Background: an optimization exercise with open tools, aiming at small area and a short achievable clock period. Do not read the settings as production practice.
RTL that was checked went through simulation tests only; none was proved equivalent to the original.
The series may have gaps, and a smaller design here may also do less where the tests do not look.
The RTL of runs 2 to 5 and 7 to 9 was laid out without a check of its function.
Power and IR drop assume default switching activity.

## flow/design.v

```verilog
`timescale 1ns / 1ps
module ALM10_SOA(
    input [15:0] x,
    input [15:0] y,
    output [31:0] p
    );
	wire [15:0] x_abs;
	wire [15:0] y_abs;
	assign x_abs = x ^ {16{x[15]}};
	assign y_abs = y ^ {16{y[15]}};
	wire [15:0] kx;
	wire zero_x;
	wire [3:0] code_x;
	LOD16 LODx (
		.data_i(x_abs),
		.zero_o(zero_x),
		.data_o(kx)
	 ); 
	PriorityEncoder_16 PEx (
		.data_i(kx),
		.code_o(code_x)
	 ); 
	wire [15:0] ky;
	wire zero_y;
	wire [3:0] code_y;
	LOD16 LODy (
		.data_i(y_abs),
		.zero_o(zero_y),
		.data_o(ky)
	 ); 
	PriorityEncoder_16 PEy (
			.data_i(ky),
			.code_o(code_y)
		 ); 
	wire [3:0] code_x_inv;
	wire [6:0] barrel_x;
	assign code_x_inv = ~code_x;
	Barrel16L BShiftx (
		.data_i(x_abs),
		.shift_i(code_x_inv),
		.data_o(barrel_x)
 	 ); 
	wire [3:0] code_y_inv;
	wire [6:0] barrel_y;
	assign code_y_inv = ~code_y;
	Barrel16L BShifty (
		.data_i(y_abs),
		.shift_i(code_y_inv),
		.data_o(barrel_y)
 	 );
	wire [9:0] op1;
	wire [9:0] op2;
	wire [19:0] L;
	wire c_in;
	assign op1 = {1'b0,code_x,barrel_x[5:1]};
	assign op2 = {1'b0,code_y,barrel_y[5:1]};
	assign c_in = barrel_x[0] & barrel_y[0];
	assign L[19:10] = op1 + op2 + c_in;
	assign L[9:0] = {10{1'b1}};
	wire [31:0] tmp_out; 
	AntiLog anti_log(
		.data_i(L),
		.data_o(tmp_out)
	);
	wire prod_sign; 
	wire [31:0] tmp_sign;
	assign prod_sign = x[15] ^ y[15];
	assign tmp_sign = {32{prod_sign}} ^ tmp_out;
	wire not_zero;
	assign not_zero = (~zero_x | x[15] | x[0]) & (~zero_y | y[15] | y[0]);
	assign p = not_zero ? tmp_sign : 32'b0;
endmodule
module AntiLog(
	input [19:0] data_i,
	output [31:0] data_o
	);
	wire [31:0] l1_in;
	wire [31:0] l1_out;
	wire [4:0] k_enc;
	wire [4:0] k_enc_inc;
	assign l1_in = {16'b0,1'b1,data_i[14:0]};
	assign k_enc = {1'b0,data_i[18:15]};
	carry_lookahead_inc inc_inst(
     .i_add1(k_enc),
     .o_result(k_enc_inc)
     );	
	Barrel32L L1shift (
		.data_i(l1_in),
		.shift_i(k_enc_inc),
		.data_o(l1_out)
 	 );
	wire [15:0] r_in;
	wire [15:0] r_out;
	wire [3:0] enc;
	assign enc = ~data_i[18:15];
	assign r_in = {1'b1,data_i[14:0]};
	Barrel16R Rshift (
		.data_i(r_in),
		.shift_i(enc),
		.data_o(r_out)
 	 );
	wire lr;
	wire [15:0] out_msb;
	assign lr = data_i[19];
	assign out_msb = {16{lr}} & l1_out[31:16];
	wire [15:0] out_lsb;
	assign out_lsb = lr ? l1_out[15:0] : r_out;
	assign data_o = {out_msb,out_lsb};
endmodule
module PriorityEncoder_16_old(
    input [15:0] data_i,
    output reg [3:0] code_o
    );
	always @*
		case (data_i)
         16'b0000000000000001 : code_o = 4'b0000;
         16'b0000000000000010 : code_o = 4'b0001;
         16'b0000000000000100 : code_o = 4'b0010;
         16'b0000000000001000 : code_o = 4'b0011;
         16'b0000000000010000 : code_o = 4'b0100;
         16'b0000000000100000 : code_o = 4'b0101;
         16'b0000000001000000 : code_o = 4'b0110;
         16'b0000000010000000 : code_o = 4'b0111;
         16'b0000000100000000 : code_o = 4'b1000;
         16'b0000001000000000 : code_o = 4'b1001;
         16'b0000010000000000 : code_o = 4'b1010;
         16'b0000100000000000 : code_o = 4'b1011;
         16'b0001000000000000 : code_o = 4'b1100;
         16'b0010000000000000 : code_o = 4'b1101;
         16'b0100000000000000 : code_o = 4'b1110;
         16'b1000000000000000 : code_o = 4'b1111;
			default     : code_o = 4'b0000;
		endcase
endmodule
module PriorityEncoder_16(
    input [15:0] data_i,
    output [3:0] code_o
    );
    wire [7:0] tmp0;
    assign tmp0 = {data_i[15],data_i[13],data_i[11],data_i[9],data_i[7],data_i[5],data_i[3],data_i[1]};
    OR_tree code0(tmp0,code_o[0]);
    wire [7:0] tmp1;
    assign tmp1 = {data_i[15],data_i[14],data_i[11],data_i[10],data_i[7],data_i[6],data_i[3],data_i[2]};
    OR_tree code1(tmp1,code_o[1]);
    wire [7:0] tmp2;
    assign tmp2 = {data_i[15],data_i[14],data_i[13],data_i[12],data_i[7],data_i[6],data_i[5],data_i[4]};
    OR_tree code2(tmp2,code_o[2]);
    wire [7:0] tmp3;
    assign tmp3 = {data_i[15],data_i[14],data_i[13],data_i[12],data_i[11],data_i[10],data_i[9],data_i[8]};
    OR_tree code3(tmp3,code_o[3]);
endmodule
module OR_tree(
    input [7:0] data_i,
    output data_o
    );
    wire [3:0] tmp1;
    wire [1:0] tmp2;
    assign tmp1 = data_i[3:0] | data_i[7:4];
    assign tmp2 = tmp1[1:0] | tmp1[3:2];
    assign data_o = tmp2[0] | tmp2[1];
endmodule
module LOD4(
    input [3:0] data_i,
    output [3:0] data_o
    );
	 wire mux0;
	 wire mux1;
	 wire mux2;
	 assign mux2 = (data_i[3]==1) ? 1'b0 : 1'b1;
	 assign mux1 = (data_i[2]==1) ? 1'b0 : mux2;
	 assign mux0 = (data_i[1]==1) ? 1'b0 : mux1;
	 assign data_o[3] = data_i[3];
	 assign data_o[2] =(mux2 & data_i[2]);
	 assign data_o[1] =(mux1 & data_i[1]);
	 assign data_o[0] =(mux0 & data_i[0]);
endmodule
module Muxes2in1Array4(
    input [3:0] data_i,
    input select_i,
    output [3:0] data_o
    );
	assign data_o[3] = select_i ? data_i[3] : 1'b0;
	assign data_o[2] = select_i ? data_i[2] : 1'b0;
	assign data_o[1] = select_i ? data_i[1] : 1'b0;
	assign data_o[0] = select_i ? data_i[0] : 1'b0;
endmodule
module LOD16(
    input [15:0] data_i,
    output zero_o,
    output [15:0] data_o
    );
	 wire [15:0] z;
	 wire [3:0] select;
	 wire [3:0] zdet;
	 assign zdet[3] = data_i[15] | data_i[14] | data_i[13] | data_i[12];
	 assign zdet[2] = data_i[11] | data_i[10] | data_i[9] | data_i[8];
	 assign zdet[1] = data_i[7] | data_i[6] | data_i[5] | data_i[4];
	 assign zdet[0] = data_i[3] | data_i[2] | data_i[1] | data_i[0];
	 assign zero_o = ~(zdet[3] | zdet[2] | zdet[1] | zdet[0]);
	 LOD4 lod4_3 (
		.data_i(data_i[15:12]), 
		.data_o(z[15:12])
	 );
	 LOD4 lod4_2 (
		.data_i(data_i[11:8]), 
		.data_o(z[11:8])
	 );
	 LOD4 lod4_1 (
		.data_i(data_i[7:4]), 
		.data_o(z[7:4])
	 );
	 LOD4 lod4_0 (
		.data_i(data_i[3:0]), 
		.data_o(z[3:0])
	 );
	 LOD4 lod4_middle (
		.data_i(zdet), 
		.data_o(select)
	 );
	 Muxes2in1Array4 Inst_MUX214_3 (
		.data_i(z[15:12]), 
		.select_i(select[3]), 
		.data_o(data_o[15:12])
    );
	 Muxes2in1Array4 Inst_MUX214_2 (
		.data_i(z[11:8]), 
		.select_i(select[2]), 
		.data_o(data_o[11:8])
    );
	 Muxes2in1Array4 Inst_MUX214_1 (
		.data_i(z[7:4]), 
		.select_i(select[1]), 
		.data_o(data_o[7:4])
    );
	 Muxes2in1Array4 Inst_MUX214_0 (
		.data_i(z[3:0]), 
		.select_i(select[0]), 
		.data_o(data_o[3:0])
    );
endmodule
module Barrel16L(
    input [15:0] data_i,
    input [3:0] shift_i,
    output [6:0] data_o
    );
   reg [15:0] tmp;
   always @*
      case (shift_i)
         4'b0000: tmp = data_i;
         4'b0001: tmp = data_i << 1;
         4'b0010: tmp = data_i << 2;
         4'b0011: tmp = data_i << 3;
         4'b0100: tmp = data_i << 4;
         4'b0101: tmp = data_i << 5;
         4'b0110: tmp = data_i << 6;
         4'b0111: tmp = data_i << 7;
         4'b1000: tmp = data_i << 8;
         4'b1001: tmp = data_i << 9;
         4'b1010: tmp = data_i << 10;
         4'b1011: tmp = data_i << 11;
         4'b1100: tmp = data_i << 12;
         4'b1101: tmp = data_i << 13;
         4'b1110: tmp = data_i << 14;
         default: tmp = data_i << 15;
      endcase
	assign data_o = tmp[15:9];
endmodule
module Barrel16R(
    input [15:0] data_i,
    input [3:0] shift_i,
    output reg [15:0] data_o
    );
   always @*
      case (shift_i)
         4'b0000: data_o = data_i;
         4'b0001: data_o = data_i >> 1;
         4'b0010: data_o = data_i >> 2;
         4'b0011: data_o = data_i >> 3;
         4'b0100: data_o = data_i >> 4;
         4'b0101: data_o = data_i >> 5;
         4'b0110: data_o = data_i >> 6;
         4'b0111: data_o = data_i >> 7;
         4'b1000: data_o = data_i >> 8;
         4'b1001: data_o = data_i >> 9;
         4'b1010: data_o = data_i >> 10;
         4'b1011: data_o = data_i >> 11;
         4'b1100: data_o = data_i >> 12;
         4'b1101: data_o = data_i >> 13;
         4'b1110: data_o = data_i >> 14;
         default: data_o = data_i >> 15;
      endcase
endmodule
module Barrel32L(
    input [31:0] data_i,
    input [4:0] shift_i,
    output reg [31:0] data_o
    );
   always @*
      case (shift_i)
         5'b00000: data_o = data_i;
         5'b00001: data_o = data_i << 1;
         5'b00010: data_o = data_i << 2;
         5'b00011: data_o = data_i << 3;
         5'b00100: data_o = data_i << 4;
         5'b00101: data_o = data_i << 5;
         5'b00110: data_o = data_i << 6;
         5'b00111: data_o = data_i << 7;
         5'b01000: data_o = data_i << 8;
         5'b01001: data_o = data_i << 9;
         5'b01010: data_o = data_i << 10;
         5'b01011: data_o = data_i << 11;
         5'b01100: data_o = data_i << 12;
         5'b01101: data_o = data_i << 13;
         5'b01110: data_o = data_i << 14;
	     5'b01111: data_o = data_i << 15;
         default:  data_o = data_i << 16;
      endcase
endmodule
module FAd(a,b,c,cy,sm);
	input a,b,c;
	output cy,sm;
	wire x,y,z;
	xor x1(x,a,b);
	xor x2(sm,x,c);
	and a1(y,a,b);
	and a2(z,x,c);
	or o1(cy,y,z);
endmodule
module carry_lookahead_inc
  (
   input [4:0] i_add1,
   output [4:0]  o_result
   );
  wire [5:0]     w_C;
  wire [4:0]   w_SUM;
  genvar  ii;
  generate 
    for (ii=0; ii<5; ii=ii+1) 
      begin: once_told
         assign w_SUM[ii] = i_add1[ii] ^ w_C[ii];
      end
  endgenerate
  genvar jj;
  generate
    for (jj=0; jj<5; jj=jj+1) 
      begin : someone
        assign w_C[jj+1] = (i_add1[jj] & w_C[jj]);
      end
  endgenerate
  assign w_C[0] = 1'b1;  
  assign o_result = w_SUM;    
endmodule  
`timescale 1ns / 10ps
module mult_top(
    input clk,
    input  [15:0] x,
    input  [15:0] y,
    output reg [31:0] p_out
    );
    wire [31:0] P_vec;
    reg [15:0] X_vec;
    reg [15:0] Y_vec;
    ALM10_SOA mult(X_vec,Y_vec,P_vec); 
    always @(posedge clk) 
    begin
        p_out <= P_vec;
        X_vec <= x;
        Y_vec <= y;
    end
endmodule
```

## flow/run.sh

```bash
#!/bin/bash
# synth_recipe.tcl (not shown) runs the flow's synth.tcl, then flattens the netlist and writes it again
# the make line also repeats each setting of config.mk as NAME=value (left out here)
make -C /OpenROAD-flow-scripts/flow DESIGN_CONFIG=/design/flow/config.mk WORK_HOME=/design/flow/orfs CLKGATE_MAP_FILE= SYNTH_SCRIPT=/design/flow/synth_recipe.tcl finish
```

## flow/config.mk

```make
export PLATFORM = sky130hd
export DESIGN_NAME = mult_top
export DESIGN_NICKNAME = mult_top
export VERILOG_FILES = /design/flow/design.v
export SDC_FILE = /design/flow/constraint.sdc
export NUM_CORES = 4
export LEC_CHECK = 0
export CAP_MARGIN = 20
export CORE_MARGIN = 2
export CORE_UTILIZATION = 40
export SLEW_MARGIN = 20
```

## flow/constraint.sdc

```tcl
create_clock -name core_clock -period 7.0 [get_ports {clk}]
set_input_delay 1.4000 -clock core_clock [delete_from_list [all_inputs] [get_ports {clk}]]
set_output_delay 1.4000 -clock core_clock [all_outputs]
set_load 0.01 [all_outputs]
```

run_1/pdn.png
Pins as bars on the die edge. Tap cells in grey.
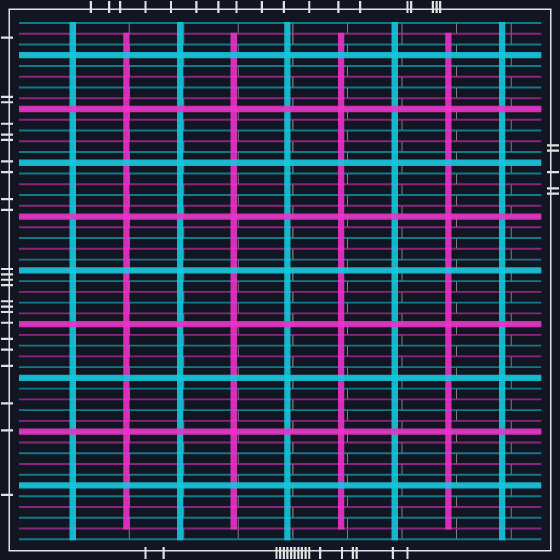
magenta -> VDD
cyan -> VSS
met5 straps = 9
met4 straps = 9
core area: 17,200 um2
die span in x: 137 um
Die Ht: 137 um
worst vdd ir: 0.211 mV

run_1/cell_classes.png
The bar under the picture is 50 um long.
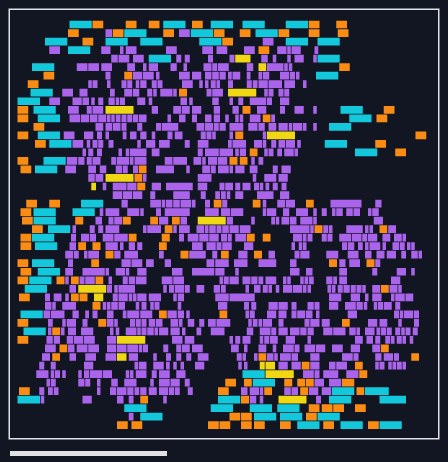
purple -> all other logic  # cells 799
cyan -> flip-flops  # cells 64
yellow -> clock drivers and dummy loads  # cells 16
orange -> other buffers and delay cells  # cells 129

run_1/clock_map.png
The bar under the picture is 50 um long.
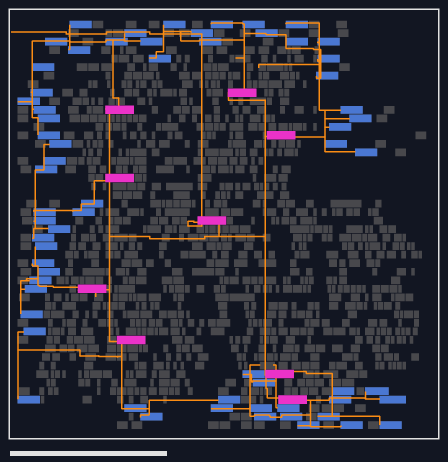
magenta -> cells driving clock nets  # count 9
blue -> flip-flops  # count 64
orange -> clock wires  # length 1,190 um
routed clock nets = 10

==> impl_metrics.env, run 1 <==
export IMPL_timing_setup_tns_ps=0
export IMPL_place_area_um2=8020
export IMPL_cp_num_cells=27
export IMPL_dp_cells=1217
export IMPL_cts_reportedPaths_clkPinSlew_ps=60
export IMPL_yosys_warnings=4
export IMPL_worst_setup_path_end_kind="register"
export IMPL_power_switching_w=0.00114
export IMPL_cpMostUsedCell="nor2_1"
export IMPL_status="complete, no violations"
export IMPL_dp_hpwl_mm=17.2
export IMPL_final_hold_viol_count=0
export IMPL_antennaDiodeCount=0
export IMPL_clk_share=0.0338
export IMPL_n_sequential_cell=64
export IMPL_rows=48
export IMPL_avgViaCountPerCell=6.38
export IMPL_r2r_start="X_vec[15]"
export IMPL_register_area_um2=1290
export IMPL_skew_ps=8.70
export IMPL_cts_buffers_inserted=9
export IMPL_synth_area_top_cells="dfxtp_1 (18%), mux2i_1 (6.7%), a21oi_1 (4.9%)"
export IMPL_n_all_buffers=129
export IMPL_cts_sinks=64
export IMPL_syn_inst=960
export IMPL_multi_input_area_share=0.633
export IMPL_wl_per_cell_um=19.0
export IMPL_initial_core_util=0.408
export IMPL_pwr_share_clk=0.174
export IMPL_io_pins=65
export IMPL_seq_share=0.154
export IMPL_top_register="p_out"
export IMPL_fin_cells=1233
export IMPL_fin_crit_ps=6630
export IMPL_synth_cell_types=97
export IMPL_synth_commonest_cells="nor2_1 (91), nand2_1 (86), clkbuf_1 (70), a21oi_1 (69), dfxtp_1 (64)"
export IMPL_nNonClkInverters=23
export IMPL_p_comb_frac=0.625
export IMPL_root_buffer="clkbuf_16"
export IMPL_antenna_left=0
export IMPL_synth_top_area_share=0.182
run_1/metal_stack.png
Only two layers are drawn.
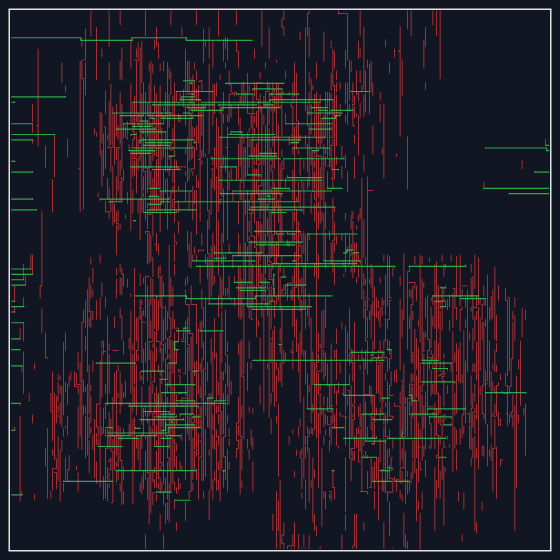

==> run 2, diff against run 1 <==
==> flow/design.v (replaced) <==
`timescale 1ns / 1ps
module ALM10_SOA_lod(
    input  [14:0] a,
    output reg [3:0] k,
    output [5:0] f
    );
    integer i;
    always @* begin
        k = 4'd0;
        for (i = 1; i < 15; i = i + 1)
            if (a[i]) k = i;
    end
    wire [20:0] ext = {a, 6'b0};
    wire [20:0] sh  = ext << (4'd14 - k);
    assign f = sh[19:14];
endmodule
module ALM10_SOA_log(
    input  [15:0] x,
    input  [15:0] y,
    output [8:0]  lx,
    output [8:0]  ly,
    output        c,
    output        sgn,
    output        nz
    );
    wire [15:0] xa = x ^ {16{x[15]}};
    wire [15:0] ya = y ^ {16{y[15]}};
    wire [3:0] kx, ky;
    wire [5:0] fx, fy;
    ALM10_SOA_lod lodx(.a(xa[14:0]), .k(kx), .f(fx));
    ALM10_SOA_lod lody(.a(ya[14:0]), .k(ky), .f(fy));
    assign lx  = {kx, fx[5:1]};
    assign ly  = {ky, fy[5:1]};
    assign c   = fx[0] & fy[0];
    assign sgn = x[15] ^ y[15];
    assign nz  = (|x) & (|y);
endmodule
module ALM10_SOA_add(
    input  [8:0] lx,
    input  [8:0] ly,
    input        c,
    output [9:0] s
    );
    assign s = lx + ly + c;
endmodule
module ALM10_SOA_antilog(
    input  [9:0]  s,
    input         sgn,
    input         nz,
    output [31:0] p
    );
    wire [15:0] m = {1'b1, s[4:0], 10'b1111111111};
    wire [46:0] sh = {31'b0, m} << s[9:5];
    wire [31:0] o = sh[46:15];
    assign p = nz ? (o ^ {32{sgn}}) : 32'b0;
endmodule
module ALM10_SOA(
    input [15:0] x,
    input [15:0] y,
    output [31:0] p
    );
    wire [8:0] lx, ly;
    wire [9:0] s;
    wire c, sgn, nz;
    ALM10_SOA_log     lg(.x(x), .y(y), .lx(lx), .ly(ly), .c(c), .sgn(sgn), .nz(nz));
    ALM10_SOA_add     ad(.lx(lx), .ly(ly), .c(c), .s(s));
    ALM10_SOA_antilog al(.s(s), .sgn(sgn), .nz(nz), .p(p));
endmodule
`timescale 1ns / 10ps
module mult_top(
    input clk,
    input  [15:0] x,
    input  [15:0] y,
    output [31:0] p_out
    );
    wire [8:0] lx, ly;
    wire [9:0] s;
    wire c, sgn, nz;
    reg  [8:0] lx1, ly1;
    reg  c1, sgn1, nz1, sgn2, nz2;
    reg  [9:0] s2;
    ALM10_SOA_log lg(.x(x), .y(y), .lx(lx), .ly(ly), .c(c), .sgn(sgn), .nz(nz));
    ALM10_SOA_add ad(.lx(lx1), .ly(ly1), .c(c1), .s(s));
    always @(posedge clk) begin
        lx1 <= lx;  ly1 <= ly;  c1 <= c;  sgn1 <= sgn;  nz1 <= nz;
        s2 <= s;    sgn2 <= sgn1;  nz2 <= nz1;
    end
    ALM10_SOA_antilog al(.s(s2), .sgn(sgn2), .nz(nz2), .p(p_out));
endmodule
--- a/flow/config.mk
+++ b/flow/config.mk
@@ -10,2 +10,3 @@
 export CORE_UTILIZATION = 40
+export SETUP_SLACK_MARGIN = 3.0
 export SLEW_MARGIN = 20
run_2/metal_stack.png
Only two layers are drawn.
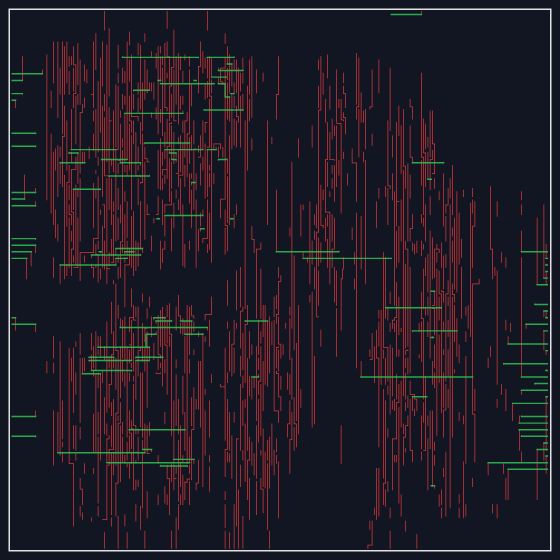
red -> met2  # wire length 6,520 um
green -> met3  # wire length 575 um
vias: 4,862
GRT Total Usage: 0.203

run_2/clock_map.png
The bar under the picture is 20 um long.
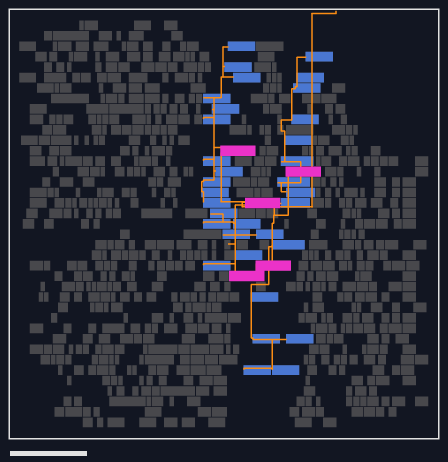
blue -> flip-flops  # count 33
magenta -> cells driving clock nets  # count 5
orange -> clock wires  # length 405 um
routed clock nets = 6

==> impl_metrics.env, run 2 <==
export IMPL_status="complete, no violations"
export IMPL_place_area_um2=5210
export IMPL_final_hold_viol_count=0
export IMPL_yosys_warnings=2
export IMPL_avgViaCountPerCell=5.82
export IMPL_fin_crit_ps=3950
export IMPL_synth_area_top_cells="dfxtp_1 (14%), mux2i_1 (7.8%), xnor2_1 (6.8%)"
export IMPL_cts_reportedPaths_clkPinSlew_ps=50
export IMPL_n_sequential_cell=33
export IMPL_wl_per_cell_um=15.8
export IMPL_antennaDiodeCount=0
export IMPL_nNonClkInverters=24
export IMPL_seq_share=0.118
export IMPL_coreArea_um2=11300
export IMPL_dp_hpwl_mm=9.91
export IMPL_fin_cells=835
export IMPL_peakVddDrop_mv=0.170
export IMPL_clk_share=0.0249
export IMPL_antenna_left=0
export IMPL_synth_commonest_cells="nand2_1 (56), nor2_1 (53), a21oi_1 (40), o21ai_0 (37)"
export IMPL_root_buffer="clkbuf_16"
export IMPL_synth_cell_types=78
export IMPL_multi_input_area_share=0.668
export IMPL_pwr_share_clk=0.133
export IMPL_die_y_um=111
export IMPL_p_comb_frac=0.669
export IMPL_initial_core_util=0.408
export IMPL_rows=39
export IMPL_worst_setup_path_end_kind="primary output"
export IMPL_io_pins=65
export IMPL_n_all_buffers=85
run_2/pdn.png
Pins as bars on the die edge. Tap cells in grey.
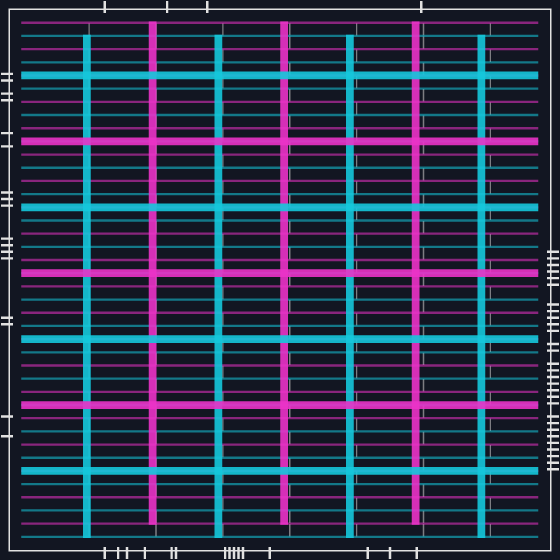
cyan -> VSS
magenta -> VDD
met1 rails = 40
met5 straps = 7

==> run 3, diff against run 2 <==
--- a/flow/config.mk
+++ b/flow/config.mk
@@ -10,3 +10,2 @@
 export CORE_UTILIZATION = 40
-export SETUP_SLACK_MARGIN = 3.0
 export SLEW_MARGIN = 20
==> impl_metrics.env, run 3 <==
export IMPL_status="complete, no violations"
export IMPL_clk_share=0.0267
export IMPL_rsz0062_at_grt="false"
export IMPL_top_register="s2"
export IMPL_dp_hpwl_mm=9.91
export IMPL_hold_end="nz2"
export IMPL_pwr_share_clk=0.142
export IMPL_cp_num_cells=10
export IMPL_crit_end="c1"
export IMPL_crit_start="y[15]"
export IMPL_fin_cells=816
export IMPL_n_sequential_cell=33
export IMPL_root_buffer="clkbuf_16"
export IMPL_yosys_warnings=2
export IMPL_io_pins=65
export IMPL_leakage_nw=2.01
export IMPL_synth_top_area_share=0.143
export IMPL_synthMuxAreaShare=0.102
export IMPL_peakVddDrop_mv=0.178
export IMPL_n_all_buffers=66
export IMPL_cts_sinks=33
export IMPL_nNonClkInverters=24
export IMPL_cts_reportedPaths_clkPinSlew_ps=50
export IMPL_synth_cell_types=78
export IMPL_r2r_slack_ps=4820
export IMPL_timing_setup_tns_ps=0
export IMPL_synth_commonest_cells="nand2_1 (56), nor2_1 (53), a21oi_1 (40), o21ai_0 (37)"
export IMPL_dp_cells=808
export IMPL_die_w_um=111
export IMPL_cp_max_fo=25
export IMPL_antennaDiodeCount=0
export IMPL_avgViaCountPerCell=5.81
export IMPL_synth_top_family_by_area="compound AO/OA/AOI/OAI gates"
export IMPL_syn_inst=656
export IMPL_power_switching_w=0.000606
export IMPL_synth_xor_area_share=0.100
export IMPL_cts_buffers_inserted=5
export IMPL_final_hold_viol_count=0
export IMPL_antenna_left=0
export IMPL_place_area_um2=5210
export IMPL_top_layer="met4"
export IMPL_synth_area_top_cells="dfxtp_1 (14%), mux2i_1 (7.8%), xnor2_1 (6.8%)"
export IMPL_skew_ps=4.04
export IMPL_drt_iter0_drc=350
export IMPL_multi_input_area_um2=3620
export IMPL_die_y_um=111
export IMPL_register_area_um2=661
export IMPL_p_comb_frac=0.641
export IMPL_worst_setup_path_end_kind="register"
export IMPL_multi_input_area_share=0.677
export IMPL_initial_core_util=0.408
export IMPL_fin_crit_ps=5150
run_3/cell_classes.png
The bar under the picture is 20 um long.
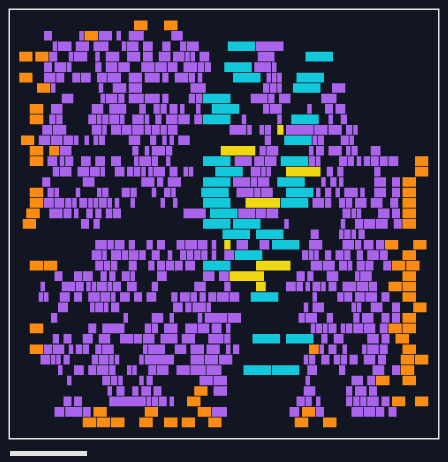
row count: 39
Final Core Density: 0.473
core area: 11,300 um2
Seq/total area: 0.123

run_3/metal_stack.png
Only two layers are drawn.
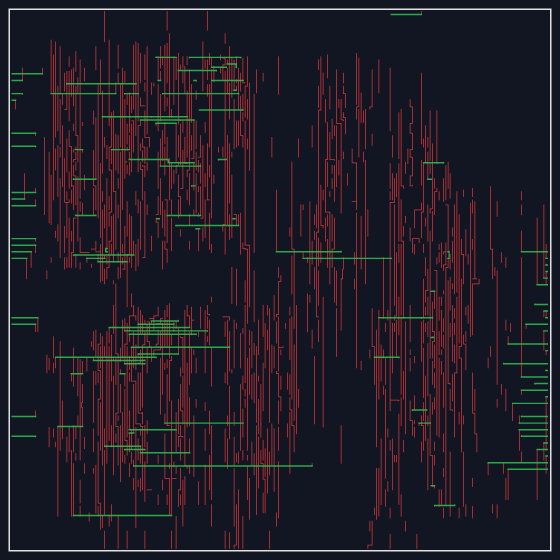
red -> met2  # wire length 6,190 um
green -> met3  # wire length 684 um
Detailed Route WL: 12.7 mm
GRT Total Usage: 0.200
vias: 4,745
WL per Instance: 15.6 um

run_3/clock_map.png
The bar under the picture is 20 um long.
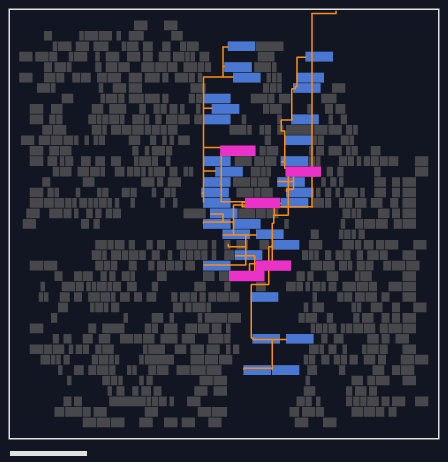
magenta -> cells driving clock nets  # count 5
blue -> flip-flops  # count 33
orange -> clock wires  # length 409 um
routed clock nets = 6

==> run 4, diff against run 3 <==
--- a/flow/config.mk
+++ b/flow/config.mk
@@ -10,2 +10,3 @@
 export CORE_UTILIZATION = 40
+export SETUP_SLACK_MARGIN = 4.0
 export SLEW_MARGIN = 20
==> impl_metrics.env, run 4 <==
export IMPL_initial_core_util=0.408
export IMPL_rows=39
export IMPL_rsz0062_at_grt="true"
export IMPL_cp_max_fo=6
export IMPL_register_area_um2=683
export IMPL_vias=5471
export IMPL_root_buffer="clkbuf_16"
export IMPL_clk_share=0.0213
export IMPL_hold_end="nz2"
export IMPL_n_sequential_cell=33
export IMPL_dp_hpwl_mm=9.85
export IMPL_wl_per_cell_um=17.8
export IMPL_cpMostUsedCell="buf_12"
export IMPL_nNonClkInverters=24
export IMPL_seq_share=0.0924
export IMPL_antennaDiodeCount=0
export IMPL_timing_setup_tns_ps=0
export IMPL_avgViaCountPerCell=5.91
export IMPL_multi_input_area_um2=4630
export IMPL_r2r_start="c1"
export IMPL_cp_num_cells=8
export IMPL_r2r_slack_ps=4790
export IMPL_synth_xor_area_share=0.100
export IMPL_grt_use_total=0.231
export IMPL_p_comb_frac=0.756
export IMPL_status="complete, no violations"
export IMPL_syn_inst=656
run_4/final_congestion.png
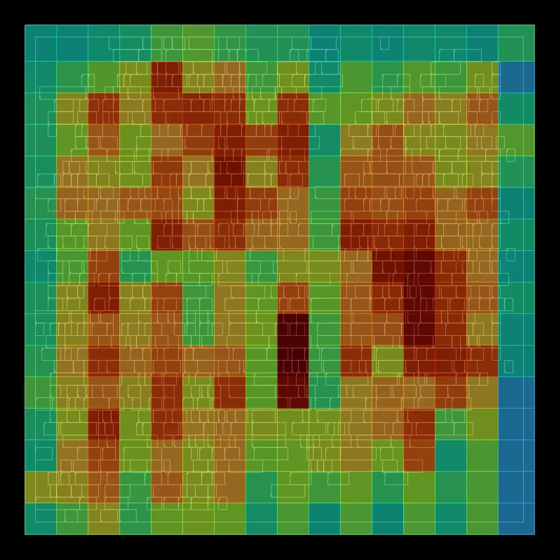
met2 usage in global routing: 0.426
met1 Track Usage GR: 0.276
met3 usage: 0.0310
Final Core Density: 0.653

run_4/pdn.png
Pins as bars on the die edge. Tap cells in grey.
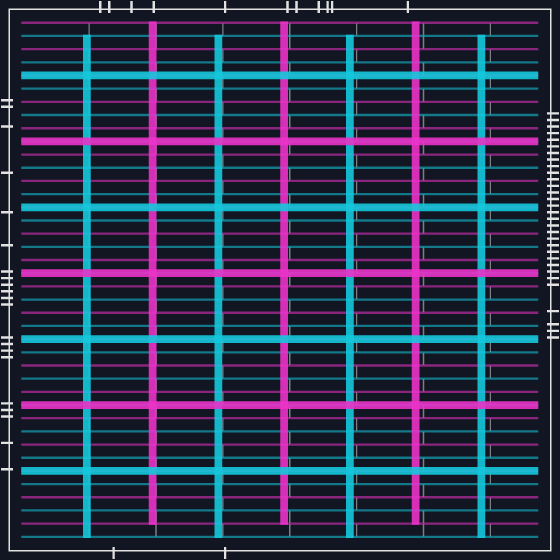
worst vdd ir: 0.225 mV
die span in x: 111 um
Die Ht: 111 um

run_4/clock_map.png
The bar under the picture is 20 um long.
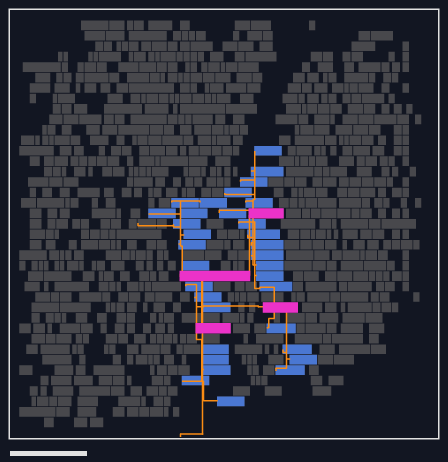
magenta -> cells driving clock nets  # count 5
blue -> flip-flops  # count 33
orange -> clock wires  # length 354 um
routed clock nets = 6

run_4/cell_classes.png
The bar under the picture is 20 um long.
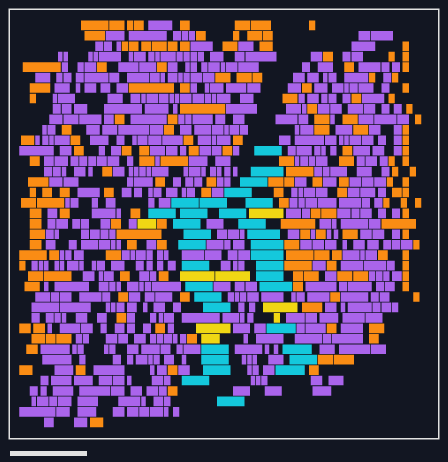

==> run 5, diff against run 4 <==
--- a/flow/config.mk
+++ b/flow/config.mk
@@ -10,3 +10,3 @@
 export CORE_UTILIZATION = 40
-export SETUP_SLACK_MARGIN = 4.0
+export SETUP_SLACK_MARGIN = 3.5
 export SLEW_MARGIN = 20
run_5/cell_classes.png
The bar under the picture is 20 um long.
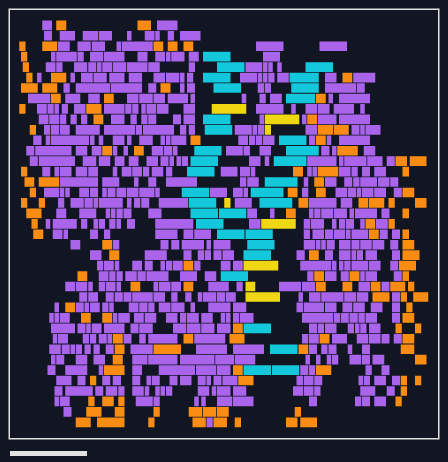
orange -> other buffers and delay cells  # cells 126
purple -> all other logic  # cells 567
yellow -> clock drivers and dummy loads  # cells 8
cyan -> flip-flops  # cells 33
Final Core Density: 0.584
Seq/total area: 0.103
fin area: 6620 um2

run_5/final_congestion.png
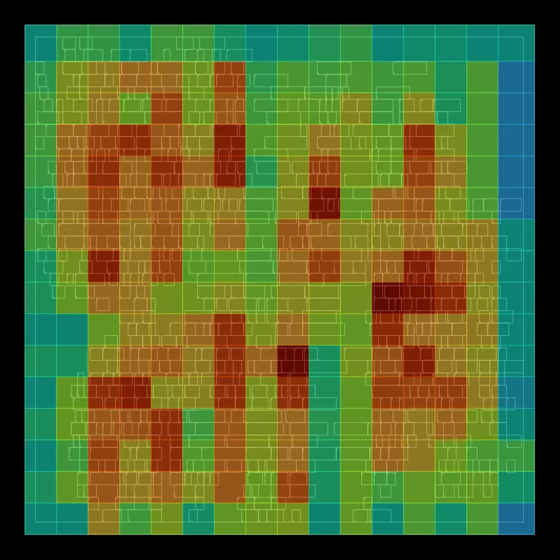
GR peak layer: met2
met2 usage in global routing: 0.400

==> impl_metrics.env, run 5 <==
export IMPL_status="complete, no violations"
export IMPL_pwr_share_clk=0.109
export IMPL_grt_use_total=0.221
export IMPL_worst_setup_path_end_kind="primary output"
export IMPL_rows=39
export IMPL_dp_hpwl_mm=9.79
export IMPL_synth_commonest_cells="nand2_1 (56), nor2_1 (53), a21oi_1 (40), o21ai_0 (37)"
export IMPL_power_switching_w=0.000819
export IMPL_p_comb_frac=0.721
export IMPL_die_w_um=111
export IMPL_antenna_left=0
export IMPL_register_area_um2=682
export IMPL_antennaDiodeCount=0
export IMPL_crit_end="p_out[25]"
export IMPL_vias=5192
export IMPL_yosys_warnings=2
export IMPL_met1_usage=0.276
export IMPL_cts_sinks=33
export IMPL_skew_ps=1.55
export IMPL_top_layer="met4"
export IMPL_cts_buffers_inserted=5
export IMPL_use_met3=0.0191
export IMPL_synth_xor_area_share=0.100
export IMPL_timing_setup_tns_ps=0
export IMPL_synthMuxAreaShare=0.102
export IMPL_rsz0062_at_grt="true"
export IMPL_fin_crit_ps=3580
export IMPL_place_area_um2=5260
export IMPL_nNonClkInverters=24
export IMPL_wl_mm=14.8
export IMPL_crit_start="s2[2]"
export IMPL_top_register="s2"
export IMPL_die_y_um=111
export IMPL_synth_cell_types=78
run_5/clock_map.png
The bar under the picture is 20 um long.
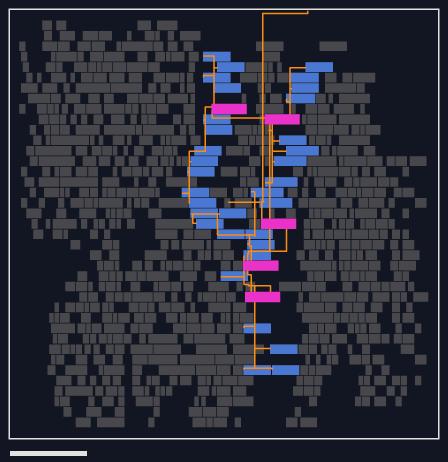
orange -> clock wires  # length 383 um
magenta -> cells driving clock nets  # count 5
blue -> flip-flops  # count 33
routed clock nets = 6

==> run 6, diff against run 5 <==
==> flow/design.v (replaced) <==
`timescale 1ns / 1ps
module ALM10_SOA_log(
    input  [15:0] x,
    input  [15:0] y,
    output [9:0]  s,
    output        sgn,
    output        nz
    );
    wire [15:0] xa = x ^ {16{x[15]}};
    wire [15:0] ya = y ^ {16{y[15]}};
    wire [3:0] kx, ky;
    wire [5:0] fx, fy;
    ALM10_SOA_lod lodx(.a(xa[14:0]), .k(kx), .f(fx));
    ALM10_SOA_lod lody(.a(ya[14:0]), .k(ky), .f(fy));
    assign s   = {1'b0, kx, fx[5:1]} + {1'b0, ky, fy[5:1]} + (fx[0] & fy[0]);
    assign sgn = x[15] ^ y[15];
    assign nz  = (|x) & (|y);
endmodule
module ALM10_SOA_lod(
    input  [14:0] a,
    output reg [3:0] k,
    output [5:0] f
    );
    integer i;
    always @* begin
        k = 4'd0;
        for (i = 1; i < 15; i = i + 1)
            if (a[i]) k = i;
    end
    wire [20:0] ext = {a, 6'b0};
    wire [20:0] sh  = ext << (4'd14 - k);
    assign f = sh[19:14];
endmodule
module ALM10_SOA_antilog(
    input  [9:0]  s,
    input         sgn,
    input         nz,
    output [31:0] p
    );
    wire [15:0] m = {1'b1, s[4:0], 10'b1111111111};
    wire [46:0] sh = {31'b0, m} << s[9:5];
    wire [31:0] o = sh[46:15];
    assign p = nz ? (o ^ {32{sgn}}) : 32'b0;
endmodule
module ALM10_SOA(
    input [15:0] x,
    input [15:0] y,
    output [31:0] p
    );
    wire [9:0] s;
    wire sgn, nz;
    ALM10_SOA_log     lg(.x(x), .y(y), .s(s), .sgn(sgn), .nz(nz));
    ALM10_SOA_antilog al(.s(s), .sgn(sgn), .nz(nz), .p(p));
endmodule
`timescale 1ns / 10ps
module mult_top(
    input clk,
    input  [15:0] x,
    input  [15:0] y,
    output [31:0] p_out
    );
    wire [9:0] s;
    wire sgn, nz;
    reg  [9:0] s1, s2;
    reg  sgn1, sgn2, nz1, nz2;
    ALM10_SOA_log lg(.x(x), .y(y), .s(s), .sgn(sgn), .nz(nz));
    always @(posedge clk) begin
        s1 <= s;   sgn1 <= sgn;   nz1 <= nz;
        s2 <= s1;  sgn2 <= sgn1;  nz2 <= nz1;
    end
    ALM10_SOA_antilog al(.s(s2), .sgn(sgn2), .nz(nz2), .p(p_out));
endmodule
--- a/flow/config.mk
+++ b/flow/config.mk
@@ -10,3 +10,2 @@
 export CORE_UTILIZATION = 40
-export SETUP_SLACK_MARGIN = 3.5
 export SLEW_MARGIN = 20
run_6/cell_classes.png
The bar under the picture is 20 um long.
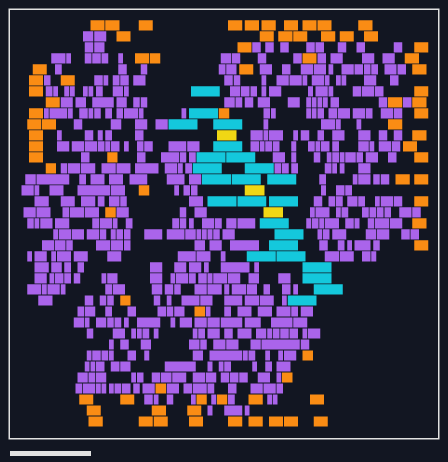
orange -> other buffers and delay cells  # cells 77
yellow -> cells driving clock nets  # cells 3
purple -> all other logic  # cells 510
cyan -> flip-flops  # cells 24
core area: 10,200 um2
Seq/total area: 0.0987

run_6/clock_map.png
The bar under the picture is 20 um long.
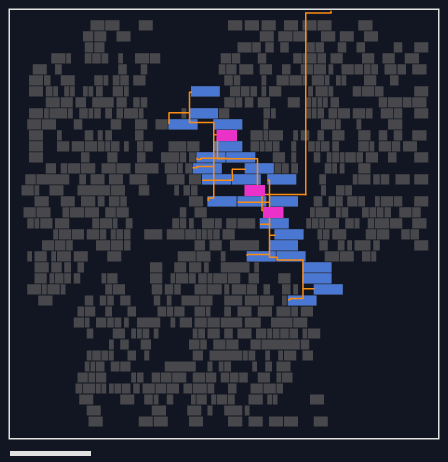
magenta -> cells driving clock nets  # count 3
orange -> clock wires  # length 236 um
blue -> flip-flops  # count 24
routed clock nets = 4
clock share of power: 0.055
clock-net power: 0.0000729 W

==> impl_metrics.env, run 6 <==
export IMPL_status="complete, no violations"
export IMPL_n_sequential_cell=24
export IMPL_dp_cells=747
export IMPL_yosys_warnings=2
export IMPL_fin_crit_ps=6070
export IMPL_synth_area_top_cells="dfxtp_1 (12%), mux2i_1 (9.4%), xnor2_1 (8.9%)"
export IMPL_power_switching_w=0.000594
export IMPL_root_buffer="clkbuf_8"
export IMPL_die_y_um=106
export IMPL_design_area_um2=4870
export IMPL_rsz0062_at_grt="false"
export IMPL_nNonClkInverters=25
export IMPL_r2r_slack_ps=6600
export IMPL_fin_cells=750
export IMPL_vias=4322
export IMPL_drt_iter0_drc=398
export IMPL_die_w_um=106
export IMPL_avgViaCountPerCell=5.76
export IMPL_skew_ps=0.952
export IMPL_worst_setup_path_end_kind="register"
export IMPL_synth_top_area_share=0.116
export IMPL_crit_start="x[15]"
export IMPL_synthMuxAreaShare=0.117
export IMPL_synth_commonest_cells="nor2_1 (48), nand2_1 (46), xnor2_1 (42), mux2i_1 (39), o21ai_0 (38)"
export IMPL_timing_setup_tns_ps=0
export IMPL_wl_mm=11.2
export IMPL_r2r_start="s1[3]"
export IMPL_cp_num_cells=26
run_6/final_congestion.png
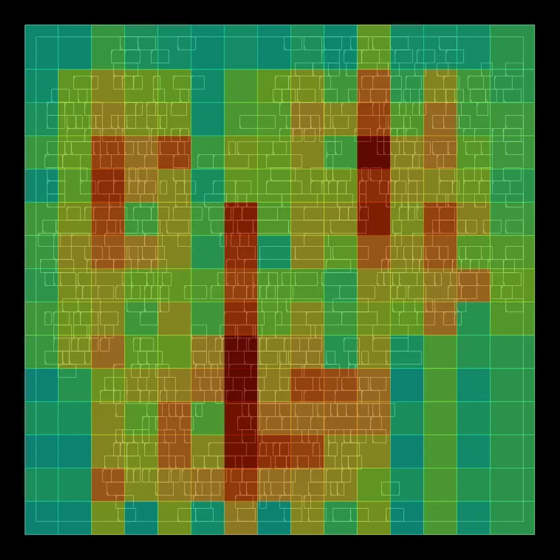
met1 Track Usage GR: 0.275
met2 usage in global routing: 0.326

## Run 7: files that changed since run 6, shown whole
==> flow/design.v <==
`timescale 1ns / 1ps
module c_xor2 (input a, input b, output y); assign y = a ^ b; endmodule
module c_nor3 (input a, input b, input c, output y); assign y = ~(a | b | c); endmodule
module c_nor4 (input a, input b, input c, input d, output y); assign y = ~(a | b | c | d); endmodule
module c_mux4 (input a0, input a1, input a2, input a3, input s0, input s1, output y);
    assign y = s1 ? (s0 ? a3 : a2) : (s0 ? a1 : a0);
endmodule
module c_ao4 (input a0, input a1, input a2, input a3,
              input s0, input s1, input s2, input s3, output y);
    assign y = (a0 & s0) | (a1 & s1) | (a2 & s2) | (a3 & s3);
endmodule
module c_ao3 (input a0, input a1, input a2, input s0, input s1, input s2, output y);
    assign y = (a0 & s0) | (a1 & s1) | (a2 & s2);
endmodule
module c_ao2 (input a0, input a1, input s0, input s1, output y);
    assign y = (a0 & s0) | (a1 & s1);
endmodule
module ALM10_SOA_lod4(input [3:0] b, output [1:0] p);
    assign p[1] = b[3] | b[2];
    assign p[0] = b[3] | (~b[2] & b[1]);
endmodule
module ALM10_SOA_grp(input z3, input z2, input z1,
                     output s3, output s2, output s1, output s0, output [1:0] g);
    assign s3 = ~z3;
    assign s2 = z3 & ~z2;
    assign s1 = z3 & z2 & ~z1;
    assign s0 = z3 & z2 & z1;
    assign g[1] = ~(z3 & z2);
    assign g[0] = ~z3 | (z2 & ~z1);
endmodule
module ALM10_SOA_lod(
    input  [15:0] x,
    output [3:0]  k,
    output [5:0]  f,
    output        xz
    );
    wire sg = x[15];
    wire [14:0] a;
    genvar i;
    generate for (i = 0; i < 15; i = i + 1) begin : abs
        c_xor2 u(.a(x[i]), .b(sg), .y(a[i]));
    end endgenerate
    wire z3, z2, z1, z0;
    c_nor3 uz3(.a(a[14]), .b(a[13]), .c(a[12]), .y(z3));
    c_nor4 uz2(.a(a[11]), .b(a[10]), .c(a[9]), .d(a[8]), .y(z2));
    c_nor4 uz1(.a(a[7]),  .b(a[6]),  .c(a[5]), .d(a[4]), .y(z1));
    c_nor4 uz0(.a(a[3]),  .b(a[2]),  .c(a[1]), .d(a[0]), .y(z0));
    wire s3, s2, s1, s0;
    ALM10_SOA_grp ug(.z3(z3), .z2(z2), .z1(z1), .s3(s3), .s2(s2), .s1(s1), .s0(s0), .g(k[3:2]));
    assign xz = ~sg & s0 & z0;
    wire [10:1] w;
    c_ao3 uw10(.a0(a[11]), .a1(a[7]), .a2(a[3]), .s0(s2), .s1(s1), .s2(s0), .y(w[10]));
    c_ao4 uw9 (.a0(a[14]), .a1(a[10]), .a2(a[6]), .a3(a[2]), .s0(s3), .s1(s2), .s2(s1), .s3(s0), .y(w[9]));
    c_ao4 uw8 (.a0(a[13]), .a1(a[9]),  .a2(a[5]), .a3(a[1]), .s0(s3), .s1(s2), .s2(s1), .s3(s0), .y(w[8]));
    c_ao4 uw7 (.a0(a[12]), .a1(a[8]),  .a2(a[4]), .a3(a[0]), .s0(s3), .s1(s2), .s2(s1), .s3(s0), .y(w[7]));
    c_ao3 uw6 (.a0(a[11]), .a1(a[7]), .a2(a[3]), .s0(s3), .s1(s2), .s2(s1), .y(w[6]));
    c_ao3 uw5 (.a0(a[10]), .a1(a[6]), .a2(a[2]), .s0(s3), .s1(s2), .s2(s1), .y(w[5]));
    c_ao3 uw4 (.a0(a[9]),  .a1(a[5]), .a2(a[1]), .s0(s3), .s1(s2), .s2(s1), .y(w[4]));
    c_ao3 uw3 (.a0(a[8]),  .a1(a[4]), .a2(a[0]), .s0(s3), .s1(s2), .s2(s1), .y(w[3]));
    c_ao2 uw2 (.a0(a[7]), .a1(a[3]), .s0(s3), .s1(s2), .y(w[2]));
    c_ao2 uw1 (.a0(a[6]), .a1(a[2]), .s0(s3), .s1(s2), .y(w[1]));
    wire [1:0] p3, p2, p1, p0;
    ALM10_SOA_lod4 ul3(.b({1'b0, a[14:12]}), .p(p3));
    ALM10_SOA_lod4 ul2(.b(a[11:8]), .p(p2));
    ALM10_SOA_lod4 ul1(.b(a[7:4]),  .p(p1));
    ALM10_SOA_lod4 ul0(.b(a[3:0]),  .p(p0));
    c_ao4 up1(.a0(p3[1]), .a1(p2[1]), .a2(p1[1]), .a3(p0[1]), .s0(s3), .s1(s2), .s2(s1), .s3(s0), .y(k[1]));
    c_ao4 up0(.a0(p3[0]), .a1(p2[0]), .a2(p1[0]), .a3(p0[0]), .s0(s3), .s1(s2), .s2(s1), .s3(s0), .y(k[0]));
    generate for (i = 0; i < 6; i = i + 1) begin : fr
        c_mux4 u(.a0(w[1+i]), .a1(w[2+i]), .a2(w[3+i]), .a3(w[4+i]), .s0(k[0]), .s1(k[1]), .y(f[i]));
    end endgenerate
endmodule
module ALM10_SOA_log(
    input  [15:0] x,
    input  [15:0] y,
    output [8:0]  lx,
    output [8:0]  ly,
    output        c,
    output        sgn,
    output        nz
    );
    wire [3:0] kx, ky;
    wire [5:0] fx, fy;
    wire xz, yz;
    ALM10_SOA_lod lodx(.x(x), .k(kx), .f(fx), .xz(xz));
    ALM10_SOA_lod lody(.x(y), .k(ky), .f(fy), .xz(yz));
    assign lx  = {kx, fx[5:1]};
    assign ly  = {ky, fy[5:1]};
    assign c   = fx[0] & fy[0];
    assign sgn = x[15] ^ y[15];
    assign nz  = ~(xz | yz);
endmodule
module ALM10_SOA_add(
    input  [8:0] lx,
    input  [8:0] ly,
    input        c,
    output [9:0] s
    );
    assign s = lx + ly + c;
endmodule
module ALM10_SOA_dec8(input [2:0] a, input en, output [7:0] h);
    assign h = en ? (8'b1 << a) : 8'b0;
endmodule
module ALM10_SOA_fine(
    input [1:0] b,
    input [4:0] t,
    output g00, g10, g20, g30,
    output g01, g11, g21, g31,
    output g32, g14, g24, g34
    );
    assign g00 = b == 2'd0 ? 1'b1 : b == 2'd1 ? t[4] : b == 2'd2 ? t[3] : t[2];
    assign g10 = b == 2'd0 ? 1'b0 : b == 2'd1 ? 1'b1 : b == 2'd2 ? t[4] : t[3];
    assign g20 = b == 2'd3 ? t[4] : (b == 2'd2);
    assign g30 = b == 2'd3;
    assign g01 = b == 2'd0 ? t[1] : b == 2'd1 ? t[0] : 1'b1;
    assign g11 = b == 2'd0 ? t[2] : b == 2'd1 ? t[1] : b == 2'd2 ? t[0] : 1'b1;
    assign g21 = b == 2'd0 ? t[3] : b == 2'd1 ? t[2] : b == 2'd2 ? t[1] : t[0];
    assign g31 = b == 2'd0 ? t[4] : b == 2'd1 ? t[3] : b == 2'd2 ? t[2] : t[1];
    assign g32 = b == 2'd0 ? t[0] : 1'b1;
    assign g14 = b == 2'd0;
    assign g24 = ~b[1];
    assign g34 = ~(b[1] & b[0]);
endmodule
module ALM10_SOA_antilog(
    input  [9:0]  s,
    input         sgn,
    input         nz,
    output [31:0] p
    );
    wire [11:0] h;                        
    ALM10_SOA_dec8 ud(.a(s[9:7]), .en(nz), .h(h[7:0]));
    assign h[11:8] = 4'b0;
    wire g00, g10, g20, g30, g01, g11, g21, g31, g32, g14, g24, g34;
    ALM10_SOA_fine uf(.b(s[6:5]), .t(s[4:0]),
        .g00(g00), .g10(g10), .g20(g20), .g30(g30),
        .g01(g01), .g11(g11), .g21(g21), .g31(g31),
        .g32(g32), .g14(g14), .g24(g24), .g34(g34));
    wire sn = sgn & nz;
    genvar q;
    generate for (q = 0; q < 8; q = q + 1) begin : ob
        assign p[4*q]   = ((h[q] & g00) | (h[q+1] & g01) | h[q+2] | h[q+3]) ^ sn;
        assign p[4*q+1] = ((h[q] & g10) | (h[q+1] & g11) | h[q+2] | h[q+3] | (h[q+4] & g14)) ^ sn;
        assign p[4*q+2] = ((h[q] & g20) | (h[q+1] & g21) | h[q+2] | h[q+3] | (h[q+4] & g24)) ^ sn;
        assign p[4*q+3] = ((h[q] & g30) | (h[q+1] & g31) | (h[q+2] & g32) | h[q+3] | (h[q+4] & g34)) ^ sn;
    end endgenerate
endmodule
module ALM10_SOA(
    input [15:0] x,
    input [15:0] y,
    output [31:0] p
    );
    wire [8:0] lx, ly;
    wire [9:0] s;
    wire c, sgn, nz;
    ALM10_SOA_log     lg(.x(x), .y(y), .lx(lx), .ly(ly), .c(c), .sgn(sgn), .nz(nz));
    ALM10_SOA_add     ad(.lx(lx), .ly(ly), .c(c), .s(s));
    ALM10_SOA_antilog al(.s(s), .sgn(sgn), .nz(nz), .p(p));
endmodule
`timescale 1ns / 10ps
module mult_top(
    input clk,
    input  [15:0] x,
    input  [15:0] y,
    output [31:0] p_out
    );
    wire [8:0] lx, ly;
    wire [9:0] s;
    wire c, sgn, nz;
    reg  [8:0] lx1, ly1;
    reg  c1, sgn1, nz1, sgn2, nz2;
    reg  [9:0] s2;
    ALM10_SOA_log lg(.x(x), .y(y), .lx(lx), .ly(ly), .c(c), .sgn(sgn), .nz(nz));
    ALM10_SOA_add ad(.lx(lx1), .ly(ly1), .c(c1), .s(s));
    always @(posedge clk) begin
        lx1 <= lx;  ly1 <= ly;  c1 <= c;  sgn1 <= sgn;  nz1 <= nz;
        s2 <= s;    sgn2 <= sgn1;  nz2 <= nz1;
    end
    ALM10_SOA_antilog al(.s(s2), .sgn(sgn2), .nz(nz2), .p(p_out));
endmodule
==> flow/config.mk <==
export PLATFORM = sky130hd
export DESIGN_NAME = mult_top
export DESIGN_NICKNAME = mult_top
export VERILOG_FILES = /design/flow/design.v
export SDC_FILE = /design/flow/constraint.sdc
export NUM_CORES = 4
export LEC_CHECK = 0
export CAP_MARGIN = 20
export CORE_MARGIN = 2
export CORE_UTILIZATION = 40
export SETUP_SLACK_MARGIN = 3.0
export SLEW_MARGIN = 20
export SYNTH_HIERARCHICAL = 1
run_7/pdn.png
Pins as bars on the die edge. Tap cells in grey.
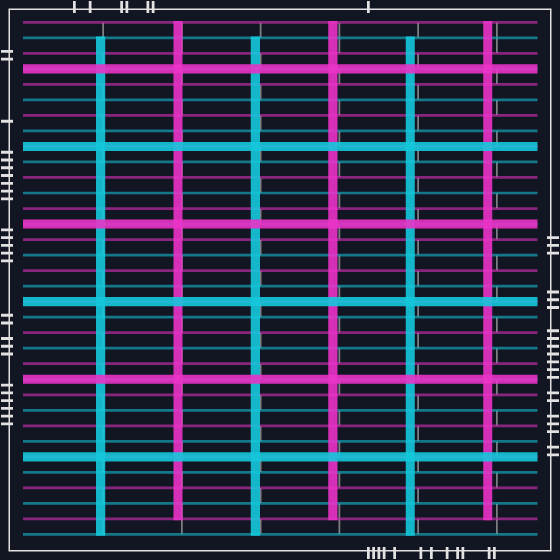
magenta -> VDD
cyan -> VSS
met5 straps = 6
signal pins = 65
rows = 33
met1 rails = 34

run_7/cell_classes.png
The bar under the picture is 20 um long.
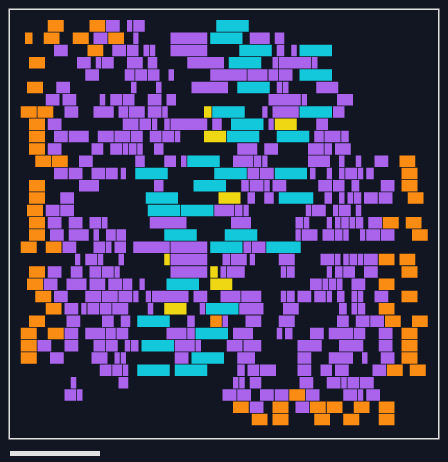
cyan -> flip-flops  # cells 33
orange -> other buffers and delay cells  # cells 65
purple -> all other logic  # cells 329
yellow -> clock drivers and dummy loads  # cells 8

run_7/metal_stack.png
Only two layers are drawn.
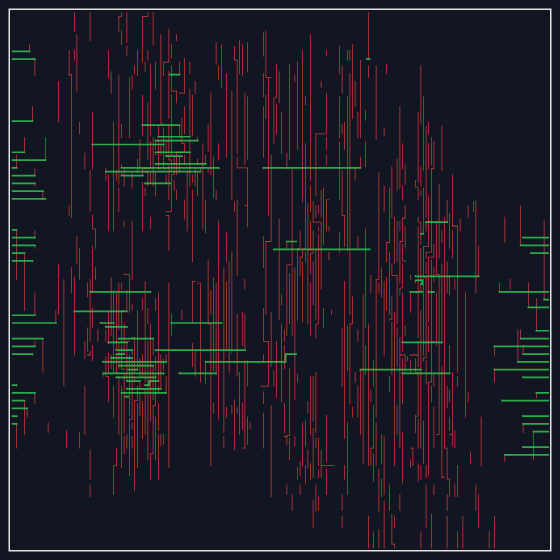
green -> met3  # wire length 505 um
red -> met2  # wire length 3,930 um

==> impl_metrics.env, run 7 <==
export IMPL_nNonClkInverters=33
export IMPL_grt_busiest_layer="met2"
export IMPL_fin_crit_ps=3910
export IMPL_design_area_um2=4080
export IMPL_io_pins=65
export IMPL_grt_use_total=0.170
export IMPL_fin_cells=540
export IMPL_synth_top_area_share=0.201
export IMPL_synthMuxAreaShare=0.101
export IMPL_top_layer="met4"
export IMPL_multi_input_area_um2=2440
export IMPL_cp_num_cells=9
export IMPL_initial_core_util=0.406
export IMPL_cts_sinks=33
export IMPL_antenna_left=0
export IMPL_n_sequential_cell=33
export IMPL_crit_start="x[15]"
export IMPL_final_hold_viol_count=0
export IMPL_timing_setup_tns_ps=0
export IMPL_synth_area_top_cells="dfxtp_1 (20%), xor2_1 (13%), mux4_2 (8.2%)"
export IMPL_top_register="s2"
export IMPL_avgViaCountPerCell=5.49
export IMPL_r2r_slack_ps=5040
export IMPL_cp_max_fo=17
export IMPL_status="complete, no violations"
export IMPL_coreArea_um2=8090
export IMPL_place_area_um2=3970
export IMPL_seq_share=0.163
export IMPL_multi_input_area_share=0.597
export IMPL_peakVddDrop_mv=0.163
export IMPL_hold_end="nz2"
export IMPL_register_area_um2=663
export IMPL_skew_ps=2.90
export IMPL_dp_hpwl_mm=6.04
export IMPL_synth_top_family_by_area="compound AO/OA/AOI/OAI gates"
export IMPL_syn_inst=377
export IMPL_root_buffer="clkbuf_8"
export IMPL_drt_iter0_drc=237
export IMPL_die_y_um=94.6
export IMPL_die_w_um=94.6
export IMPL_antennaDiodeCount=0
export IMPL_yosys_warnings=7
export IMPL_wl_mm=7.58
==> run 8, diff against run 7 <==
--- a/flow/design.v
+++ b/flow/design.v
@@ -20,2 +20,6 @@
     assign p[0] = b[3] | (~b[2] & b[1]);
+endmodule
+module ALM10_SOA_lod3(input [2:0] b, output [1:0] p);
+    assign p[1] = b[2];
+    assign p[0] = ~b[2] & b[1];
 endmodule
@@ -62,3 +66,3 @@
     wire [1:0] p3, p2, p1, p0;
-    ALM10_SOA_lod4 ul3(.b({1'b0, a[14:12]}), .p(p3));
+    ALM10_SOA_lod3 ul3(.b(a[14:12]), .p(p3));
     ALM10_SOA_lod4 ul2(.b(a[11:8]), .p(p2));
@@ -123,3 +127,3 @@
 endmodule
-module ALM10_SOA_antilog(
+module ALM10_SOA_expand(
     input  [9:0]  s,
@@ -127,19 +131,29 @@
     input         nz,
+    output [7:0]  h,
+    output [11:0] g,
+    output        sn
+    );
+    ALM10_SOA_dec8 ud(.a(s[9:7]), .en(nz), .h(h));
+    ALM10_SOA_fine uf(.b(s[6:5]), .t(s[4:0]),
+        .g00(g[0]), .g10(g[1]), .g20(g[2]), .g30(g[3]),
+        .g01(g[4]), .g11(g[5]), .g21(g[6]), .g31(g[7]),
+        .g32(g[8]), .g14(g[9]), .g24(g[10]), .g34(g[11]));
+    assign sn = sgn & nz;
+endmodule
+module ALM10_SOA_out(
+    input  [7:0]  h,
+    input  [11:0] g,
+    input         sn,
     output [31:0] p
     );
-    wire [11:0] h;                        
-    ALM10_SOA_dec8 ud(.a(s[9:7]), .en(nz), .h(h[7:0]));
-    assign h[11:8] = 4'b0;
-    wire g00, g10, g20, g30, g01, g11, g21, g31, g32, g14, g24, g34;
-    ALM10_SOA_fine uf(.b(s[6:5]), .t(s[4:0]),
-        .g00(g00), .g10(g10), .g20(g20), .g30(g30),
-        .g01(g01), .g11(g11), .g21(g21), .g31(g31),
-        .g32(g32), .g14(g14), .g24(g24), .g34(g34));
-    wire sn = sgn & nz;
+    wire [11:0] hh = {4'b0, h};
+    wire g00 = g[0], g10 = g[1], g20 = g[2], g30 = g[3];
+    wire g01 = g[4], g11 = g[5], g21 = g[6], g31 = g[7];
+    wire g32 = g[8], g14 = g[9], g24 = g[10], g34 = g[11];
     genvar q;
     generate for (q = 0; q < 8; q = q + 1) begin : ob
-        assign p[4*q]   = ((h[q] & g00) | (h[q+1] & g01) | h[q+2] | h[q+3]) ^ sn;
-        assign p[4*q+1] = ((h[q] & g10) | (h[q+1] & g11) | h[q+2] | h[q+3] | (h[q+4] & g14)) ^ sn;
-        assign p[4*q+2] = ((h[q] & g20) | (h[q+1] & g21) | h[q+2] | h[q+3] | (h[q+4] & g24)) ^ sn;
-        assign p[4*q+3] = ((h[q] & g30) | (h[q+1] & g31) | (h[q+2] & g32) | h[q+3] | (h[q+4] & g34)) ^ sn;
+        assign p[4*q]   = ((hh[q] & g00) | (hh[q+1] & g01) | hh[q+2] | hh[q+3]) ^ sn;
+        assign p[4*q+1] = ((hh[q] & g10) | (hh[q+1] & g11) | hh[q+2] | hh[q+3] | (hh[q+4] & g14)) ^ sn;
+        assign p[4*q+2] = ((hh[q] & g20) | (hh[q+1] & g21) | hh[q+2] | hh[q+3] | (hh[q+4] & g24)) ^ sn;
+        assign p[4*q+3] = ((hh[q] & g30) | (hh[q+1] & g31) | (hh[q+2] & g32) | hh[q+3] | (hh[q+4] & g34)) ^ sn;
     end endgenerate
@@ -156,3 +170,7 @@
     ALM10_SOA_add     ad(.lx(lx), .ly(ly), .c(c), .s(s));
-    ALM10_SOA_antilog al(.s(s), .sgn(sgn), .nz(nz), .p(p));
+    wire [7:0] h;
+    wire [11:0] g;
+    wire sn;
+    ALM10_SOA_expand  ex(.s(s), .sgn(sgn), .nz(nz), .h(h), .g(g), .sn(sn));
+    ALM10_SOA_out     ou(.h(h), .g(g), .sn(sn), .p(p));
 endmodule
@@ -166,14 +184,20 @@
     wire [8:0] lx, ly;
-    wire [9:0] s;
     wire c, sgn, nz;
     reg  [8:0] lx1, ly1;
-    reg  c1, sgn1, nz1, sgn2, nz2;
-    reg  [9:0] s2;
+    reg  c1, sgn1, nz1;
     ALM10_SOA_log lg(.x(x), .y(y), .lx(lx), .ly(ly), .c(c), .sgn(sgn), .nz(nz));
-    ALM10_SOA_add ad(.lx(lx1), .ly(ly1), .c(c1), .s(s));
+    wire [9:0] s;
+    wire [7:0] h;
+    wire [11:0] g;
+    wire sn;
+    reg  [7:0] h2;
+    reg  [11:0] g2;
+    reg  sn2;
+    ALM10_SOA_add    ad(.lx(lx1), .ly(ly1), .c(c1), .s(s));
+    ALM10_SOA_expand ex(.s(s), .sgn(sgn1), .nz(nz1), .h(h), .g(g), .sn(sn));
     always @(posedge clk) begin
         lx1 <= lx;  ly1 <= ly;  c1 <= c;  sgn1 <= sgn;  nz1 <= nz;
-        s2 <= s;    sgn2 <= sgn1;  nz2 <= nz1;
+        h2 <= h;    g2 <= g;    sn2 <= sn;
     end
-    ALM10_SOA_antilog al(.s(s2), .sgn(sgn2), .nz(nz2), .p(p_out));
-endmodule
+    ALM10_SOA_out ou(.h(h2), .g(g2), .sn(sn2), .p(p_out));
+endmodule
==> impl_metrics.env, run 8 <==
export IMPL_peakVddDrop_mv=0.157
export IMPL_antennaDiodeCount=0
export IMPL_n_sequential_cell=42
export IMPL_multi_input_area_share=0.575
export IMPL_met1_usage=0.187
export IMPL_rsz0062_at_grt="false"
export IMPL_use_met3=0.0245
export IMPL_multi_input_area_um2=2450
export IMPL_synth_area_top_cells="dfxtp_1 (24%), xor2_1 (13%), mux4_2 (7.7%)"
export IMPL_rows=34
export IMPL_n_all_buffers=65
export IMPL_die_w_um=97.4
export IMPL_antenna_left=0
export IMPL_synthMuxAreaShare=0.0947
export IMPL_timing_setup_tns_ps=0
export IMPL_place_area_um2=4150
export IMPL_clock_power_w=0.000143
export IMPL_cp_max_fo=9
export IMPL_fin_crit_ps=3810
export IMPL_status="complete, no violations"
export IMPL_coreArea_um2=8590
export IMPL_io_pins=65
export IMPL_cts_buffers_inserted=5
export IMPL_nNonClkInverters=31
export IMPL_synth_top_family_by_area="compound AO/OA/AOI/OAI gates"
export IMPL_synth_cell_types=46
export IMPL_r2r_start="c1"
run_8/metal_stack.png
Only two layers are drawn.
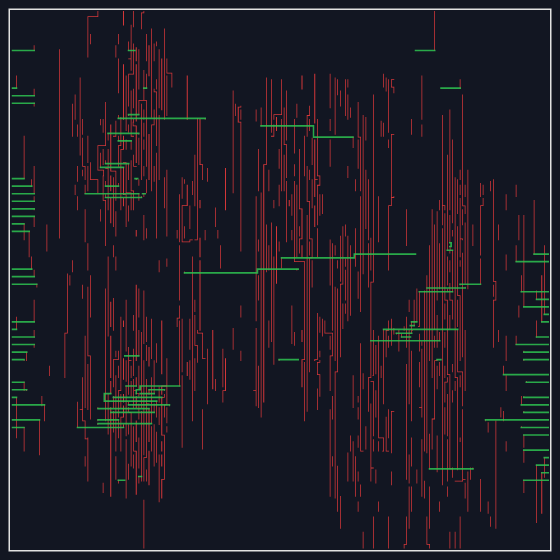
red -> met2  # wire length 4,050 um
green -> met3  # wire length 456 um
vias: 3,001
Detailed Route WL: 7.81 mm
WL per Instance: 14.4 um
GRT Total Usage: 0.162

run_8/pdn.png
Pins as bars on the die edge. Tap cells in grey.
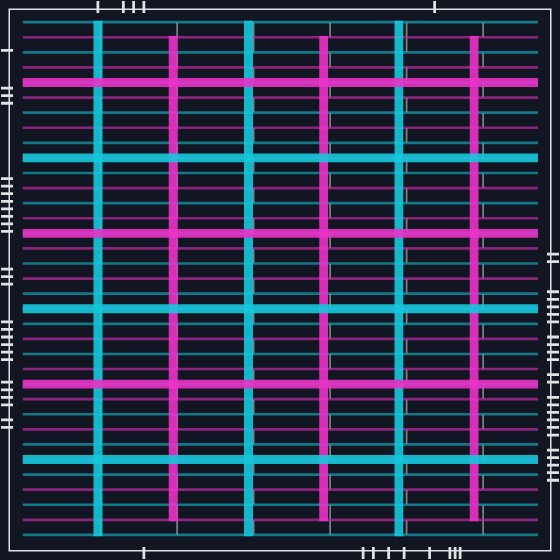
magenta -> VDD
cyan -> VSS
met5 straps = 6
signal pins = 65
tap cells = 108
rows = 34

run_8/cell_classes.png
The bar under the picture is 20 um long.
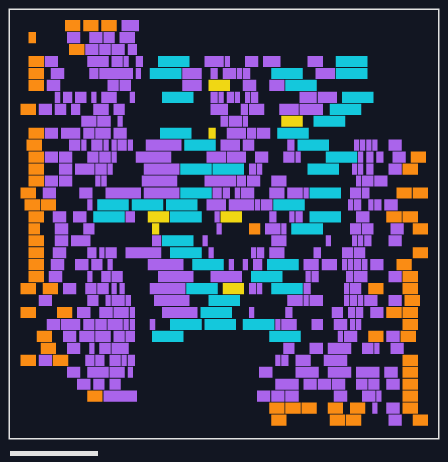
orange -> other buffers and delay cells  # cells 65
cyan -> flip-flops  # cells 42
yellow -> clock drivers and dummy loads  # cells 7
purple -> all other logic  # cells 321

==> run 9, diff against run 8 <==
==> flow/flow/run.sh (new file) <==
#!/bin/bash
# The standard layout, with plain buffers (not delay cells) on the ports.
set -euo pipefail
bash standard.sh BUFFER_PORTS_ARGS="-buffer_cell sky130_fd_sc_hd__buf_2" finish > flow_make.log 2>&1
==> flow/standard.sh (new file) <==
#!/bin/bash
# synth_recipe.tcl (not shown) runs the flow's synth.tcl, then flattens the netlist and writes it again
# the make line also repeats each setting of config.mk as NAME=value (left out here)
make -C /OpenROAD-flow-scripts/flow DESIGN_CONFIG=/design/flow/config.mk WORK_HOME=/design/flow/orfs CLKGATE_MAP_FILE= SYNTH_SCRIPT=/design/flow/synth_recipe.tcl "${@:-finish}"
removed: flow/run.sh
run_9/cell_classes.png
The bar under the picture is 20 um long.
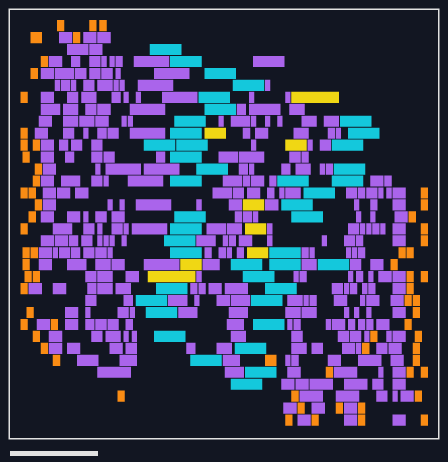
purple -> all other logic  # cells 321
cyan -> flip-flops  # cells 42
orange -> other buffers and delay cells  # cells 65
yellow -> clock drivers and dummy loads  # cells 8

run_9/final_congestion.png
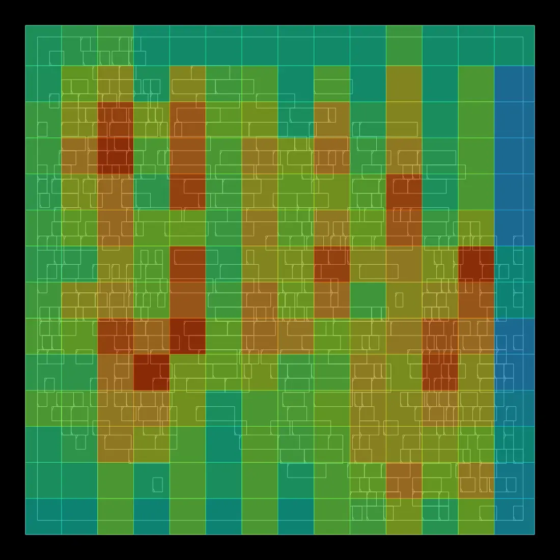
GRT Total Usage: 0.158
met2 usage in global routing: 0.282
met3 usage: 0.0252

==> impl_metrics.env, run 9 <==
export IMPL_status="complete, no violations"
export IMPL_antenna_left=0
export IMPL_design_area_um2=4000
export IMPL_r2r_slack_ps=4240
export IMPL_r2r_start="c1"
export IMPL_die_w_um=97.4
export IMPL_cts_sinks=42
export IMPL_synth_top_family_by_area="compound AO/OA/AOI/OAI gates"
export IMPL_dp_hpwl_mm=5.92
export IMPL_final_util=0.465
export IMPL_cts_reportedPaths_clkPinSlew_ps=80
export IMPL_place_area_um2=3830
export IMPL_grt_busiest_layer="met2"
export IMPL_synthMuxAreaShare=0.0947
export IMPL_cts_buffers_inserted=5
export IMPL_register_area_um2=841
export IMPL_coreArea_um2=8590
export IMPL_synth_area_top_cells="dfxtp_1 (24%), xor2_1 (13%), mux4_2 (7.7%)"
export IMPL_p_comb_frac=0.578
export IMPL_power_switching_w=0.000691
export IMPL_root_buffer="clkbuf_8"
export IMPL_pwr_share_clk=0.144
export IMPL_syn_inst=383
export IMPL_seq_share=0.210
export IMPL_crit_end="c1"
export IMPL_multi_input_area_share=0.609
export IMPL_synth_commonest_cells="xor2_1 (50), dfxtp_1 (42), nand2_1 (42), a22oi_1 (33), inv_1 (31)"
export IMPL_initial_core_util=0.406
export IMPL_rows=34
export IMPL_io_pins=65
export IMPL_n_all_buffers=65
export IMPL_clock_power_w=0.000229
export IMPL_top_layer="met4"
export IMPL_final_hold_viol_count=0
export IMPL_dp_cells=536
export IMPL_cp_max_fo=17
run_9/metal_stack.png
Only two layers are drawn.
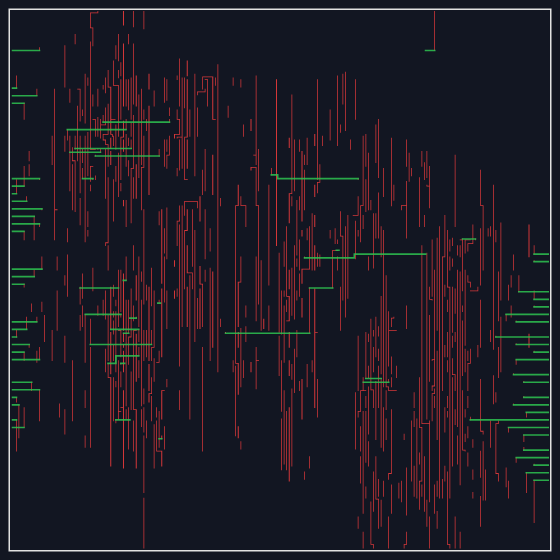
green -> met3  # wire length 365 um
red -> met2  # wire length 3,850 um
vias: 2,987
WL per Instance: 13.8 um

--- run 10 (changed files replaced; the others as in run 9) ---
removed: flow/flow/run.sh
removed: flow/standard.sh
==> flow/design.v <==
`timescale 1ns / 1ps
module c_xor2 (input a, input b, output y); assign y = a ^ b; endmodule
module c_nor2 (input a, input b, output y); assign y = ~(a | b); endmodule
module c_nand2 (input a, input b, output y); assign y = ~(a & b); endmodule
module c_nor3 (input a, input b, input c, output y); assign y = ~(a | b | c); endmodule
module c_mux4 (input a0, input a1, input a2, input a3, input s0, input s1, output y);
    assign y = s1 ? (s0 ? a3 : a2) : (s0 ? a1 : a0);
endmodule
module c_ao4 (input a0, input a1, input a2, input a3,
              input s0, input s1, input s2, input s3, output y);
    assign y = (a0 & s0) | (a1 & s1) | (a2 & s2) | (a3 & s3);
endmodule
module c_ao3 (input a0, input a1, input a2, input s0, input s1, input s2, output y);
    assign y = (a0 & s0) | (a1 & s1) | (a2 & s2);
endmodule
module c_ao2 (input a0, input a1, input s0, input s1, output y);
    assign y = (a0 & s0) | (a1 & s1);
endmodule
module ALM10_SOA_grp(input n3, input n2, input n1,
                     output s3, output s2, output s1, output s0, output [1:0] g);
    assign s3 = n3;
    assign s2 = ~n3 & n2;
    assign s1 = ~n3 & ~n2 & n1;
    assign s0 = ~n3 & ~n2 & ~n1;
    assign g[1] = n3 | n2;
    assign g[0] = n3 | (~n2 & n1);
endmodule
module ALM10_SOA_win(
    input  [15:0] x,
    output [1:0]  g,
    output [10:1] w,
    output        xz
    );
    wire sg = x[15];
    wire [14:0] a;
    genvar i;
    generate for (i = 0; i < 15; i = i + 1) begin : abs
        c_xor2 u(.a(x[i]), .b(sg), .y(a[i]));
    end endgenerate
    wire n3, n2, n1, z0;
    wire [5:0] o;
    c_nor2 uo0(.a(a[11]), .b(a[10]), .y(o[0]));
    c_nor2 uo1(.a(a[9]),  .b(a[8]),  .y(o[1]));
    c_nor2 uo2(.a(a[7]),  .b(a[6]),  .y(o[2]));
    c_nor2 uo3(.a(a[5]),  .b(a[4]),  .y(o[3]));
    c_nor2 uo4(.a(a[13]), .b(a[12]), .y(o[4]));
    c_nor2 uo5(.a(a[3]),  .b(a[2]),  .y(o[5]));
    c_nand2 un2(.a(o[0]), .b(o[1]), .y(n2));
    c_nand2 un1(.a(o[2]), .b(o[3]), .y(n1));
    wire a14n;
    c_nor2 un3a(.a(a[14]), .b(a[14]), .y(a14n));
    c_nand2 un3(.a(o[4]), .b(a14n), .y(n3));
    c_nor3 uz0(.a(a[1]), .b(a[0]), .c(~o[5]), .y(z0));
    wire s3, s2, s1, s0;
    ALM10_SOA_grp ug(.n3(n3), .n2(n2), .n1(n1), .s3(s3), .s2(s2), .s1(s1), .s0(s0), .g(g));
    assign xz = ~sg & s0 & z0;
    c_ao3 uw10(.a0(a[11]), .a1(a[7]), .a2(a[3]), .s0(s2), .s1(s1), .s2(s0), .y(w[10]));
    c_ao4 uw9 (.a0(a[14]), .a1(a[10]), .a2(a[6]), .a3(a[2]), .s0(s3), .s1(s2), .s2(s1), .s3(s0), .y(w[9]));
    c_ao4 uw8 (.a0(a[13]), .a1(a[9]),  .a2(a[5]), .a3(a[1]), .s0(s3), .s1(s2), .s2(s1), .s3(s0), .y(w[8]));
    c_ao4 uw7 (.a0(a[12]), .a1(a[8]),  .a2(a[4]), .a3(a[0]), .s0(s3), .s1(s2), .s2(s1), .s3(s0), .y(w[7]));
    c_ao3 uw6 (.a0(a[11]), .a1(a[7]), .a2(a[3]), .s0(s3), .s1(s2), .s2(s1), .y(w[6]));
    c_ao3 uw5 (.a0(a[10]), .a1(a[6]), .a2(a[2]), .s0(s3), .s1(s2), .s2(s1), .y(w[5]));
    c_ao3 uw4 (.a0(a[9]),  .a1(a[5]), .a2(a[1]), .s0(s3), .s1(s2), .s2(s1), .y(w[4]));
    c_ao3 uw3 (.a0(a[8]),  .a1(a[4]), .a2(a[0]), .s0(s3), .s1(s2), .s2(s1), .y(w[3]));
    c_ao2 uw2 (.a0(a[7]), .a1(a[3]), .s0(s3), .s1(s2), .y(w[2]));
    c_ao2 uw1 (.a0(a[6]), .a1(a[2]), .s0(s3), .s1(s2), .y(w[1]));
endmodule
module ALM10_SOA_norm(
    input  [1:0]  g,
    input  [10:1] w,
    output [3:0]  k,
    output [5:0]  f
    );
    wire [1:0] p;
    assign p[1] = w[10] | w[9];
    assign p[0] = w[10] | (~w[9] & w[8]);
    assign k = {g, p};
    genvar i;
    generate for (i = 0; i < 6; i = i + 1) begin : fr
        c_mux4 u(.a0(w[1+i]), .a1(w[2+i]), .a2(w[3+i]), .a3(w[4+i]), .s0(p[0]), .s1(p[1]), .y(f[i]));
    end endgenerate
endmodule
module ALM10_SOA_add(
    input  [8:0] lx,
    input  [8:0] ly,
    input        c,
    output [9:0] s
    );
    assign s = lx + ly + c;
endmodule
module ALM10_SOA_dec8(input [2:0] a, input en, output [7:0] h);
    assign h = en ? (8'b1 << a) : 8'b0;
endmodule
module ALM10_SOA_fine(
    input [1:0] b,
    input [4:0] t,
    output g00, g10, g20, g30,
    output g01, g11, g21, g31,
    output g32, g14, g24, g34
    );
    assign g00 = b == 2'd0 ? 1'b1 : b == 2'd1 ? t[4] : b == 2'd2 ? t[3] : t[2];
    assign g10 = b == 2'd0 ? 1'b0 : b == 2'd1 ? 1'b1 : b == 2'd2 ? t[4] : t[3];
    assign g20 = b == 2'd3 ? t[4] : (b == 2'd2);
    assign g30 = b == 2'd3;
    assign g01 = b == 2'd0 ? t[1] : b == 2'd1 ? t[0] : 1'b1;
    assign g11 = b == 2'd0 ? t[2] : b == 2'd1 ? t[1] : b == 2'd2 ? t[0] : 1'b1;
    assign g21 = b == 2'd0 ? t[3] : b == 2'd1 ? t[2] : b == 2'd2 ? t[1] : t[0];
    assign g31 = b == 2'd0 ? t[4] : b == 2'd1 ? t[3] : b == 2'd2 ? t[2] : t[1];
    assign g32 = b == 2'd0 ? t[0] : 1'b1;
    assign g14 = b == 2'd0;
    assign g24 = ~b[1];
    assign g34 = ~(b[1] & b[0]);
endmodule
module ALM10_SOA_expand(
    input  [9:0]  s,
    input         sgn,
    input         nz,
    output [7:0]  h,
    output [11:0] g,
    output        sn
    );
    ALM10_SOA_dec8 ud(.a(s[9:7]), .en(nz), .h(h));
    ALM10_SOA_fine uf(.b(s[6:5]), .t(s[4:0]),
        .g00(g[0]), .g10(g[1]), .g20(g[2]), .g30(g[3]),
        .g01(g[4]), .g11(g[5]), .g21(g[6]), .g31(g[7]),
        .g32(g[8]), .g14(g[9]), .g24(g[10]), .g34(g[11]));
    assign sn = sgn & nz;
endmodule
module ALM10_SOA_out(
    input  [7:0]  h,
    input  [11:0] g,
    input         sn,
    output [31:0] p
    );
    wire [11:0] hh = {4'b0, h};
    wire g00 = g[0], g10 = g[1], g20 = g[2], g30 = g[3];
    wire g01 = g[4], g11 = g[5], g21 = g[6], g31 = g[7];
    wire g32 = g[8], g14 = g[9], g24 = g[10], g34 = g[11];
    genvar q;
    generate for (q = 0; q < 8; q = q + 1) begin : ob
        assign p[4*q]   = ((hh[q] & g00) | (hh[q+1] & g01) | hh[q+2] | hh[q+3]) ^ sn;
        assign p[4*q+1] = ((hh[q] & g10) | (hh[q+1] & g11) | hh[q+2] | hh[q+3] | (hh[q+4] & g14)) ^ sn;
        assign p[4*q+2] = ((hh[q] & g20) | (hh[q+1] & g21) | hh[q+2] | hh[q+3] | (hh[q+4] & g24)) ^ sn;
        assign p[4*q+3] = ((hh[q] & g30) | (hh[q+1] & g31) | (hh[q+2] & g32) | hh[q+3] | (hh[q+4] & g34)) ^ sn;
    end endgenerate
endmodule
module ALM10_SOA_mid(
    input  [1:0]  gx,
    input  [10:1] wx,
    input  [1:0]  gy,
    input  [10:1] wy,
    input         sgn,
    input         nz,
    output [7:0]  h,
    output [11:0] g,
    output        sn
    );
    wire [3:0] kx, ky;
    wire [5:0] fx, fy;
    ALM10_SOA_norm nx(.g(gx), .w(wx), .k(kx), .f(fx));
    ALM10_SOA_norm ny(.g(gy), .w(wy), .k(ky), .f(fy));
    wire [9:0] s;
    ALM10_SOA_add ad(.lx({kx, fx[5:1]}), .ly({ky, fy[5:1]}), .c(fx[0] & fy[0]), .s(s));
    ALM10_SOA_expand ex(.s(s), .sgn(sgn), .nz(nz), .h(h), .g(g), .sn(sn));
endmodule
module ALM10_SOA(
    input [15:0] x,
    input [15:0] y,
    output [31:0] p
    );
    wire [1:0] gx, gy;
    wire [10:1] wx, wy;
    wire xz, yz;
    ALM10_SOA_win ux(.x(x), .g(gx), .w(wx), .xz(xz));
    ALM10_SOA_win uy(.x(y), .g(gy), .w(wy), .xz(yz));
    wire [7:0] h;
    wire [11:0] g;
    wire sn;
    ALM10_SOA_mid um(.gx(gx), .wx(wx), .gy(gy), .wy(wy), .sgn(x[15] ^ y[15]), .nz(~(xz | yz)),
                     .h(h), .g(g), .sn(sn));
    ALM10_SOA_out uo(.h(h), .g(g), .sn(sn), .p(p));
endmodule
`timescale 1ns / 10ps
module mult_top(
    input clk,
    input  [15:0] x,
    input  [15:0] y,
    output [31:0] p_out
    );
    wire [1:0] gx, gy;
    wire [10:1] wx, wy;
    wire xz, yz;
    reg  [1:0] gx1, gy1;
    reg  [10:1] wx1, wy1;
    reg  sgn1, nz1;
    ALM10_SOA_win ux(.x(x), .g(gx), .w(wx), .xz(xz));
    ALM10_SOA_win uy(.x(y), .g(gy), .w(wy), .xz(yz));
    wire [7:0] h;
    wire [11:0] g;
    wire sn;
    reg  [7:0] h2;
    reg  [11:0] g2;
    reg  sn2;
    ALM10_SOA_mid um(.gx(gx1), .wx(wx1), .gy(gy1), .wy(wy1), .sgn(sgn1), .nz(nz1),
                     .h(h), .g(g), .sn(sn));
    always @(posedge clk) begin
        gx1 <= gx;  wx1 <= wx;  gy1 <= gy;  wy1 <= wy;
        sgn1 <= x[15] ^ y[15];  nz1 <= ~(xz | yz);
        h2 <= h;    g2 <= g;    sn2 <= sn;
    end
    ALM10_SOA_out uo(.h(h2), .g(g2), .sn(sn2), .p(p_out));
endmodule
==> flow/run.sh <==
#!/bin/bash
# synth_recipe.tcl (not shown) runs the flow's synth.tcl, then flattens the netlist and writes it again
# the make line also repeats each setting of config.mk as NAME=value (left out here)
make -C /OpenROAD-flow-scripts/flow DESIGN_CONFIG=/design/flow/config.mk WORK_HOME=/design/flow/orfs CLKGATE_MAP_FILE= SYNTH_SCRIPT=/design/flow/synth_recipe.tcl finish
==> impl_metrics.env, run 10 <==
export IMPL_status="complete, no violations"
export IMPL_skew_ps=7.11
export IMPL_pwr_share_clk=0.115
export IMPL_cp_max_fo=17
export IMPL_coreArea_um2=8590
export IMPL_n_all_buffers=65
export IMPL_drt_iter0_drc=176
export IMPL_synth_top_area_share=0.269
export IMPL_die_w_um=97.5
export IMPL_use_met3=0.0295
export IMPL_syn_inst=386
export IMPL_root_buffer="clkbuf_8"
export IMPL_final_hold_viol_count=0
export IMPL_place_area_um2=4130
export IMPL_multi_input_area_share=0.541
export IMPL_antennaDiodeCount=0
export IMPL_cp_num_cells=7
export IMPL_dp_hpwl_mm=5.96
export IMPL_design_area_um2=4230
export IMPL_multi_input_area_um2=2290
export IMPL_cpMostUsedCell="nor2_1"
export IMPL_clk_share=0.0243
export IMPL_fin_crit_ps=3620
export IMPL_synth_area_top_cells="dfxtp_1 (27%), xor2_1 (13%), mux4_2 (7.7%)"
export IMPL_peakVddDrop_mv=0.130
export IMPL_worst_setup_path_end_kind="register"
export IMPL_io_pins=65
export IMPL_cts_buffers_inserted=5
export IMPL_cts_sinks=47
export IMPL_power_switching_w=0.000641
export IMPL_register_area_um2=941
run_10/metal_stack.png
Only two layers are drawn.
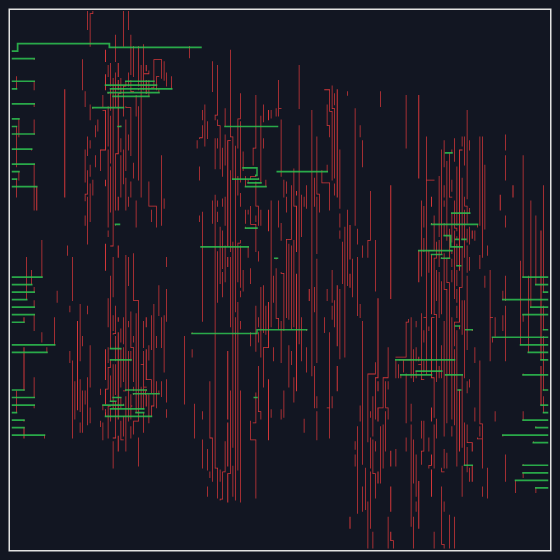
green -> met3  # wire length 414 um
red -> met2  # wire length 3,850 um
WL per Instance: 13.8 um
Detailed Route WL: 7.50 mm
vias: 2,926

run_10/final_congestion.png
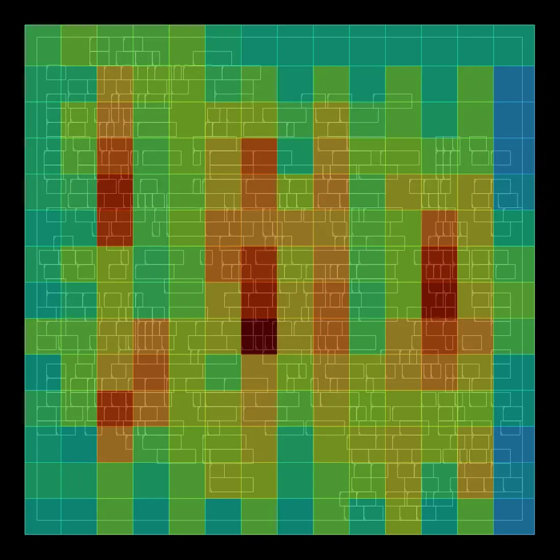
met2 usage in global routing: 0.295
met1 Track Usage GR: 0.179
GRT Total Usage: 0.159

run_10/pdn.png
Pins as bars on the die edge. Tap cells in grey.
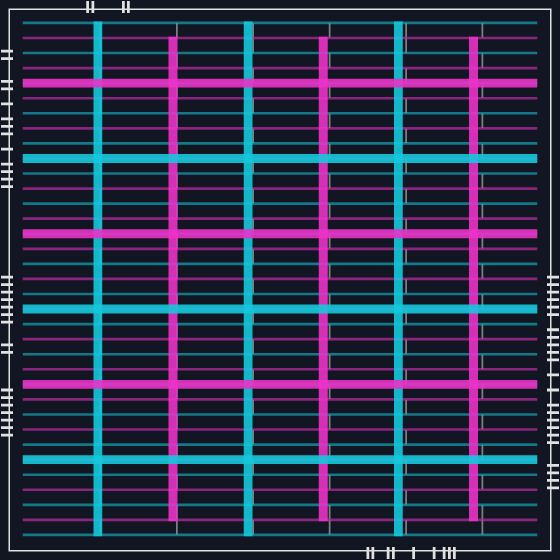
cyan -> VSS
magenta -> VDD
met5 straps = 6
met4 straps = 6
tap cells = 108
signal pins = 65

run_10/cell_classes.png
The bar under the picture is 20 um long.
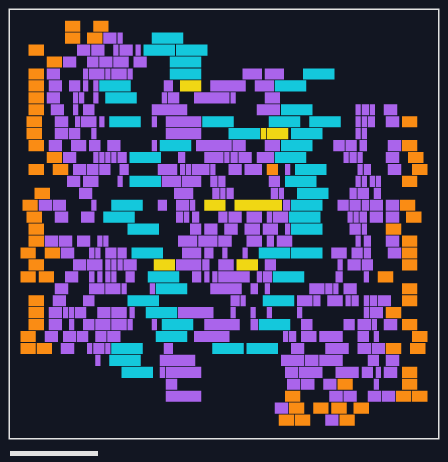

==> run 11, diff against run 10 <==
==> flow/flow/run.sh (new file) <==
#!/bin/bash
# The standard layout, with plain buffers (not delay cells) on the ports.
set -euo pipefail
bash standard.sh BUFFER_PORTS_ARGS="-buffer_cell sky130_fd_sc_hd__buf_2" finish > flow_make.log 2>&1
==> flow/standard.sh (new file) <==
#!/bin/bash
# synth_recipe.tcl (not shown) runs the flow's synth.tcl, then flattens the netlist and writes it again
# the make line also repeats each setting of config.mk as NAME=value (left out here)
make -C /OpenROAD-flow-scripts/flow DESIGN_CONFIG=/design/flow/config.mk WORK_HOME=/design/flow/orfs CLKGATE_MAP_FILE= SYNTH_SCRIPT=/design/flow/synth_recipe.tcl "${@:-finish}"
--- a/flow/config.mk
+++ b/flow/config.mk
@@ -10,3 +10,3 @@
 export CORE_UTILIZATION = 40
-export SETUP_SLACK_MARGIN = 3.0
+export SETUP_SLACK_MARGIN = 3.5
 export SLEW_MARGIN = 20
removed: flow/run.sh
run_11/cell_classes.png
The bar under the picture is 20 um long.
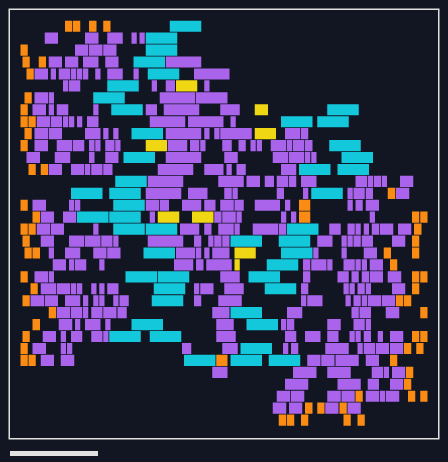
yellow -> clock drivers and dummy loads  # cells 8
cyan -> flip-flops  # cells 47
orange -> other buffers and delay cells  # cells 67
purple -> all other logic  # cells 315

run_11/clock_map.png
The bar under the picture is 20 um long.
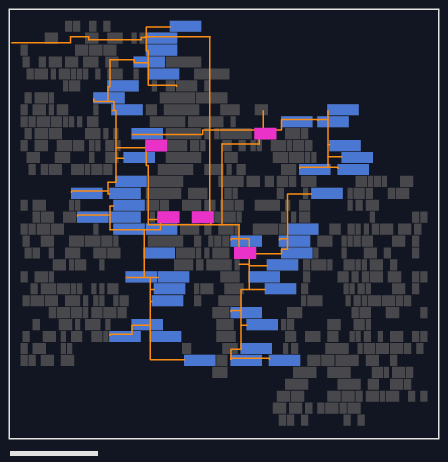
blue -> flip-flops  # count 47
magenta -> cells driving clock nets  # count 5
orange -> clock wires  # length 530 um
routed clock nets = 6
Clk Latency, worst-skew pair: 290 ps
clk_skew: 3.98 ps
clock-net power: 0.000165 W
clock share of power: 0.114

==> impl_metrics.env, run 11 <==
export IMPL_die_w_um=97.5
export IMPL_cts_buffers_inserted=5
export IMPL_power_switching_w=0.000634
export IMPL_fin_cells=545
export IMPL_cp_max_fo=8
export IMPL_multi_input_area_um2=2310
export IMPL_multi_input_area_share=0.586
export IMPL_design_area_um2=3940
export IMPL_coreArea_um2=8590
export IMPL_leakage_nw=1.81
export IMPL_antenna_left=0
export IMPL_grt_use_total=0.150
export IMPL_p_comb_frac=0.573
export IMPL_cts_sinks=47
export IMPL_dp_hpwl_mm=5.58
export IMPL_cts_reportedPaths_clkPinSlew_ps=80
export IMPL_timing_setup_tns_ps=0
export IMPL_status="complete, no violations"
export IMPL_worst_setup_path_end_kind="register"
export IMPL_root_buffer="clkbuf_8"
export IMPL_syn_inst=386
export IMPL_synth_top_area_share=0.269
export IMPL_rows=34
export IMPL_n_sequential_cell=47
export IMPL_fin_crit_ps=3240
export IMPL_antennaDiodeCount=0
export IMPL_synth_top_family_by_area="compound AO/OA/AOI/OAI gates"
export IMPL_crit_start="wy1[9]"
export IMPL_synth_commonest_cells="xor2_1 (50), dfxtp_1 (47), nand2_1 (42), inv_1 (31)"
export IMPL_synth_area_top_cells="dfxtp_1 (27%), xor2_1 (13%), mux4_2 (7.7%)"
export IMPL_avgViaCountPerCell=5.28
export IMPL_final_util=0.459
export IMPL_wl_mm=7.09
export IMPL_met2_usage=0.259
export IMPL_met1_usage=0.191
export IMPL_cp_num_cells=13
export IMPL_grt_busiest_layer="met2"
export IMPL_seq_share=0.239
export IMPL_final_hold_viol_count=0
export IMPL_rsz0062_at_grt="false"
export IMPL_io_pins=65
export IMPL_hold_end="sn2"
export IMPL_n_all_buffers=67
export IMPL_die_y_um=97.5
export IMPL_top_register="g2"
export IMPL_clk_share=0.0241
run_11/metal_stack.png
Only two layers are drawn.
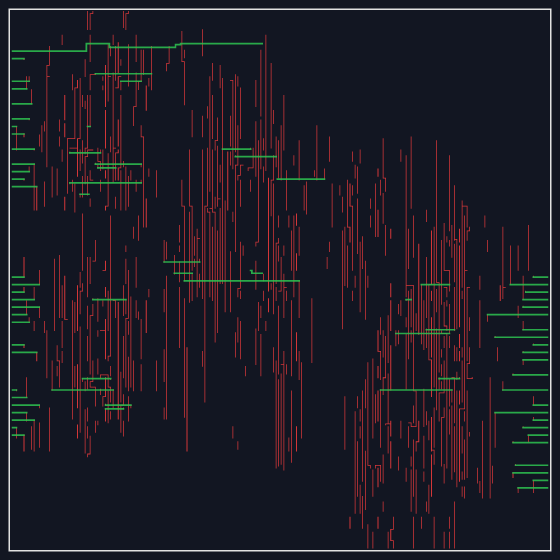
vias: 2,876
WL per Instance: 13.0 um

==> run 12, diff against run 11 <==
--- a/flow/config.mk
+++ b/flow/config.mk
@@ -10,3 +10,3 @@
 export CORE_UTILIZATION = 40
-export SETUP_SLACK_MARGIN = 3.5
+export SETUP_SLACK_MARGIN = 4.0
 export SLEW_MARGIN = 20
run_12/final_congestion.png
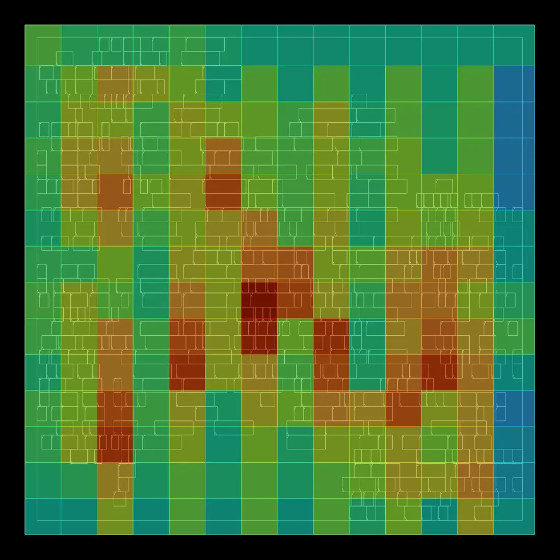
met1 Track Usage GR: 0.188
GRT Total Usage: 0.156

run_12/clock_map.png
The bar under the picture is 20 um long.
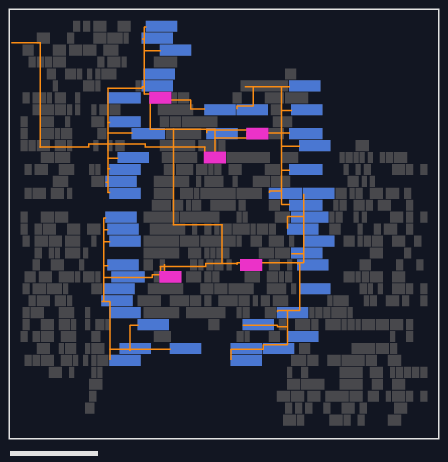
clk_skew: 2.10 ps
Clk Latency, worst-skew pair: 300 ps

run_12/cell_classes.png
The bar under the picture is 20 um long.
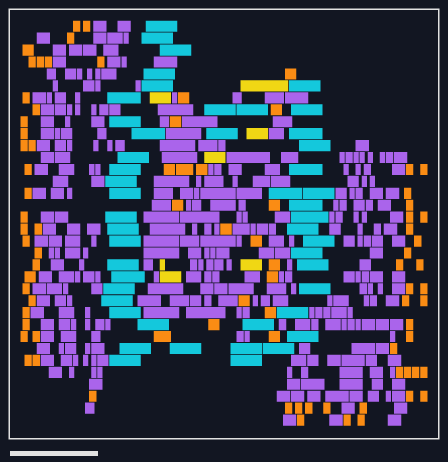
Seq/total area: 0.229
fin area: 4160 um2

==> impl_metrics.env, run 12 <==
export IMPL_status="complete, no violations"
export IMPL_register_area_um2=953
export IMPL_synthMuxAreaShare=0.0944
export IMPL_multi_input_area_um2=2390
export IMPL_wl_mm=7.58
export IMPL_worst_setup_path_end_kind="register"
export IMPL_final_util=0.484
export IMPL_root_buffer="clkbuf_8"
export IMPL_drt_iter0_drc=114
export IMPL_r2r_slack_ps=4040
export IMPL_synth_area_top_cells="dfxtp_1 (27%), xor2_1 (13%), mux4_2 (7.7%)"
export IMPL_dp_hpwl_mm=5.82
export IMPL_initial_core_util=0.407
export IMPL_p_comb_frac=0.592
export IMPL_r2r_start="wx1[9]"
export IMPL_leakage_nw=1.89
export IMPL_cts_reportedPaths_clkPinSlew_ps=80
export IMPL_syn_inst=386
export IMPL_rows=34
export IMPL_pwr_share_clk=0.118
export IMPL_synth_top_area_share=0.269
export IMPL_top_layer="met4"
export IMPL_clk_share=0.0247
export IMPL_wl_per_cell_um=13.6
export IMPL_cpMostUsedCell="buf_4"
export IMPL_grt_busiest_layer="met2"
export IMPL_cp_num_cells=13
export IMPL_antennaDiodeCount=0
export IMPL_n_sequential_cell=47
export IMPL_n_all_buffers=82
export IMPL_synth_commonest_cells="xor2_1 (50), dfxtp_1 (47), nand2_1 (42), inv_1 (31)"
export IMPL_antenna_left=0
export IMPL_multi_input_area_share=0.573
export IMPL_fin_crit_ps=2960
export IMPL_vias=2993
export IMPL_timing_setup_tns_ps=0
export IMPL_met2_usage=0.272
export IMPL_use_met3=0.0324
export IMPL_peakVddDrop_mv=0.115
export IMPL_coreArea_um2=8590
export IMPL_die_w_um=97.5
export IMPL_avgViaCountPerCell=5.35
export IMPL_cp_max_fo=6
export IMPL_synth_xor_area_share=0.175
export IMPL_synth_top_family_by_area="compound AO/OA/AOI/OAI gates"
export IMPL_die_y_um=97.5
export IMPL_rsz0062_at_grt="true"
export IMPL_io_pins=65
export IMPL_top_register="g2"
export IMPL_final_hold_viol_count=0
export IMPL_dp_cells=535
==> run 13, diff against run 12 <==
--- a/flow/design.v
+++ b/flow/design.v
@@ -4,2 +4,6 @@
 module c_nand2 (input a, input b, output y); assign y = ~(a & b); endmodule
+module c_inv (input a, output y); assign y = ~a; endmodule
+module c_xnor2 (input a, input b, output y); assign y = ~(a ^ b); endmodule
+module c_a21oi (input a1, input a2, input b1, output y); assign y = ~((a1 & a2) | b1); endmodule
+module c_o21ai (input a1, input a2, input b1, output y); assign y = ~((a1 | a2) & b1); endmodule
 module c_nor3 (input a, input b, input c, output y); assign y = ~(a | b | c); endmodule
@@ -50,3 +54,3 @@
     wire a14n;
-    c_nor2 un3a(.a(a[14]), .b(a[14]), .y(a14n));
+    c_inv un3a(.a(a[14]), .y(a14n));
     c_nand2 un3(.a(o[4]), .b(a14n), .y(n3));
@@ -85,9 +89,144 @@
     input  [8:0] ly,
-    input        c,
+    input        fx0,
+    input        fy0,
     output [9:0] s
     );
-    assign s = lx + ly + c;
+    wire g0_0;
+    c_nand2 u1(.a(fx0), .b(fy0), .y(g0_0));
+    wire g0_1;
+    c_nand2 u2(.a(lx[0]), .b(ly[0]), .y(g0_1));
+    wire t0_1;
+    c_nor2 u3(.a(lx[0]), .b(ly[0]), .y(t0_1));
+    wire p_1;
+    c_xor2 u4(.a(lx[0]), .b(ly[0]), .y(p_1));
+    wire g0_2;
+    c_nand2 u5(.a(lx[1]), .b(ly[1]), .y(g0_2));
+    wire t0_2;
+    c_nor2 u6(.a(lx[1]), .b(ly[1]), .y(t0_2));
+    wire p_2;
+    c_xor2 u7(.a(lx[1]), .b(ly[1]), .y(p_2));
+    wire g0_3;
+    c_nand2 u8(.a(lx[2]), .b(ly[2]), .y(g0_3));
+    wire t0_3;
+    c_nor2 u9(.a(lx[2]), .b(ly[2]), .y(t0_3));
+    wire p_3;
+    c_xor2 u10(.a(lx[2]), .b(ly[2]), .y(p_3));
+    wire g0_4;
+    c_nand2 u11(.a(lx[3]), .b(ly[3]), .y(g0_4));
+    wire t0_4;
+    c_nor2 u12(.a(lx[3]), .b(ly[3]), .y(t0_4));
+    wire p_4;
+    c_xor2 u13(.a(lx[3]), .b(ly[3]), .y(p_4));
+    wire g0_5;
+    c_nand2 u14(.a(lx[4]), .b(ly[4]), .y(g0_5));
+    wire t0_5;
+    c_nor2 u15(.a(lx[4]), .b(ly[4]), .y(t0_5));
+    wire p_5;
+    c_xor2 u16(.a(lx[4]), .b(ly[4]), .y(p_5));
+    wire g0_6;
+    c_nand2 u17(.a(lx[5]), .b(ly[5]), .y(g0_6));
+    wire t0_6;
+    c_nor2 u18(.a(lx[5]), .b(ly[5]), .y(t0_6));
+    wire p_6;
+    c_xor2 u19(.a(lx[5]), .b(ly[5]), .y(p_6));
+    wire g0_7;
+    c_nand2 u20(.a(lx[6]), .b(ly[6]), .y(g0_7));
+    wire t0_7;
+    c_nor2 u21(.a(lx[6]), .b(ly[6]), .y(t0_7));
+    wire p_7;
+    c_xor2 u22(.a(lx[6]), .b(ly[6]), .y(p_7));
+    wire g0_8;
+    c_nand2 u23(.a(lx[7]), .b(ly[7]), .y(g0_8));
+    wire t0_8;
+    c_nor2 u24(.a(lx[7]), .b(ly[7]), .y(t0_8));
+    wire p_8;
+    c_xor2 u25(.a(lx[7]), .b(ly[7]), .y(p_8));
+    wire g0_9;
+    c_nand2 u26(.a(lx[8]), .b(ly[8]), .y(g0_9));
+    wire t0_9;
+    c_nor2 u27(.a(lx[8]), .b(ly[8]), .y(t0_9));
+    wire p_9;
+    c_xor2 u28(.a(lx[8]), .b(ly[8]), .y(p_9));
+    wire g1_1;
+    c_o21ai u29(.a1(t0_1), .a2(g0_0), .b1(g0_1), .y(g1_1));
+    wire g1_3;
+    c_o21ai u30(.a1(t0_3), .a2(g0_2), .b1(g0_3), .y(g1_3));
+    wire t1_3;
+    c_nor2 u31(.a(t0_3), .b(t0_2), .y(t1_3));
+    wire g1_5;
+    c_o21ai u32(.a1(t0_5), .a2(g0_4), .b1(g0_5), .y(g1_5));
+    wire t1_5;
+    c_nor2 u33(.a(t0_5), .b(t0_4), .y(t1_5));
+    wire g1_7;
+    c_o21ai u34(.a1(t0_7), .a2(g0_6), .b1(g0_7), .y(g1_7));
+    wire t1_7;
+    c_nor2 u35(.a(t0_7), .b(t0_6), .y(t1_7));
+    wire g1_9;
+    c_o21ai u36(.a1(t0_9), .a2(g0_8), .b1(g0_9), .y(g1_9));
+    wire t1_9;
+    c_nor2 u37(.a(t0_9), .b(t0_8), .y(t1_9));
+    wire g1_1_i;
+    c_inv u38(.a(g1_1), .y(g1_1_i));
+    wire g2_2;
+    c_o21ai u39(.a1(t0_2), .a2(g1_1_i), .b1(g0_2), .y(g2_2));
+    wire g2_3;
+    c_a21oi u40(.a1(t1_3), .a2(g1_1), .b1(g1_3), .y(g2_3));
+    wire g1_5_i;
+    c_inv u41(.a(g1_5), .y(g1_5_i));
+    wire g2_6;
+    c_o21ai u42(.a1(t0_6), .a2(g1_5_i), .b1(g0_6), .y(g2_6));
+    wire t1_5_i;
+    c_inv u43(.a(t1_5), .y(t1_5_i));
+    wire t2_6;
+    c_nor2 u44(.a(t0_6), .b(t1_5_i), .y(t2_6));
+    wire g2_7;
+    c_a21oi u45(.a1(t1_7), .a2(g1_5), .b1(g1_7), .y(g2_7));
+    wire t2_7;
+    c_nand2 u46(.a(t1_7), .b(t1_5), .y(t2_7));
+    wire g3_4;
+    c_o21ai u47(.a1(t0_4), .a2(g2_3), .b1(g0_4), .y(g3_4));
+    wire g2_3_i;
+    c_inv u48(.a(g2_3), .y(g2_3_i));
+    wire g3_5;
+    c_a21oi u49(.a1(t1_5), .a2(g2_3_i), .b1(g1_5), .y(g3_5));
+    wire g3_6;
+    c_a21oi u50(.a1(t2_6), .a2(g2_3_i), .b1(g2_6), .y(g3_6));
+    wire g3_7;
+    c_o21ai u51(.a1(t2_7), .a2(g2_3), .b1(g2_7), .y(g3_7));
+    wire g3_7_i;
+    c_inv u52(.a(g3_7), .y(g3_7_i));
+    wire g4_8;
+    c_o21ai u53(.a1(t0_8), .a2(g3_7_i), .b1(g0_8), .y(g4_8));
+    wire g4_9;
+    c_a21oi u54(.a1(t1_9), .a2(g3_7), .b1(g1_9), .y(g4_9));
+    c_xnor2 u55(.a(p_1), .b(g0_0), .y(s[0]));
+    c_xor2 u56(.a(p_2), .b(g1_1), .y(s[1]));
+    c_xor2 u57(.a(p_3), .b(g2_2), .y(s[2]));
+    c_xnor2 u58(.a(p_4), .b(g2_3), .y(s[3]));
+    c_xor2 u59(.a(p_5), .b(g3_4), .y(s[4]));
+    c_xnor2 u60(.a(p_6), .b(g3_5), .y(s[5]));
+    c_xnor2 u61(.a(p_7), .b(g3_6), .y(s[6]));
+    c_xor2 u62(.a(p_8), .b(g3_7), .y(s[7]));
+    c_xor2 u63(.a(p_9), .b(g4_8), .y(s[8]));
+    wire g4_9_i;
+    c_inv u64(.a(g4_9), .y(g4_9_i));
+    assign s[9] = g4_9_i;
 endmodule
 module ALM10_SOA_dec8(input [2:0] a, input en, output [7:0] h);
-    assign h = en ? (8'b1 << a) : 8'b0;
+    wire [2:0] an;
+    c_inv ui0(.a(a[0]), .y(an[0]));
+    c_inv ui1(.a(a[1]), .y(an[1]));
+    c_inv ui2(.a(a[2]), .y(an[2]));
+    wire [3:0] pn;
+    wire [1:0] qn;
+    c_nand2 up0(.a(an[1]), .b(an[0]), .y(pn[0]));
+    c_nand2 up1(.a(an[1]), .b(a[0]),  .y(pn[1]));
+    c_nand2 up2(.a(a[1]),  .b(an[0]), .y(pn[2]));
+    c_nand2 up3(.a(a[1]),  .b(a[0]),  .y(pn[3]));
+    c_nand2 uq0(.a(en), .b(an[2]), .y(qn[0]));
+    c_nand2 uq1(.a(en), .b(a[2]),  .y(qn[1]));
+    genvar i;
+    generate for (i = 0; i < 8; i = i + 1) begin : o
+        c_nor2 u(.a(pn[i % 4]), .b(qn[i / 4]), .y(h[i]));
+    end endgenerate
 endmodule
@@ -162,3 +301,3 @@
     wire [9:0] s;
-    ALM10_SOA_add ad(.lx({kx, fx[5:1]}), .ly({ky, fy[5:1]}), .c(fx[0] & fy[0]), .s(s));
+    ALM10_SOA_add ad(.lx({kx, fx[5:1]}), .ly({ky, fy[5:1]}), .fx0(fx[0]), .fy0(fy[0]), .s(s));
     ALM10_SOA_expand ex(.s(s), .sgn(sgn), .nz(nz), .h(h), .g(g), .sn(sn));
run_13/metal_stack.png
Only two layers are drawn.
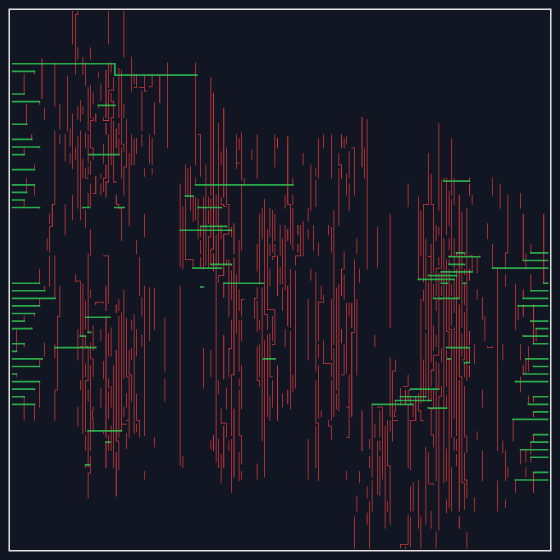
green -> met3  # wire length 389 um
red -> met2  # wire length 3,750 um

run_13/pdn.png
Pins as bars on the die edge. Tap cells in grey.
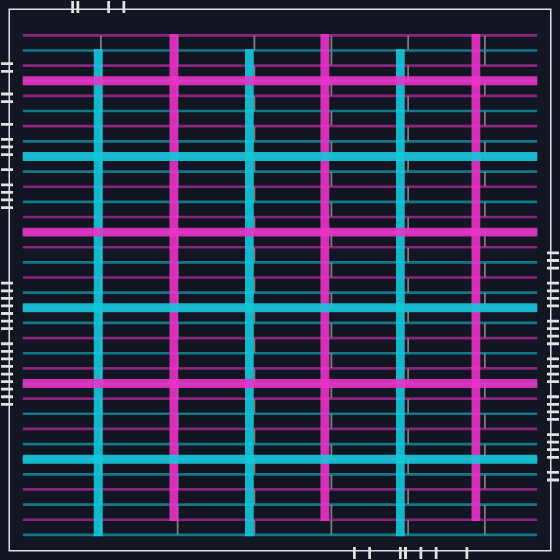
cyan -> VSS
magenta -> VDD
met4 straps = 6
met5 straps = 6
tap cells = 105
signal pins = 65

==> impl_metrics.env, run 13 <==
export IMPL_power_switching_w=0.000687
export IMPL_cp_max_fo=15
export IMPL_nNonClkInverters=33
export IMPL_io_pins=65
export IMPL_multi_input_area_um2=2270
export IMPL_synth_top_area_share=0.272
export IMPL_use_met3=0.0246
export IMPL_rows=33
export IMPL_synth_commonest_cells="xor2_1 (62), nand2_1 (56), dfxtp_1 (47), nor2_1 (42), inv_1 (33)"
export IMPL_synthMuxAreaShare=0.0954
export IMPL_dp_hpwl_mm=5.86
export IMPL_synth_xor_area_share=0.205
export IMPL_met1_usage=0.191
export IMPL_place_area_um2=3750
export IMPL_yosys_warnings=7
export IMPL_cp_num_cells=4
export IMPL_antenna_left=0
export IMPL_status="complete, no violations"
export IMPL_r2r_start="wx1[9]"
export IMPL_top_register="g2"
export IMPL_final_hold_viol_count=0
export IMPL_worst_setup_path_end_kind="primary output"
export IMPL_drt_iter0_drc=162
export IMPL_n_all_buffers=64
export IMPL_cts_sinks=47
export IMPL_die_y_um=97.0
run_13/cell_classes.png
The bar under the picture is 20 um long.
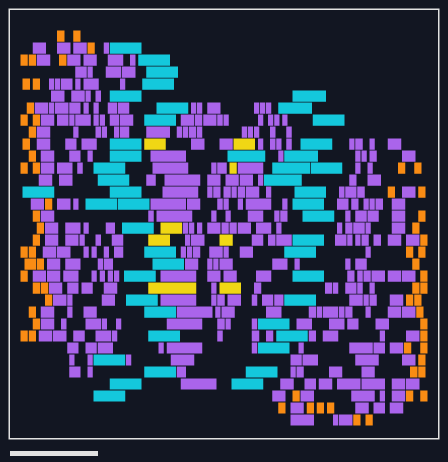
Seq/total area: 0.244
Final Core Density: 0.472
fin area: 3920 um2
core area: 8300 um2

run_13/clock_map.png
The bar under the picture is 20 um long.
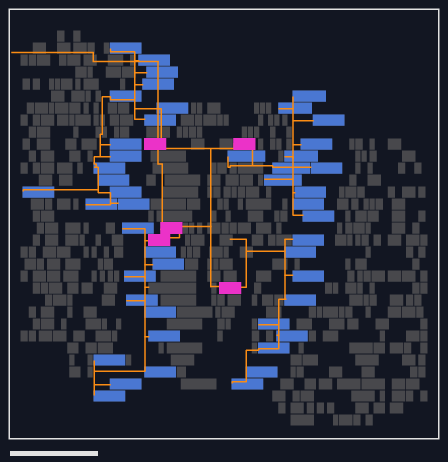

==> run 14, diff against run 13 <==
--- a/flow/config.mk
+++ b/flow/config.mk
@@ -10,3 +10,3 @@
 export CORE_UTILIZATION = 40
-export SETUP_SLACK_MARGIN = 4.0
+export SETUP_SLACK_MARGIN = 4.3
 export SLEW_MARGIN = 20
run_14/clock_map.png
The bar under the picture is 20 um long.
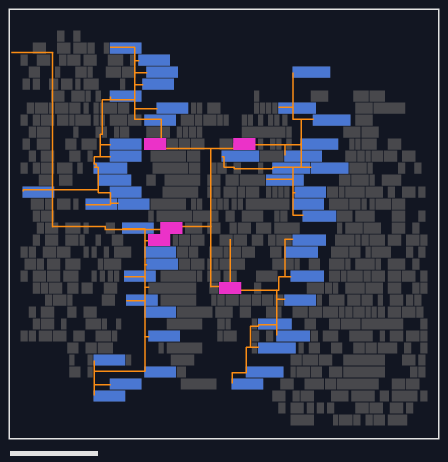
clk_skew: 7.53 ps
clock share of power: 0.104
clock-net power: 0.000193 W

run_14/cell_classes.png
The bar under the picture is 20 um long.
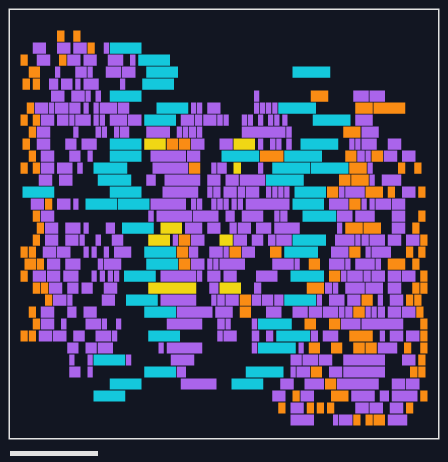
row count: 33
Seq/total area: 0.212
fin area: 4670 um2
Final Core Density: 0.563

run_14/final_congestion.png
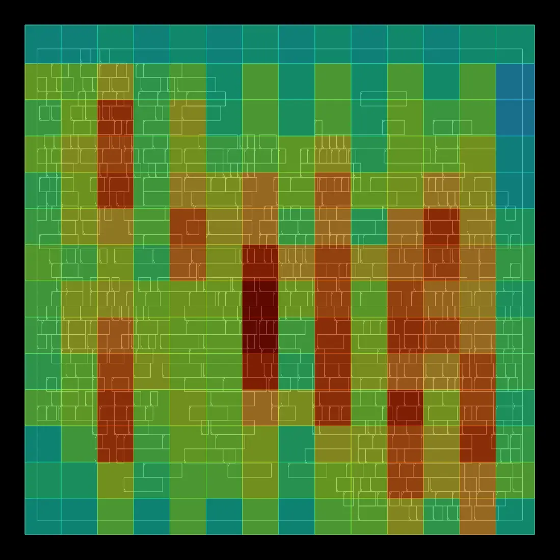
GRT Total Usage: 0.177
met1 Track Usage GR: 0.206
met3 usage: 0.0224

==> impl_metrics.env, run 14 <==
export IMPL_status="complete, no violations"
export IMPL_timing_setup_tns_ps=0
export IMPL_cp_num_cells=4
export IMPL_nNonClkInverters=33
export IMPL_r2r_slack_ps=4370
export IMPL_synth_cell_types=29
export IMPL_synth_commonest_cells="xor2_1 (62), nand2_1 (56), dfxtp_1 (47), nor2_1 (42), inv_1 (33)"
export IMPL_cts_reportedPaths_clkPinSlew_ps=90
export IMPL_synth_area_top_cells="dfxtp_1 (27%), xor2_1 (16%), mux4_2 (7.8%)"
export IMPL_multi_input_area_share=0.555
export IMPL_synth_top_area_share=0.272
export IMPL_top_register="g2"
export IMPL_p_comb_frac=0.643
export IMPL_avgViaCountPerCell=5.35
export IMPL_io_pins=65
export IMPL_dp_cells=554
export IMPL_met2_usage=0.337
export IMPL_antennaDiodeCount=0
export IMPL_fin_cells=606
export IMPL_syn_inst=410
export IMPL_n_sequential_cell=47
export IMPL_dp_hpwl_mm=5.86
export IMPL_leakage_nw=2.15
export IMPL_hold_end="sn2"
export IMPL_synthMuxAreaShare=0.0954
export IMPL_rsz0062_at_grt="true"
export IMPL_n_all_buffers=107
export IMPL_final_hold_viol_count=0
export IMPL_fin_crit_ps=2870
export IMPL_antenna_left=0
export IMPL_coreArea_um2=8300
==> run 15, diff against run 14 <==
--- a/flow/config.mk
+++ b/flow/config.mk
@@ -10,3 +10,3 @@
 export CORE_UTILIZATION = 40
-export SETUP_SLACK_MARGIN = 4.3
+export SETUP_SLACK_MARGIN = 4.6
 export SLEW_MARGIN = 20
run_15/cell_classes.png
The bar under the picture is 20 um long.
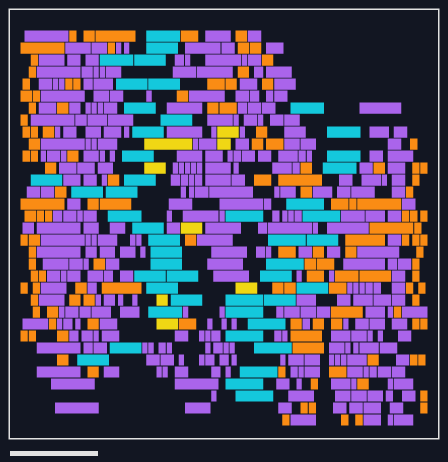
Final Core Density: 0.669
fin area: 5550 um2
Seq/total area: 0.180

run_15/metal_stack.png
Only two layers are drawn.
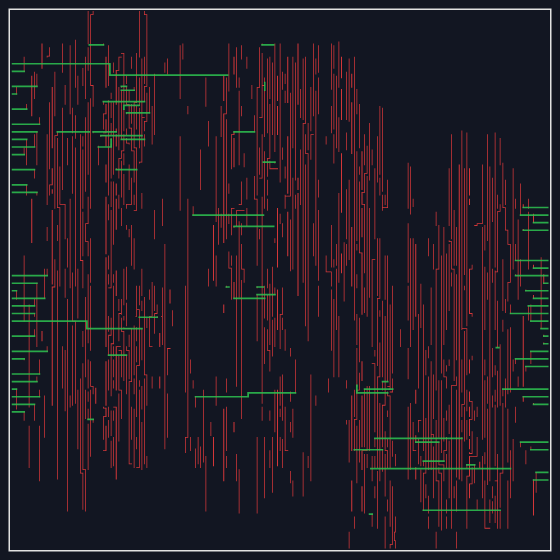
green -> met3  # wire length 452 um
red -> met2  # wire length 5,560 um
GRT Total Usage: 0.180
Detailed Route WL: 9.92 mm
vias: 3,382

==> impl_metrics.env, run 15 <==
export IMPL_synth_top_flop_cell="dfxtp_1"
export IMPL_pwr_share_clk=0.096
export IMPL_r2r_start="wy1[9]"
export IMPL_wl_per_cell_um=15.7
export IMPL_multi_input_area_um2=3070
export IMPL_cp_max_fo=6
export IMPL_clkLatencyLatePin_ps=300
export IMPL_syn_inst=410
export IMPL_place_area_um2=3820
export IMPL_synth_cell_types=29
export IMPL_cts_sinks=47
export IMPL_status="complete, no violations"
export IMPL_fin_crit_ps=2900
export IMPL_use_met3=0.0224
export IMPL_cp_num_cells=4
export IMPL_crit_end="p_out[17]"
export IMPL_synth_commonest_cells="xor2_1 (62), nand2_1 (56), dfxtp_1 (47), nor2_1 (42), inv_1 (33)"
export IMPL_p_comb_frac=0.678
export IMPL_register_area_um2=1000
export IMPL_timing_setup_tns_ps=0
export IMPL_synth_top_area_share=0.272
export IMPL_final_hold_viol_count=0
export IMPL_rows=33
export IMPL_synth_xor_area_share=0.205
export IMPL_synth_top_family_by_area="XOR/XNOR gates"
export IMPL_drt_iter0_drc=167
export IMPL_grt_busiest_layer="met2"
export IMPL_n_sequential_cell=47
export IMPL_worst_setup_path_end_kind="primary output"
export IMPL_leakage_nw=2.42
export IMPL_fin_cells=632
export IMPL_hold_end="sn2"
export IMPL_avgViaCountPerCell=5.35
export IMPL_synth_area_top_cells="dfxtp_1 (27%), xor2_1 (16%), mux4_2 (7.8%)"
export IMPL_coreArea_um2=8300
export IMPL_dp_hpwl_mm=5.61
export IMPL_io_pins=65
export IMPL_met2_usage=0.335
export IMPL_crit_start="h2[7]"
export IMPL_antenna_left=0
export IMPL_nNonClkInverters=33
export IMPL_top_layer="met4"
export IMPL_power_switching_w=0.000926
export IMPL_cts_buffers_inserted=5
run_15/pdn.png
Pins as bars on the die edge. Tap cells in grey.
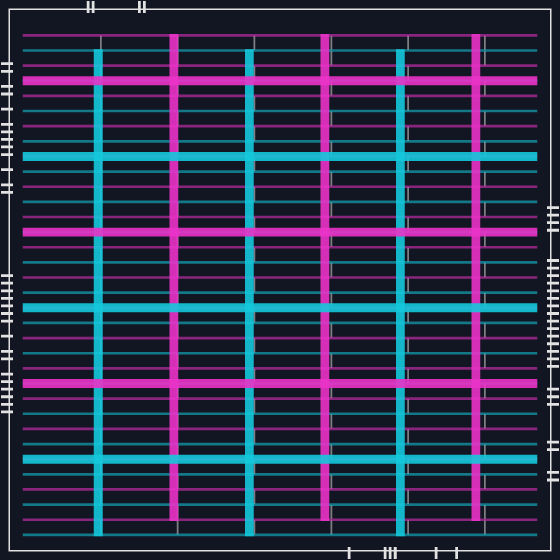
die span in x: 97.0 um
Die Ht: 97.0 um
worst vdd ir: 0.146 mV


==> notes/layouts.md <==
Pictures saved along the way, in no particular order.

Power grid.
Pins as bars on the die edge. Tap cells in grey.
panel A
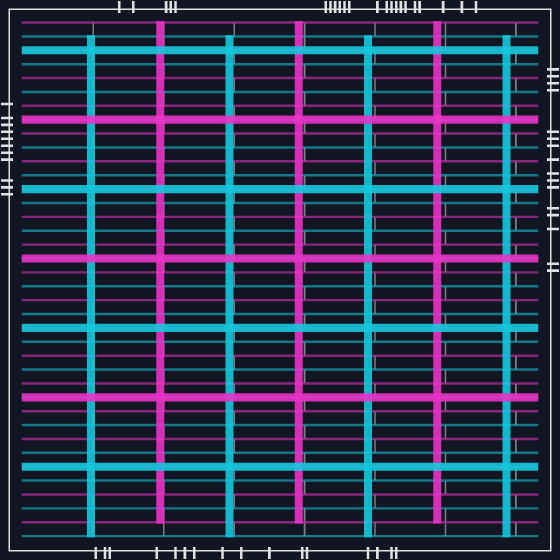
panel B
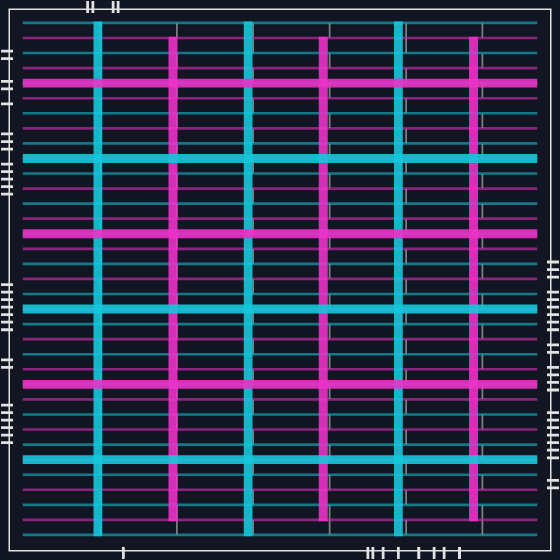
panel C
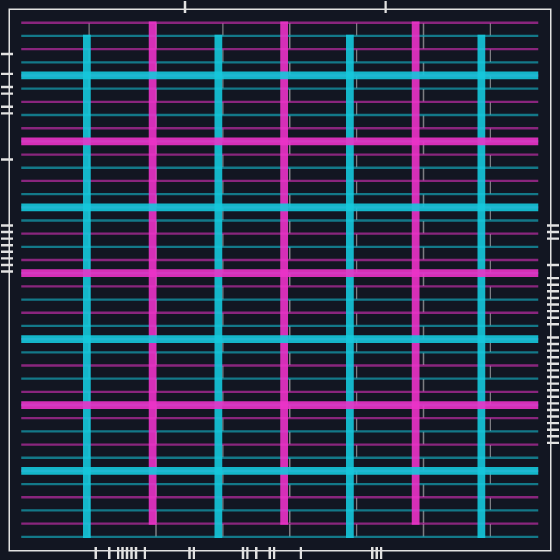
- smallest die: panel B
panel A -> run 6
panel C -> run 5
panel B -> run 12


## Gallery

Routed metal, one colour a layer.
Only two layers are drawn.
picture 1
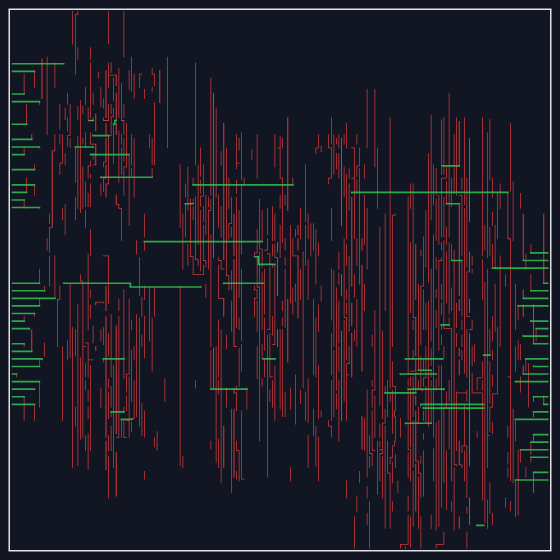
picture 2
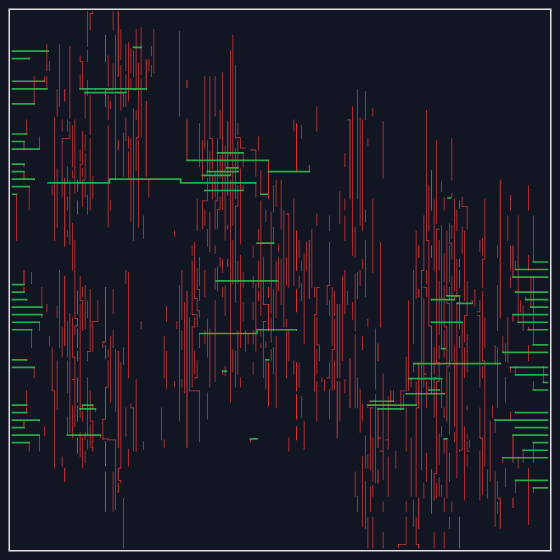
picture 3
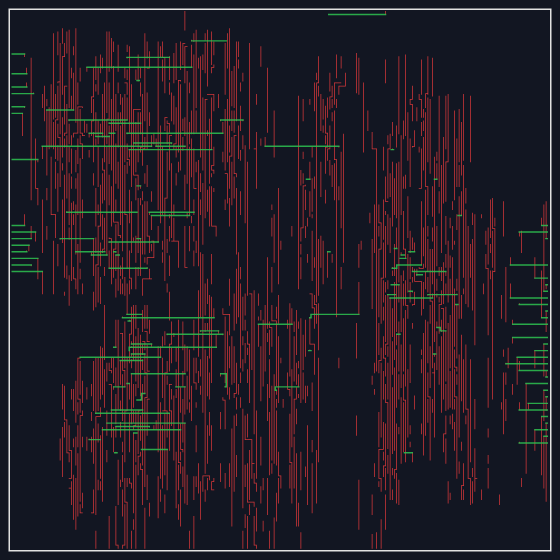
picture 4
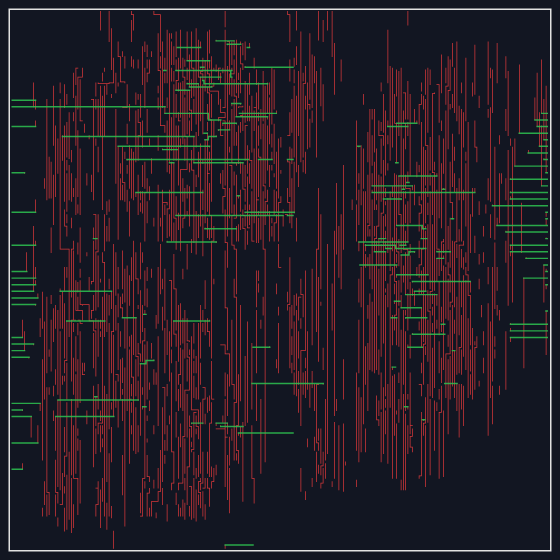
picture 5
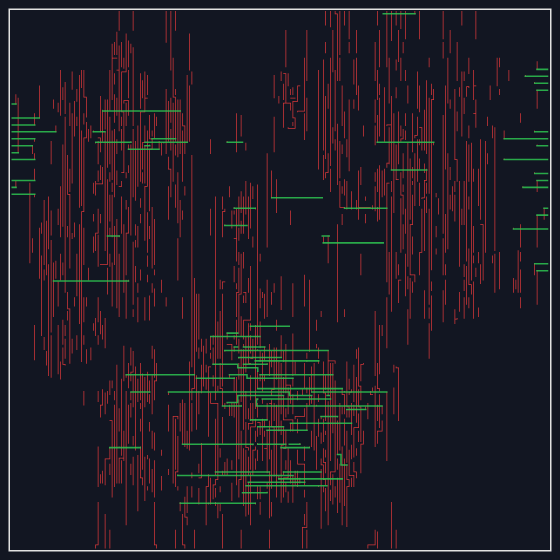
Of these, least wire: picture 2
- picture 5 = run 6
- picture 3 = run 5
- picture 1 = run 14
- picture 4 = run 4
- picture 2 = run 12

==> separate check: timing with driven ports <==
Ports are ideal in the flow. The routed layouts listed here were re-timed in OpenROAD.
Step 1 assumes that a clkbuf_16 drives the clock port and a buf_2 every other input.
Step 2 moves the port delays by t, midway between the first and last clock arrival at a register: inputs arrive t later, outputs are due t later. That takes back most of the time a late clock gives input paths.
Slacks: ideal / step 1 / step 2; pairs: ideal / step 1.
run | t, ns | setup slack, ns | hold slack, ns | pins driven straight from the clock port
run 1 | 0.395 | 0.368 / 0.368 / 0.368 | 0.978 / 0.978 / 0.978 | 1
run 2 | 0.303 | 3.051 / 3.017 / 2.807 | 0.324 / 0.324 / 0.324 | 1
run 3 | 0.303 | 1.852 / 1.865 / 1.562 | 0.324 / 0.324 / 0.324 | 1
run 4 | 0.295 | 3.286 / 3.257 / 3.071 | 0.336 / 0.336 / 0.336 | 1
run 5 | 0.303 | 3.422 / 3.390 / 3.179 | 0.324 / 0.324 / 0.324 | 1
run 6 | 0.280 | 0.935 / 0.942 / 0.663 | 0.327 / 0.327 / 0.327 | 1
run 7 | 0.307 | 3.087 / 3.093 / 2.786 | 0.329 / 0.329 / 0.329 | 1
run 8 | 0.317 | 3.187 / 3.191 / 2.874 | 0.434 / 0.434 / 0.434 | 1
run 9 | 0.309 | 3.211 / 3.219 / 2.909 | 0.438 / 0.438 / 0.438 | 1
run 10 | 0.321 | 3.376 / 3.385 / 3.064 | 0.490 / 0.490 / 0.490 | 1
run 11 | 0.324 | 3.760 / 3.760 / 3.747 | 0.437 / 0.437 / 0.437 | 1
run 12 | 0.324 | 4.036 / 4.036 / 3.910 | 0.438 / 0.438 / 0.438 | 1
run 13 | 0.324 | 4.077 / 4.046 / 3.799 | 0.520 / 0.520 / 0.520 | 1
run 14 | 0.322 | 4.125 / 4.096 / 4.085 | 0.521 / 0.521 / 0.521 | 1
run 15 | 0.332 | 4.102 / 4.071 / 4.174 | 0.519 / 0.519 / 0.519 | 1
After both steps setup and hold are still met in every run listed. For run 8, which loses most, drivers alone change the setup slack by +0.004 ns; drivers and shift together by -0.313 ns.
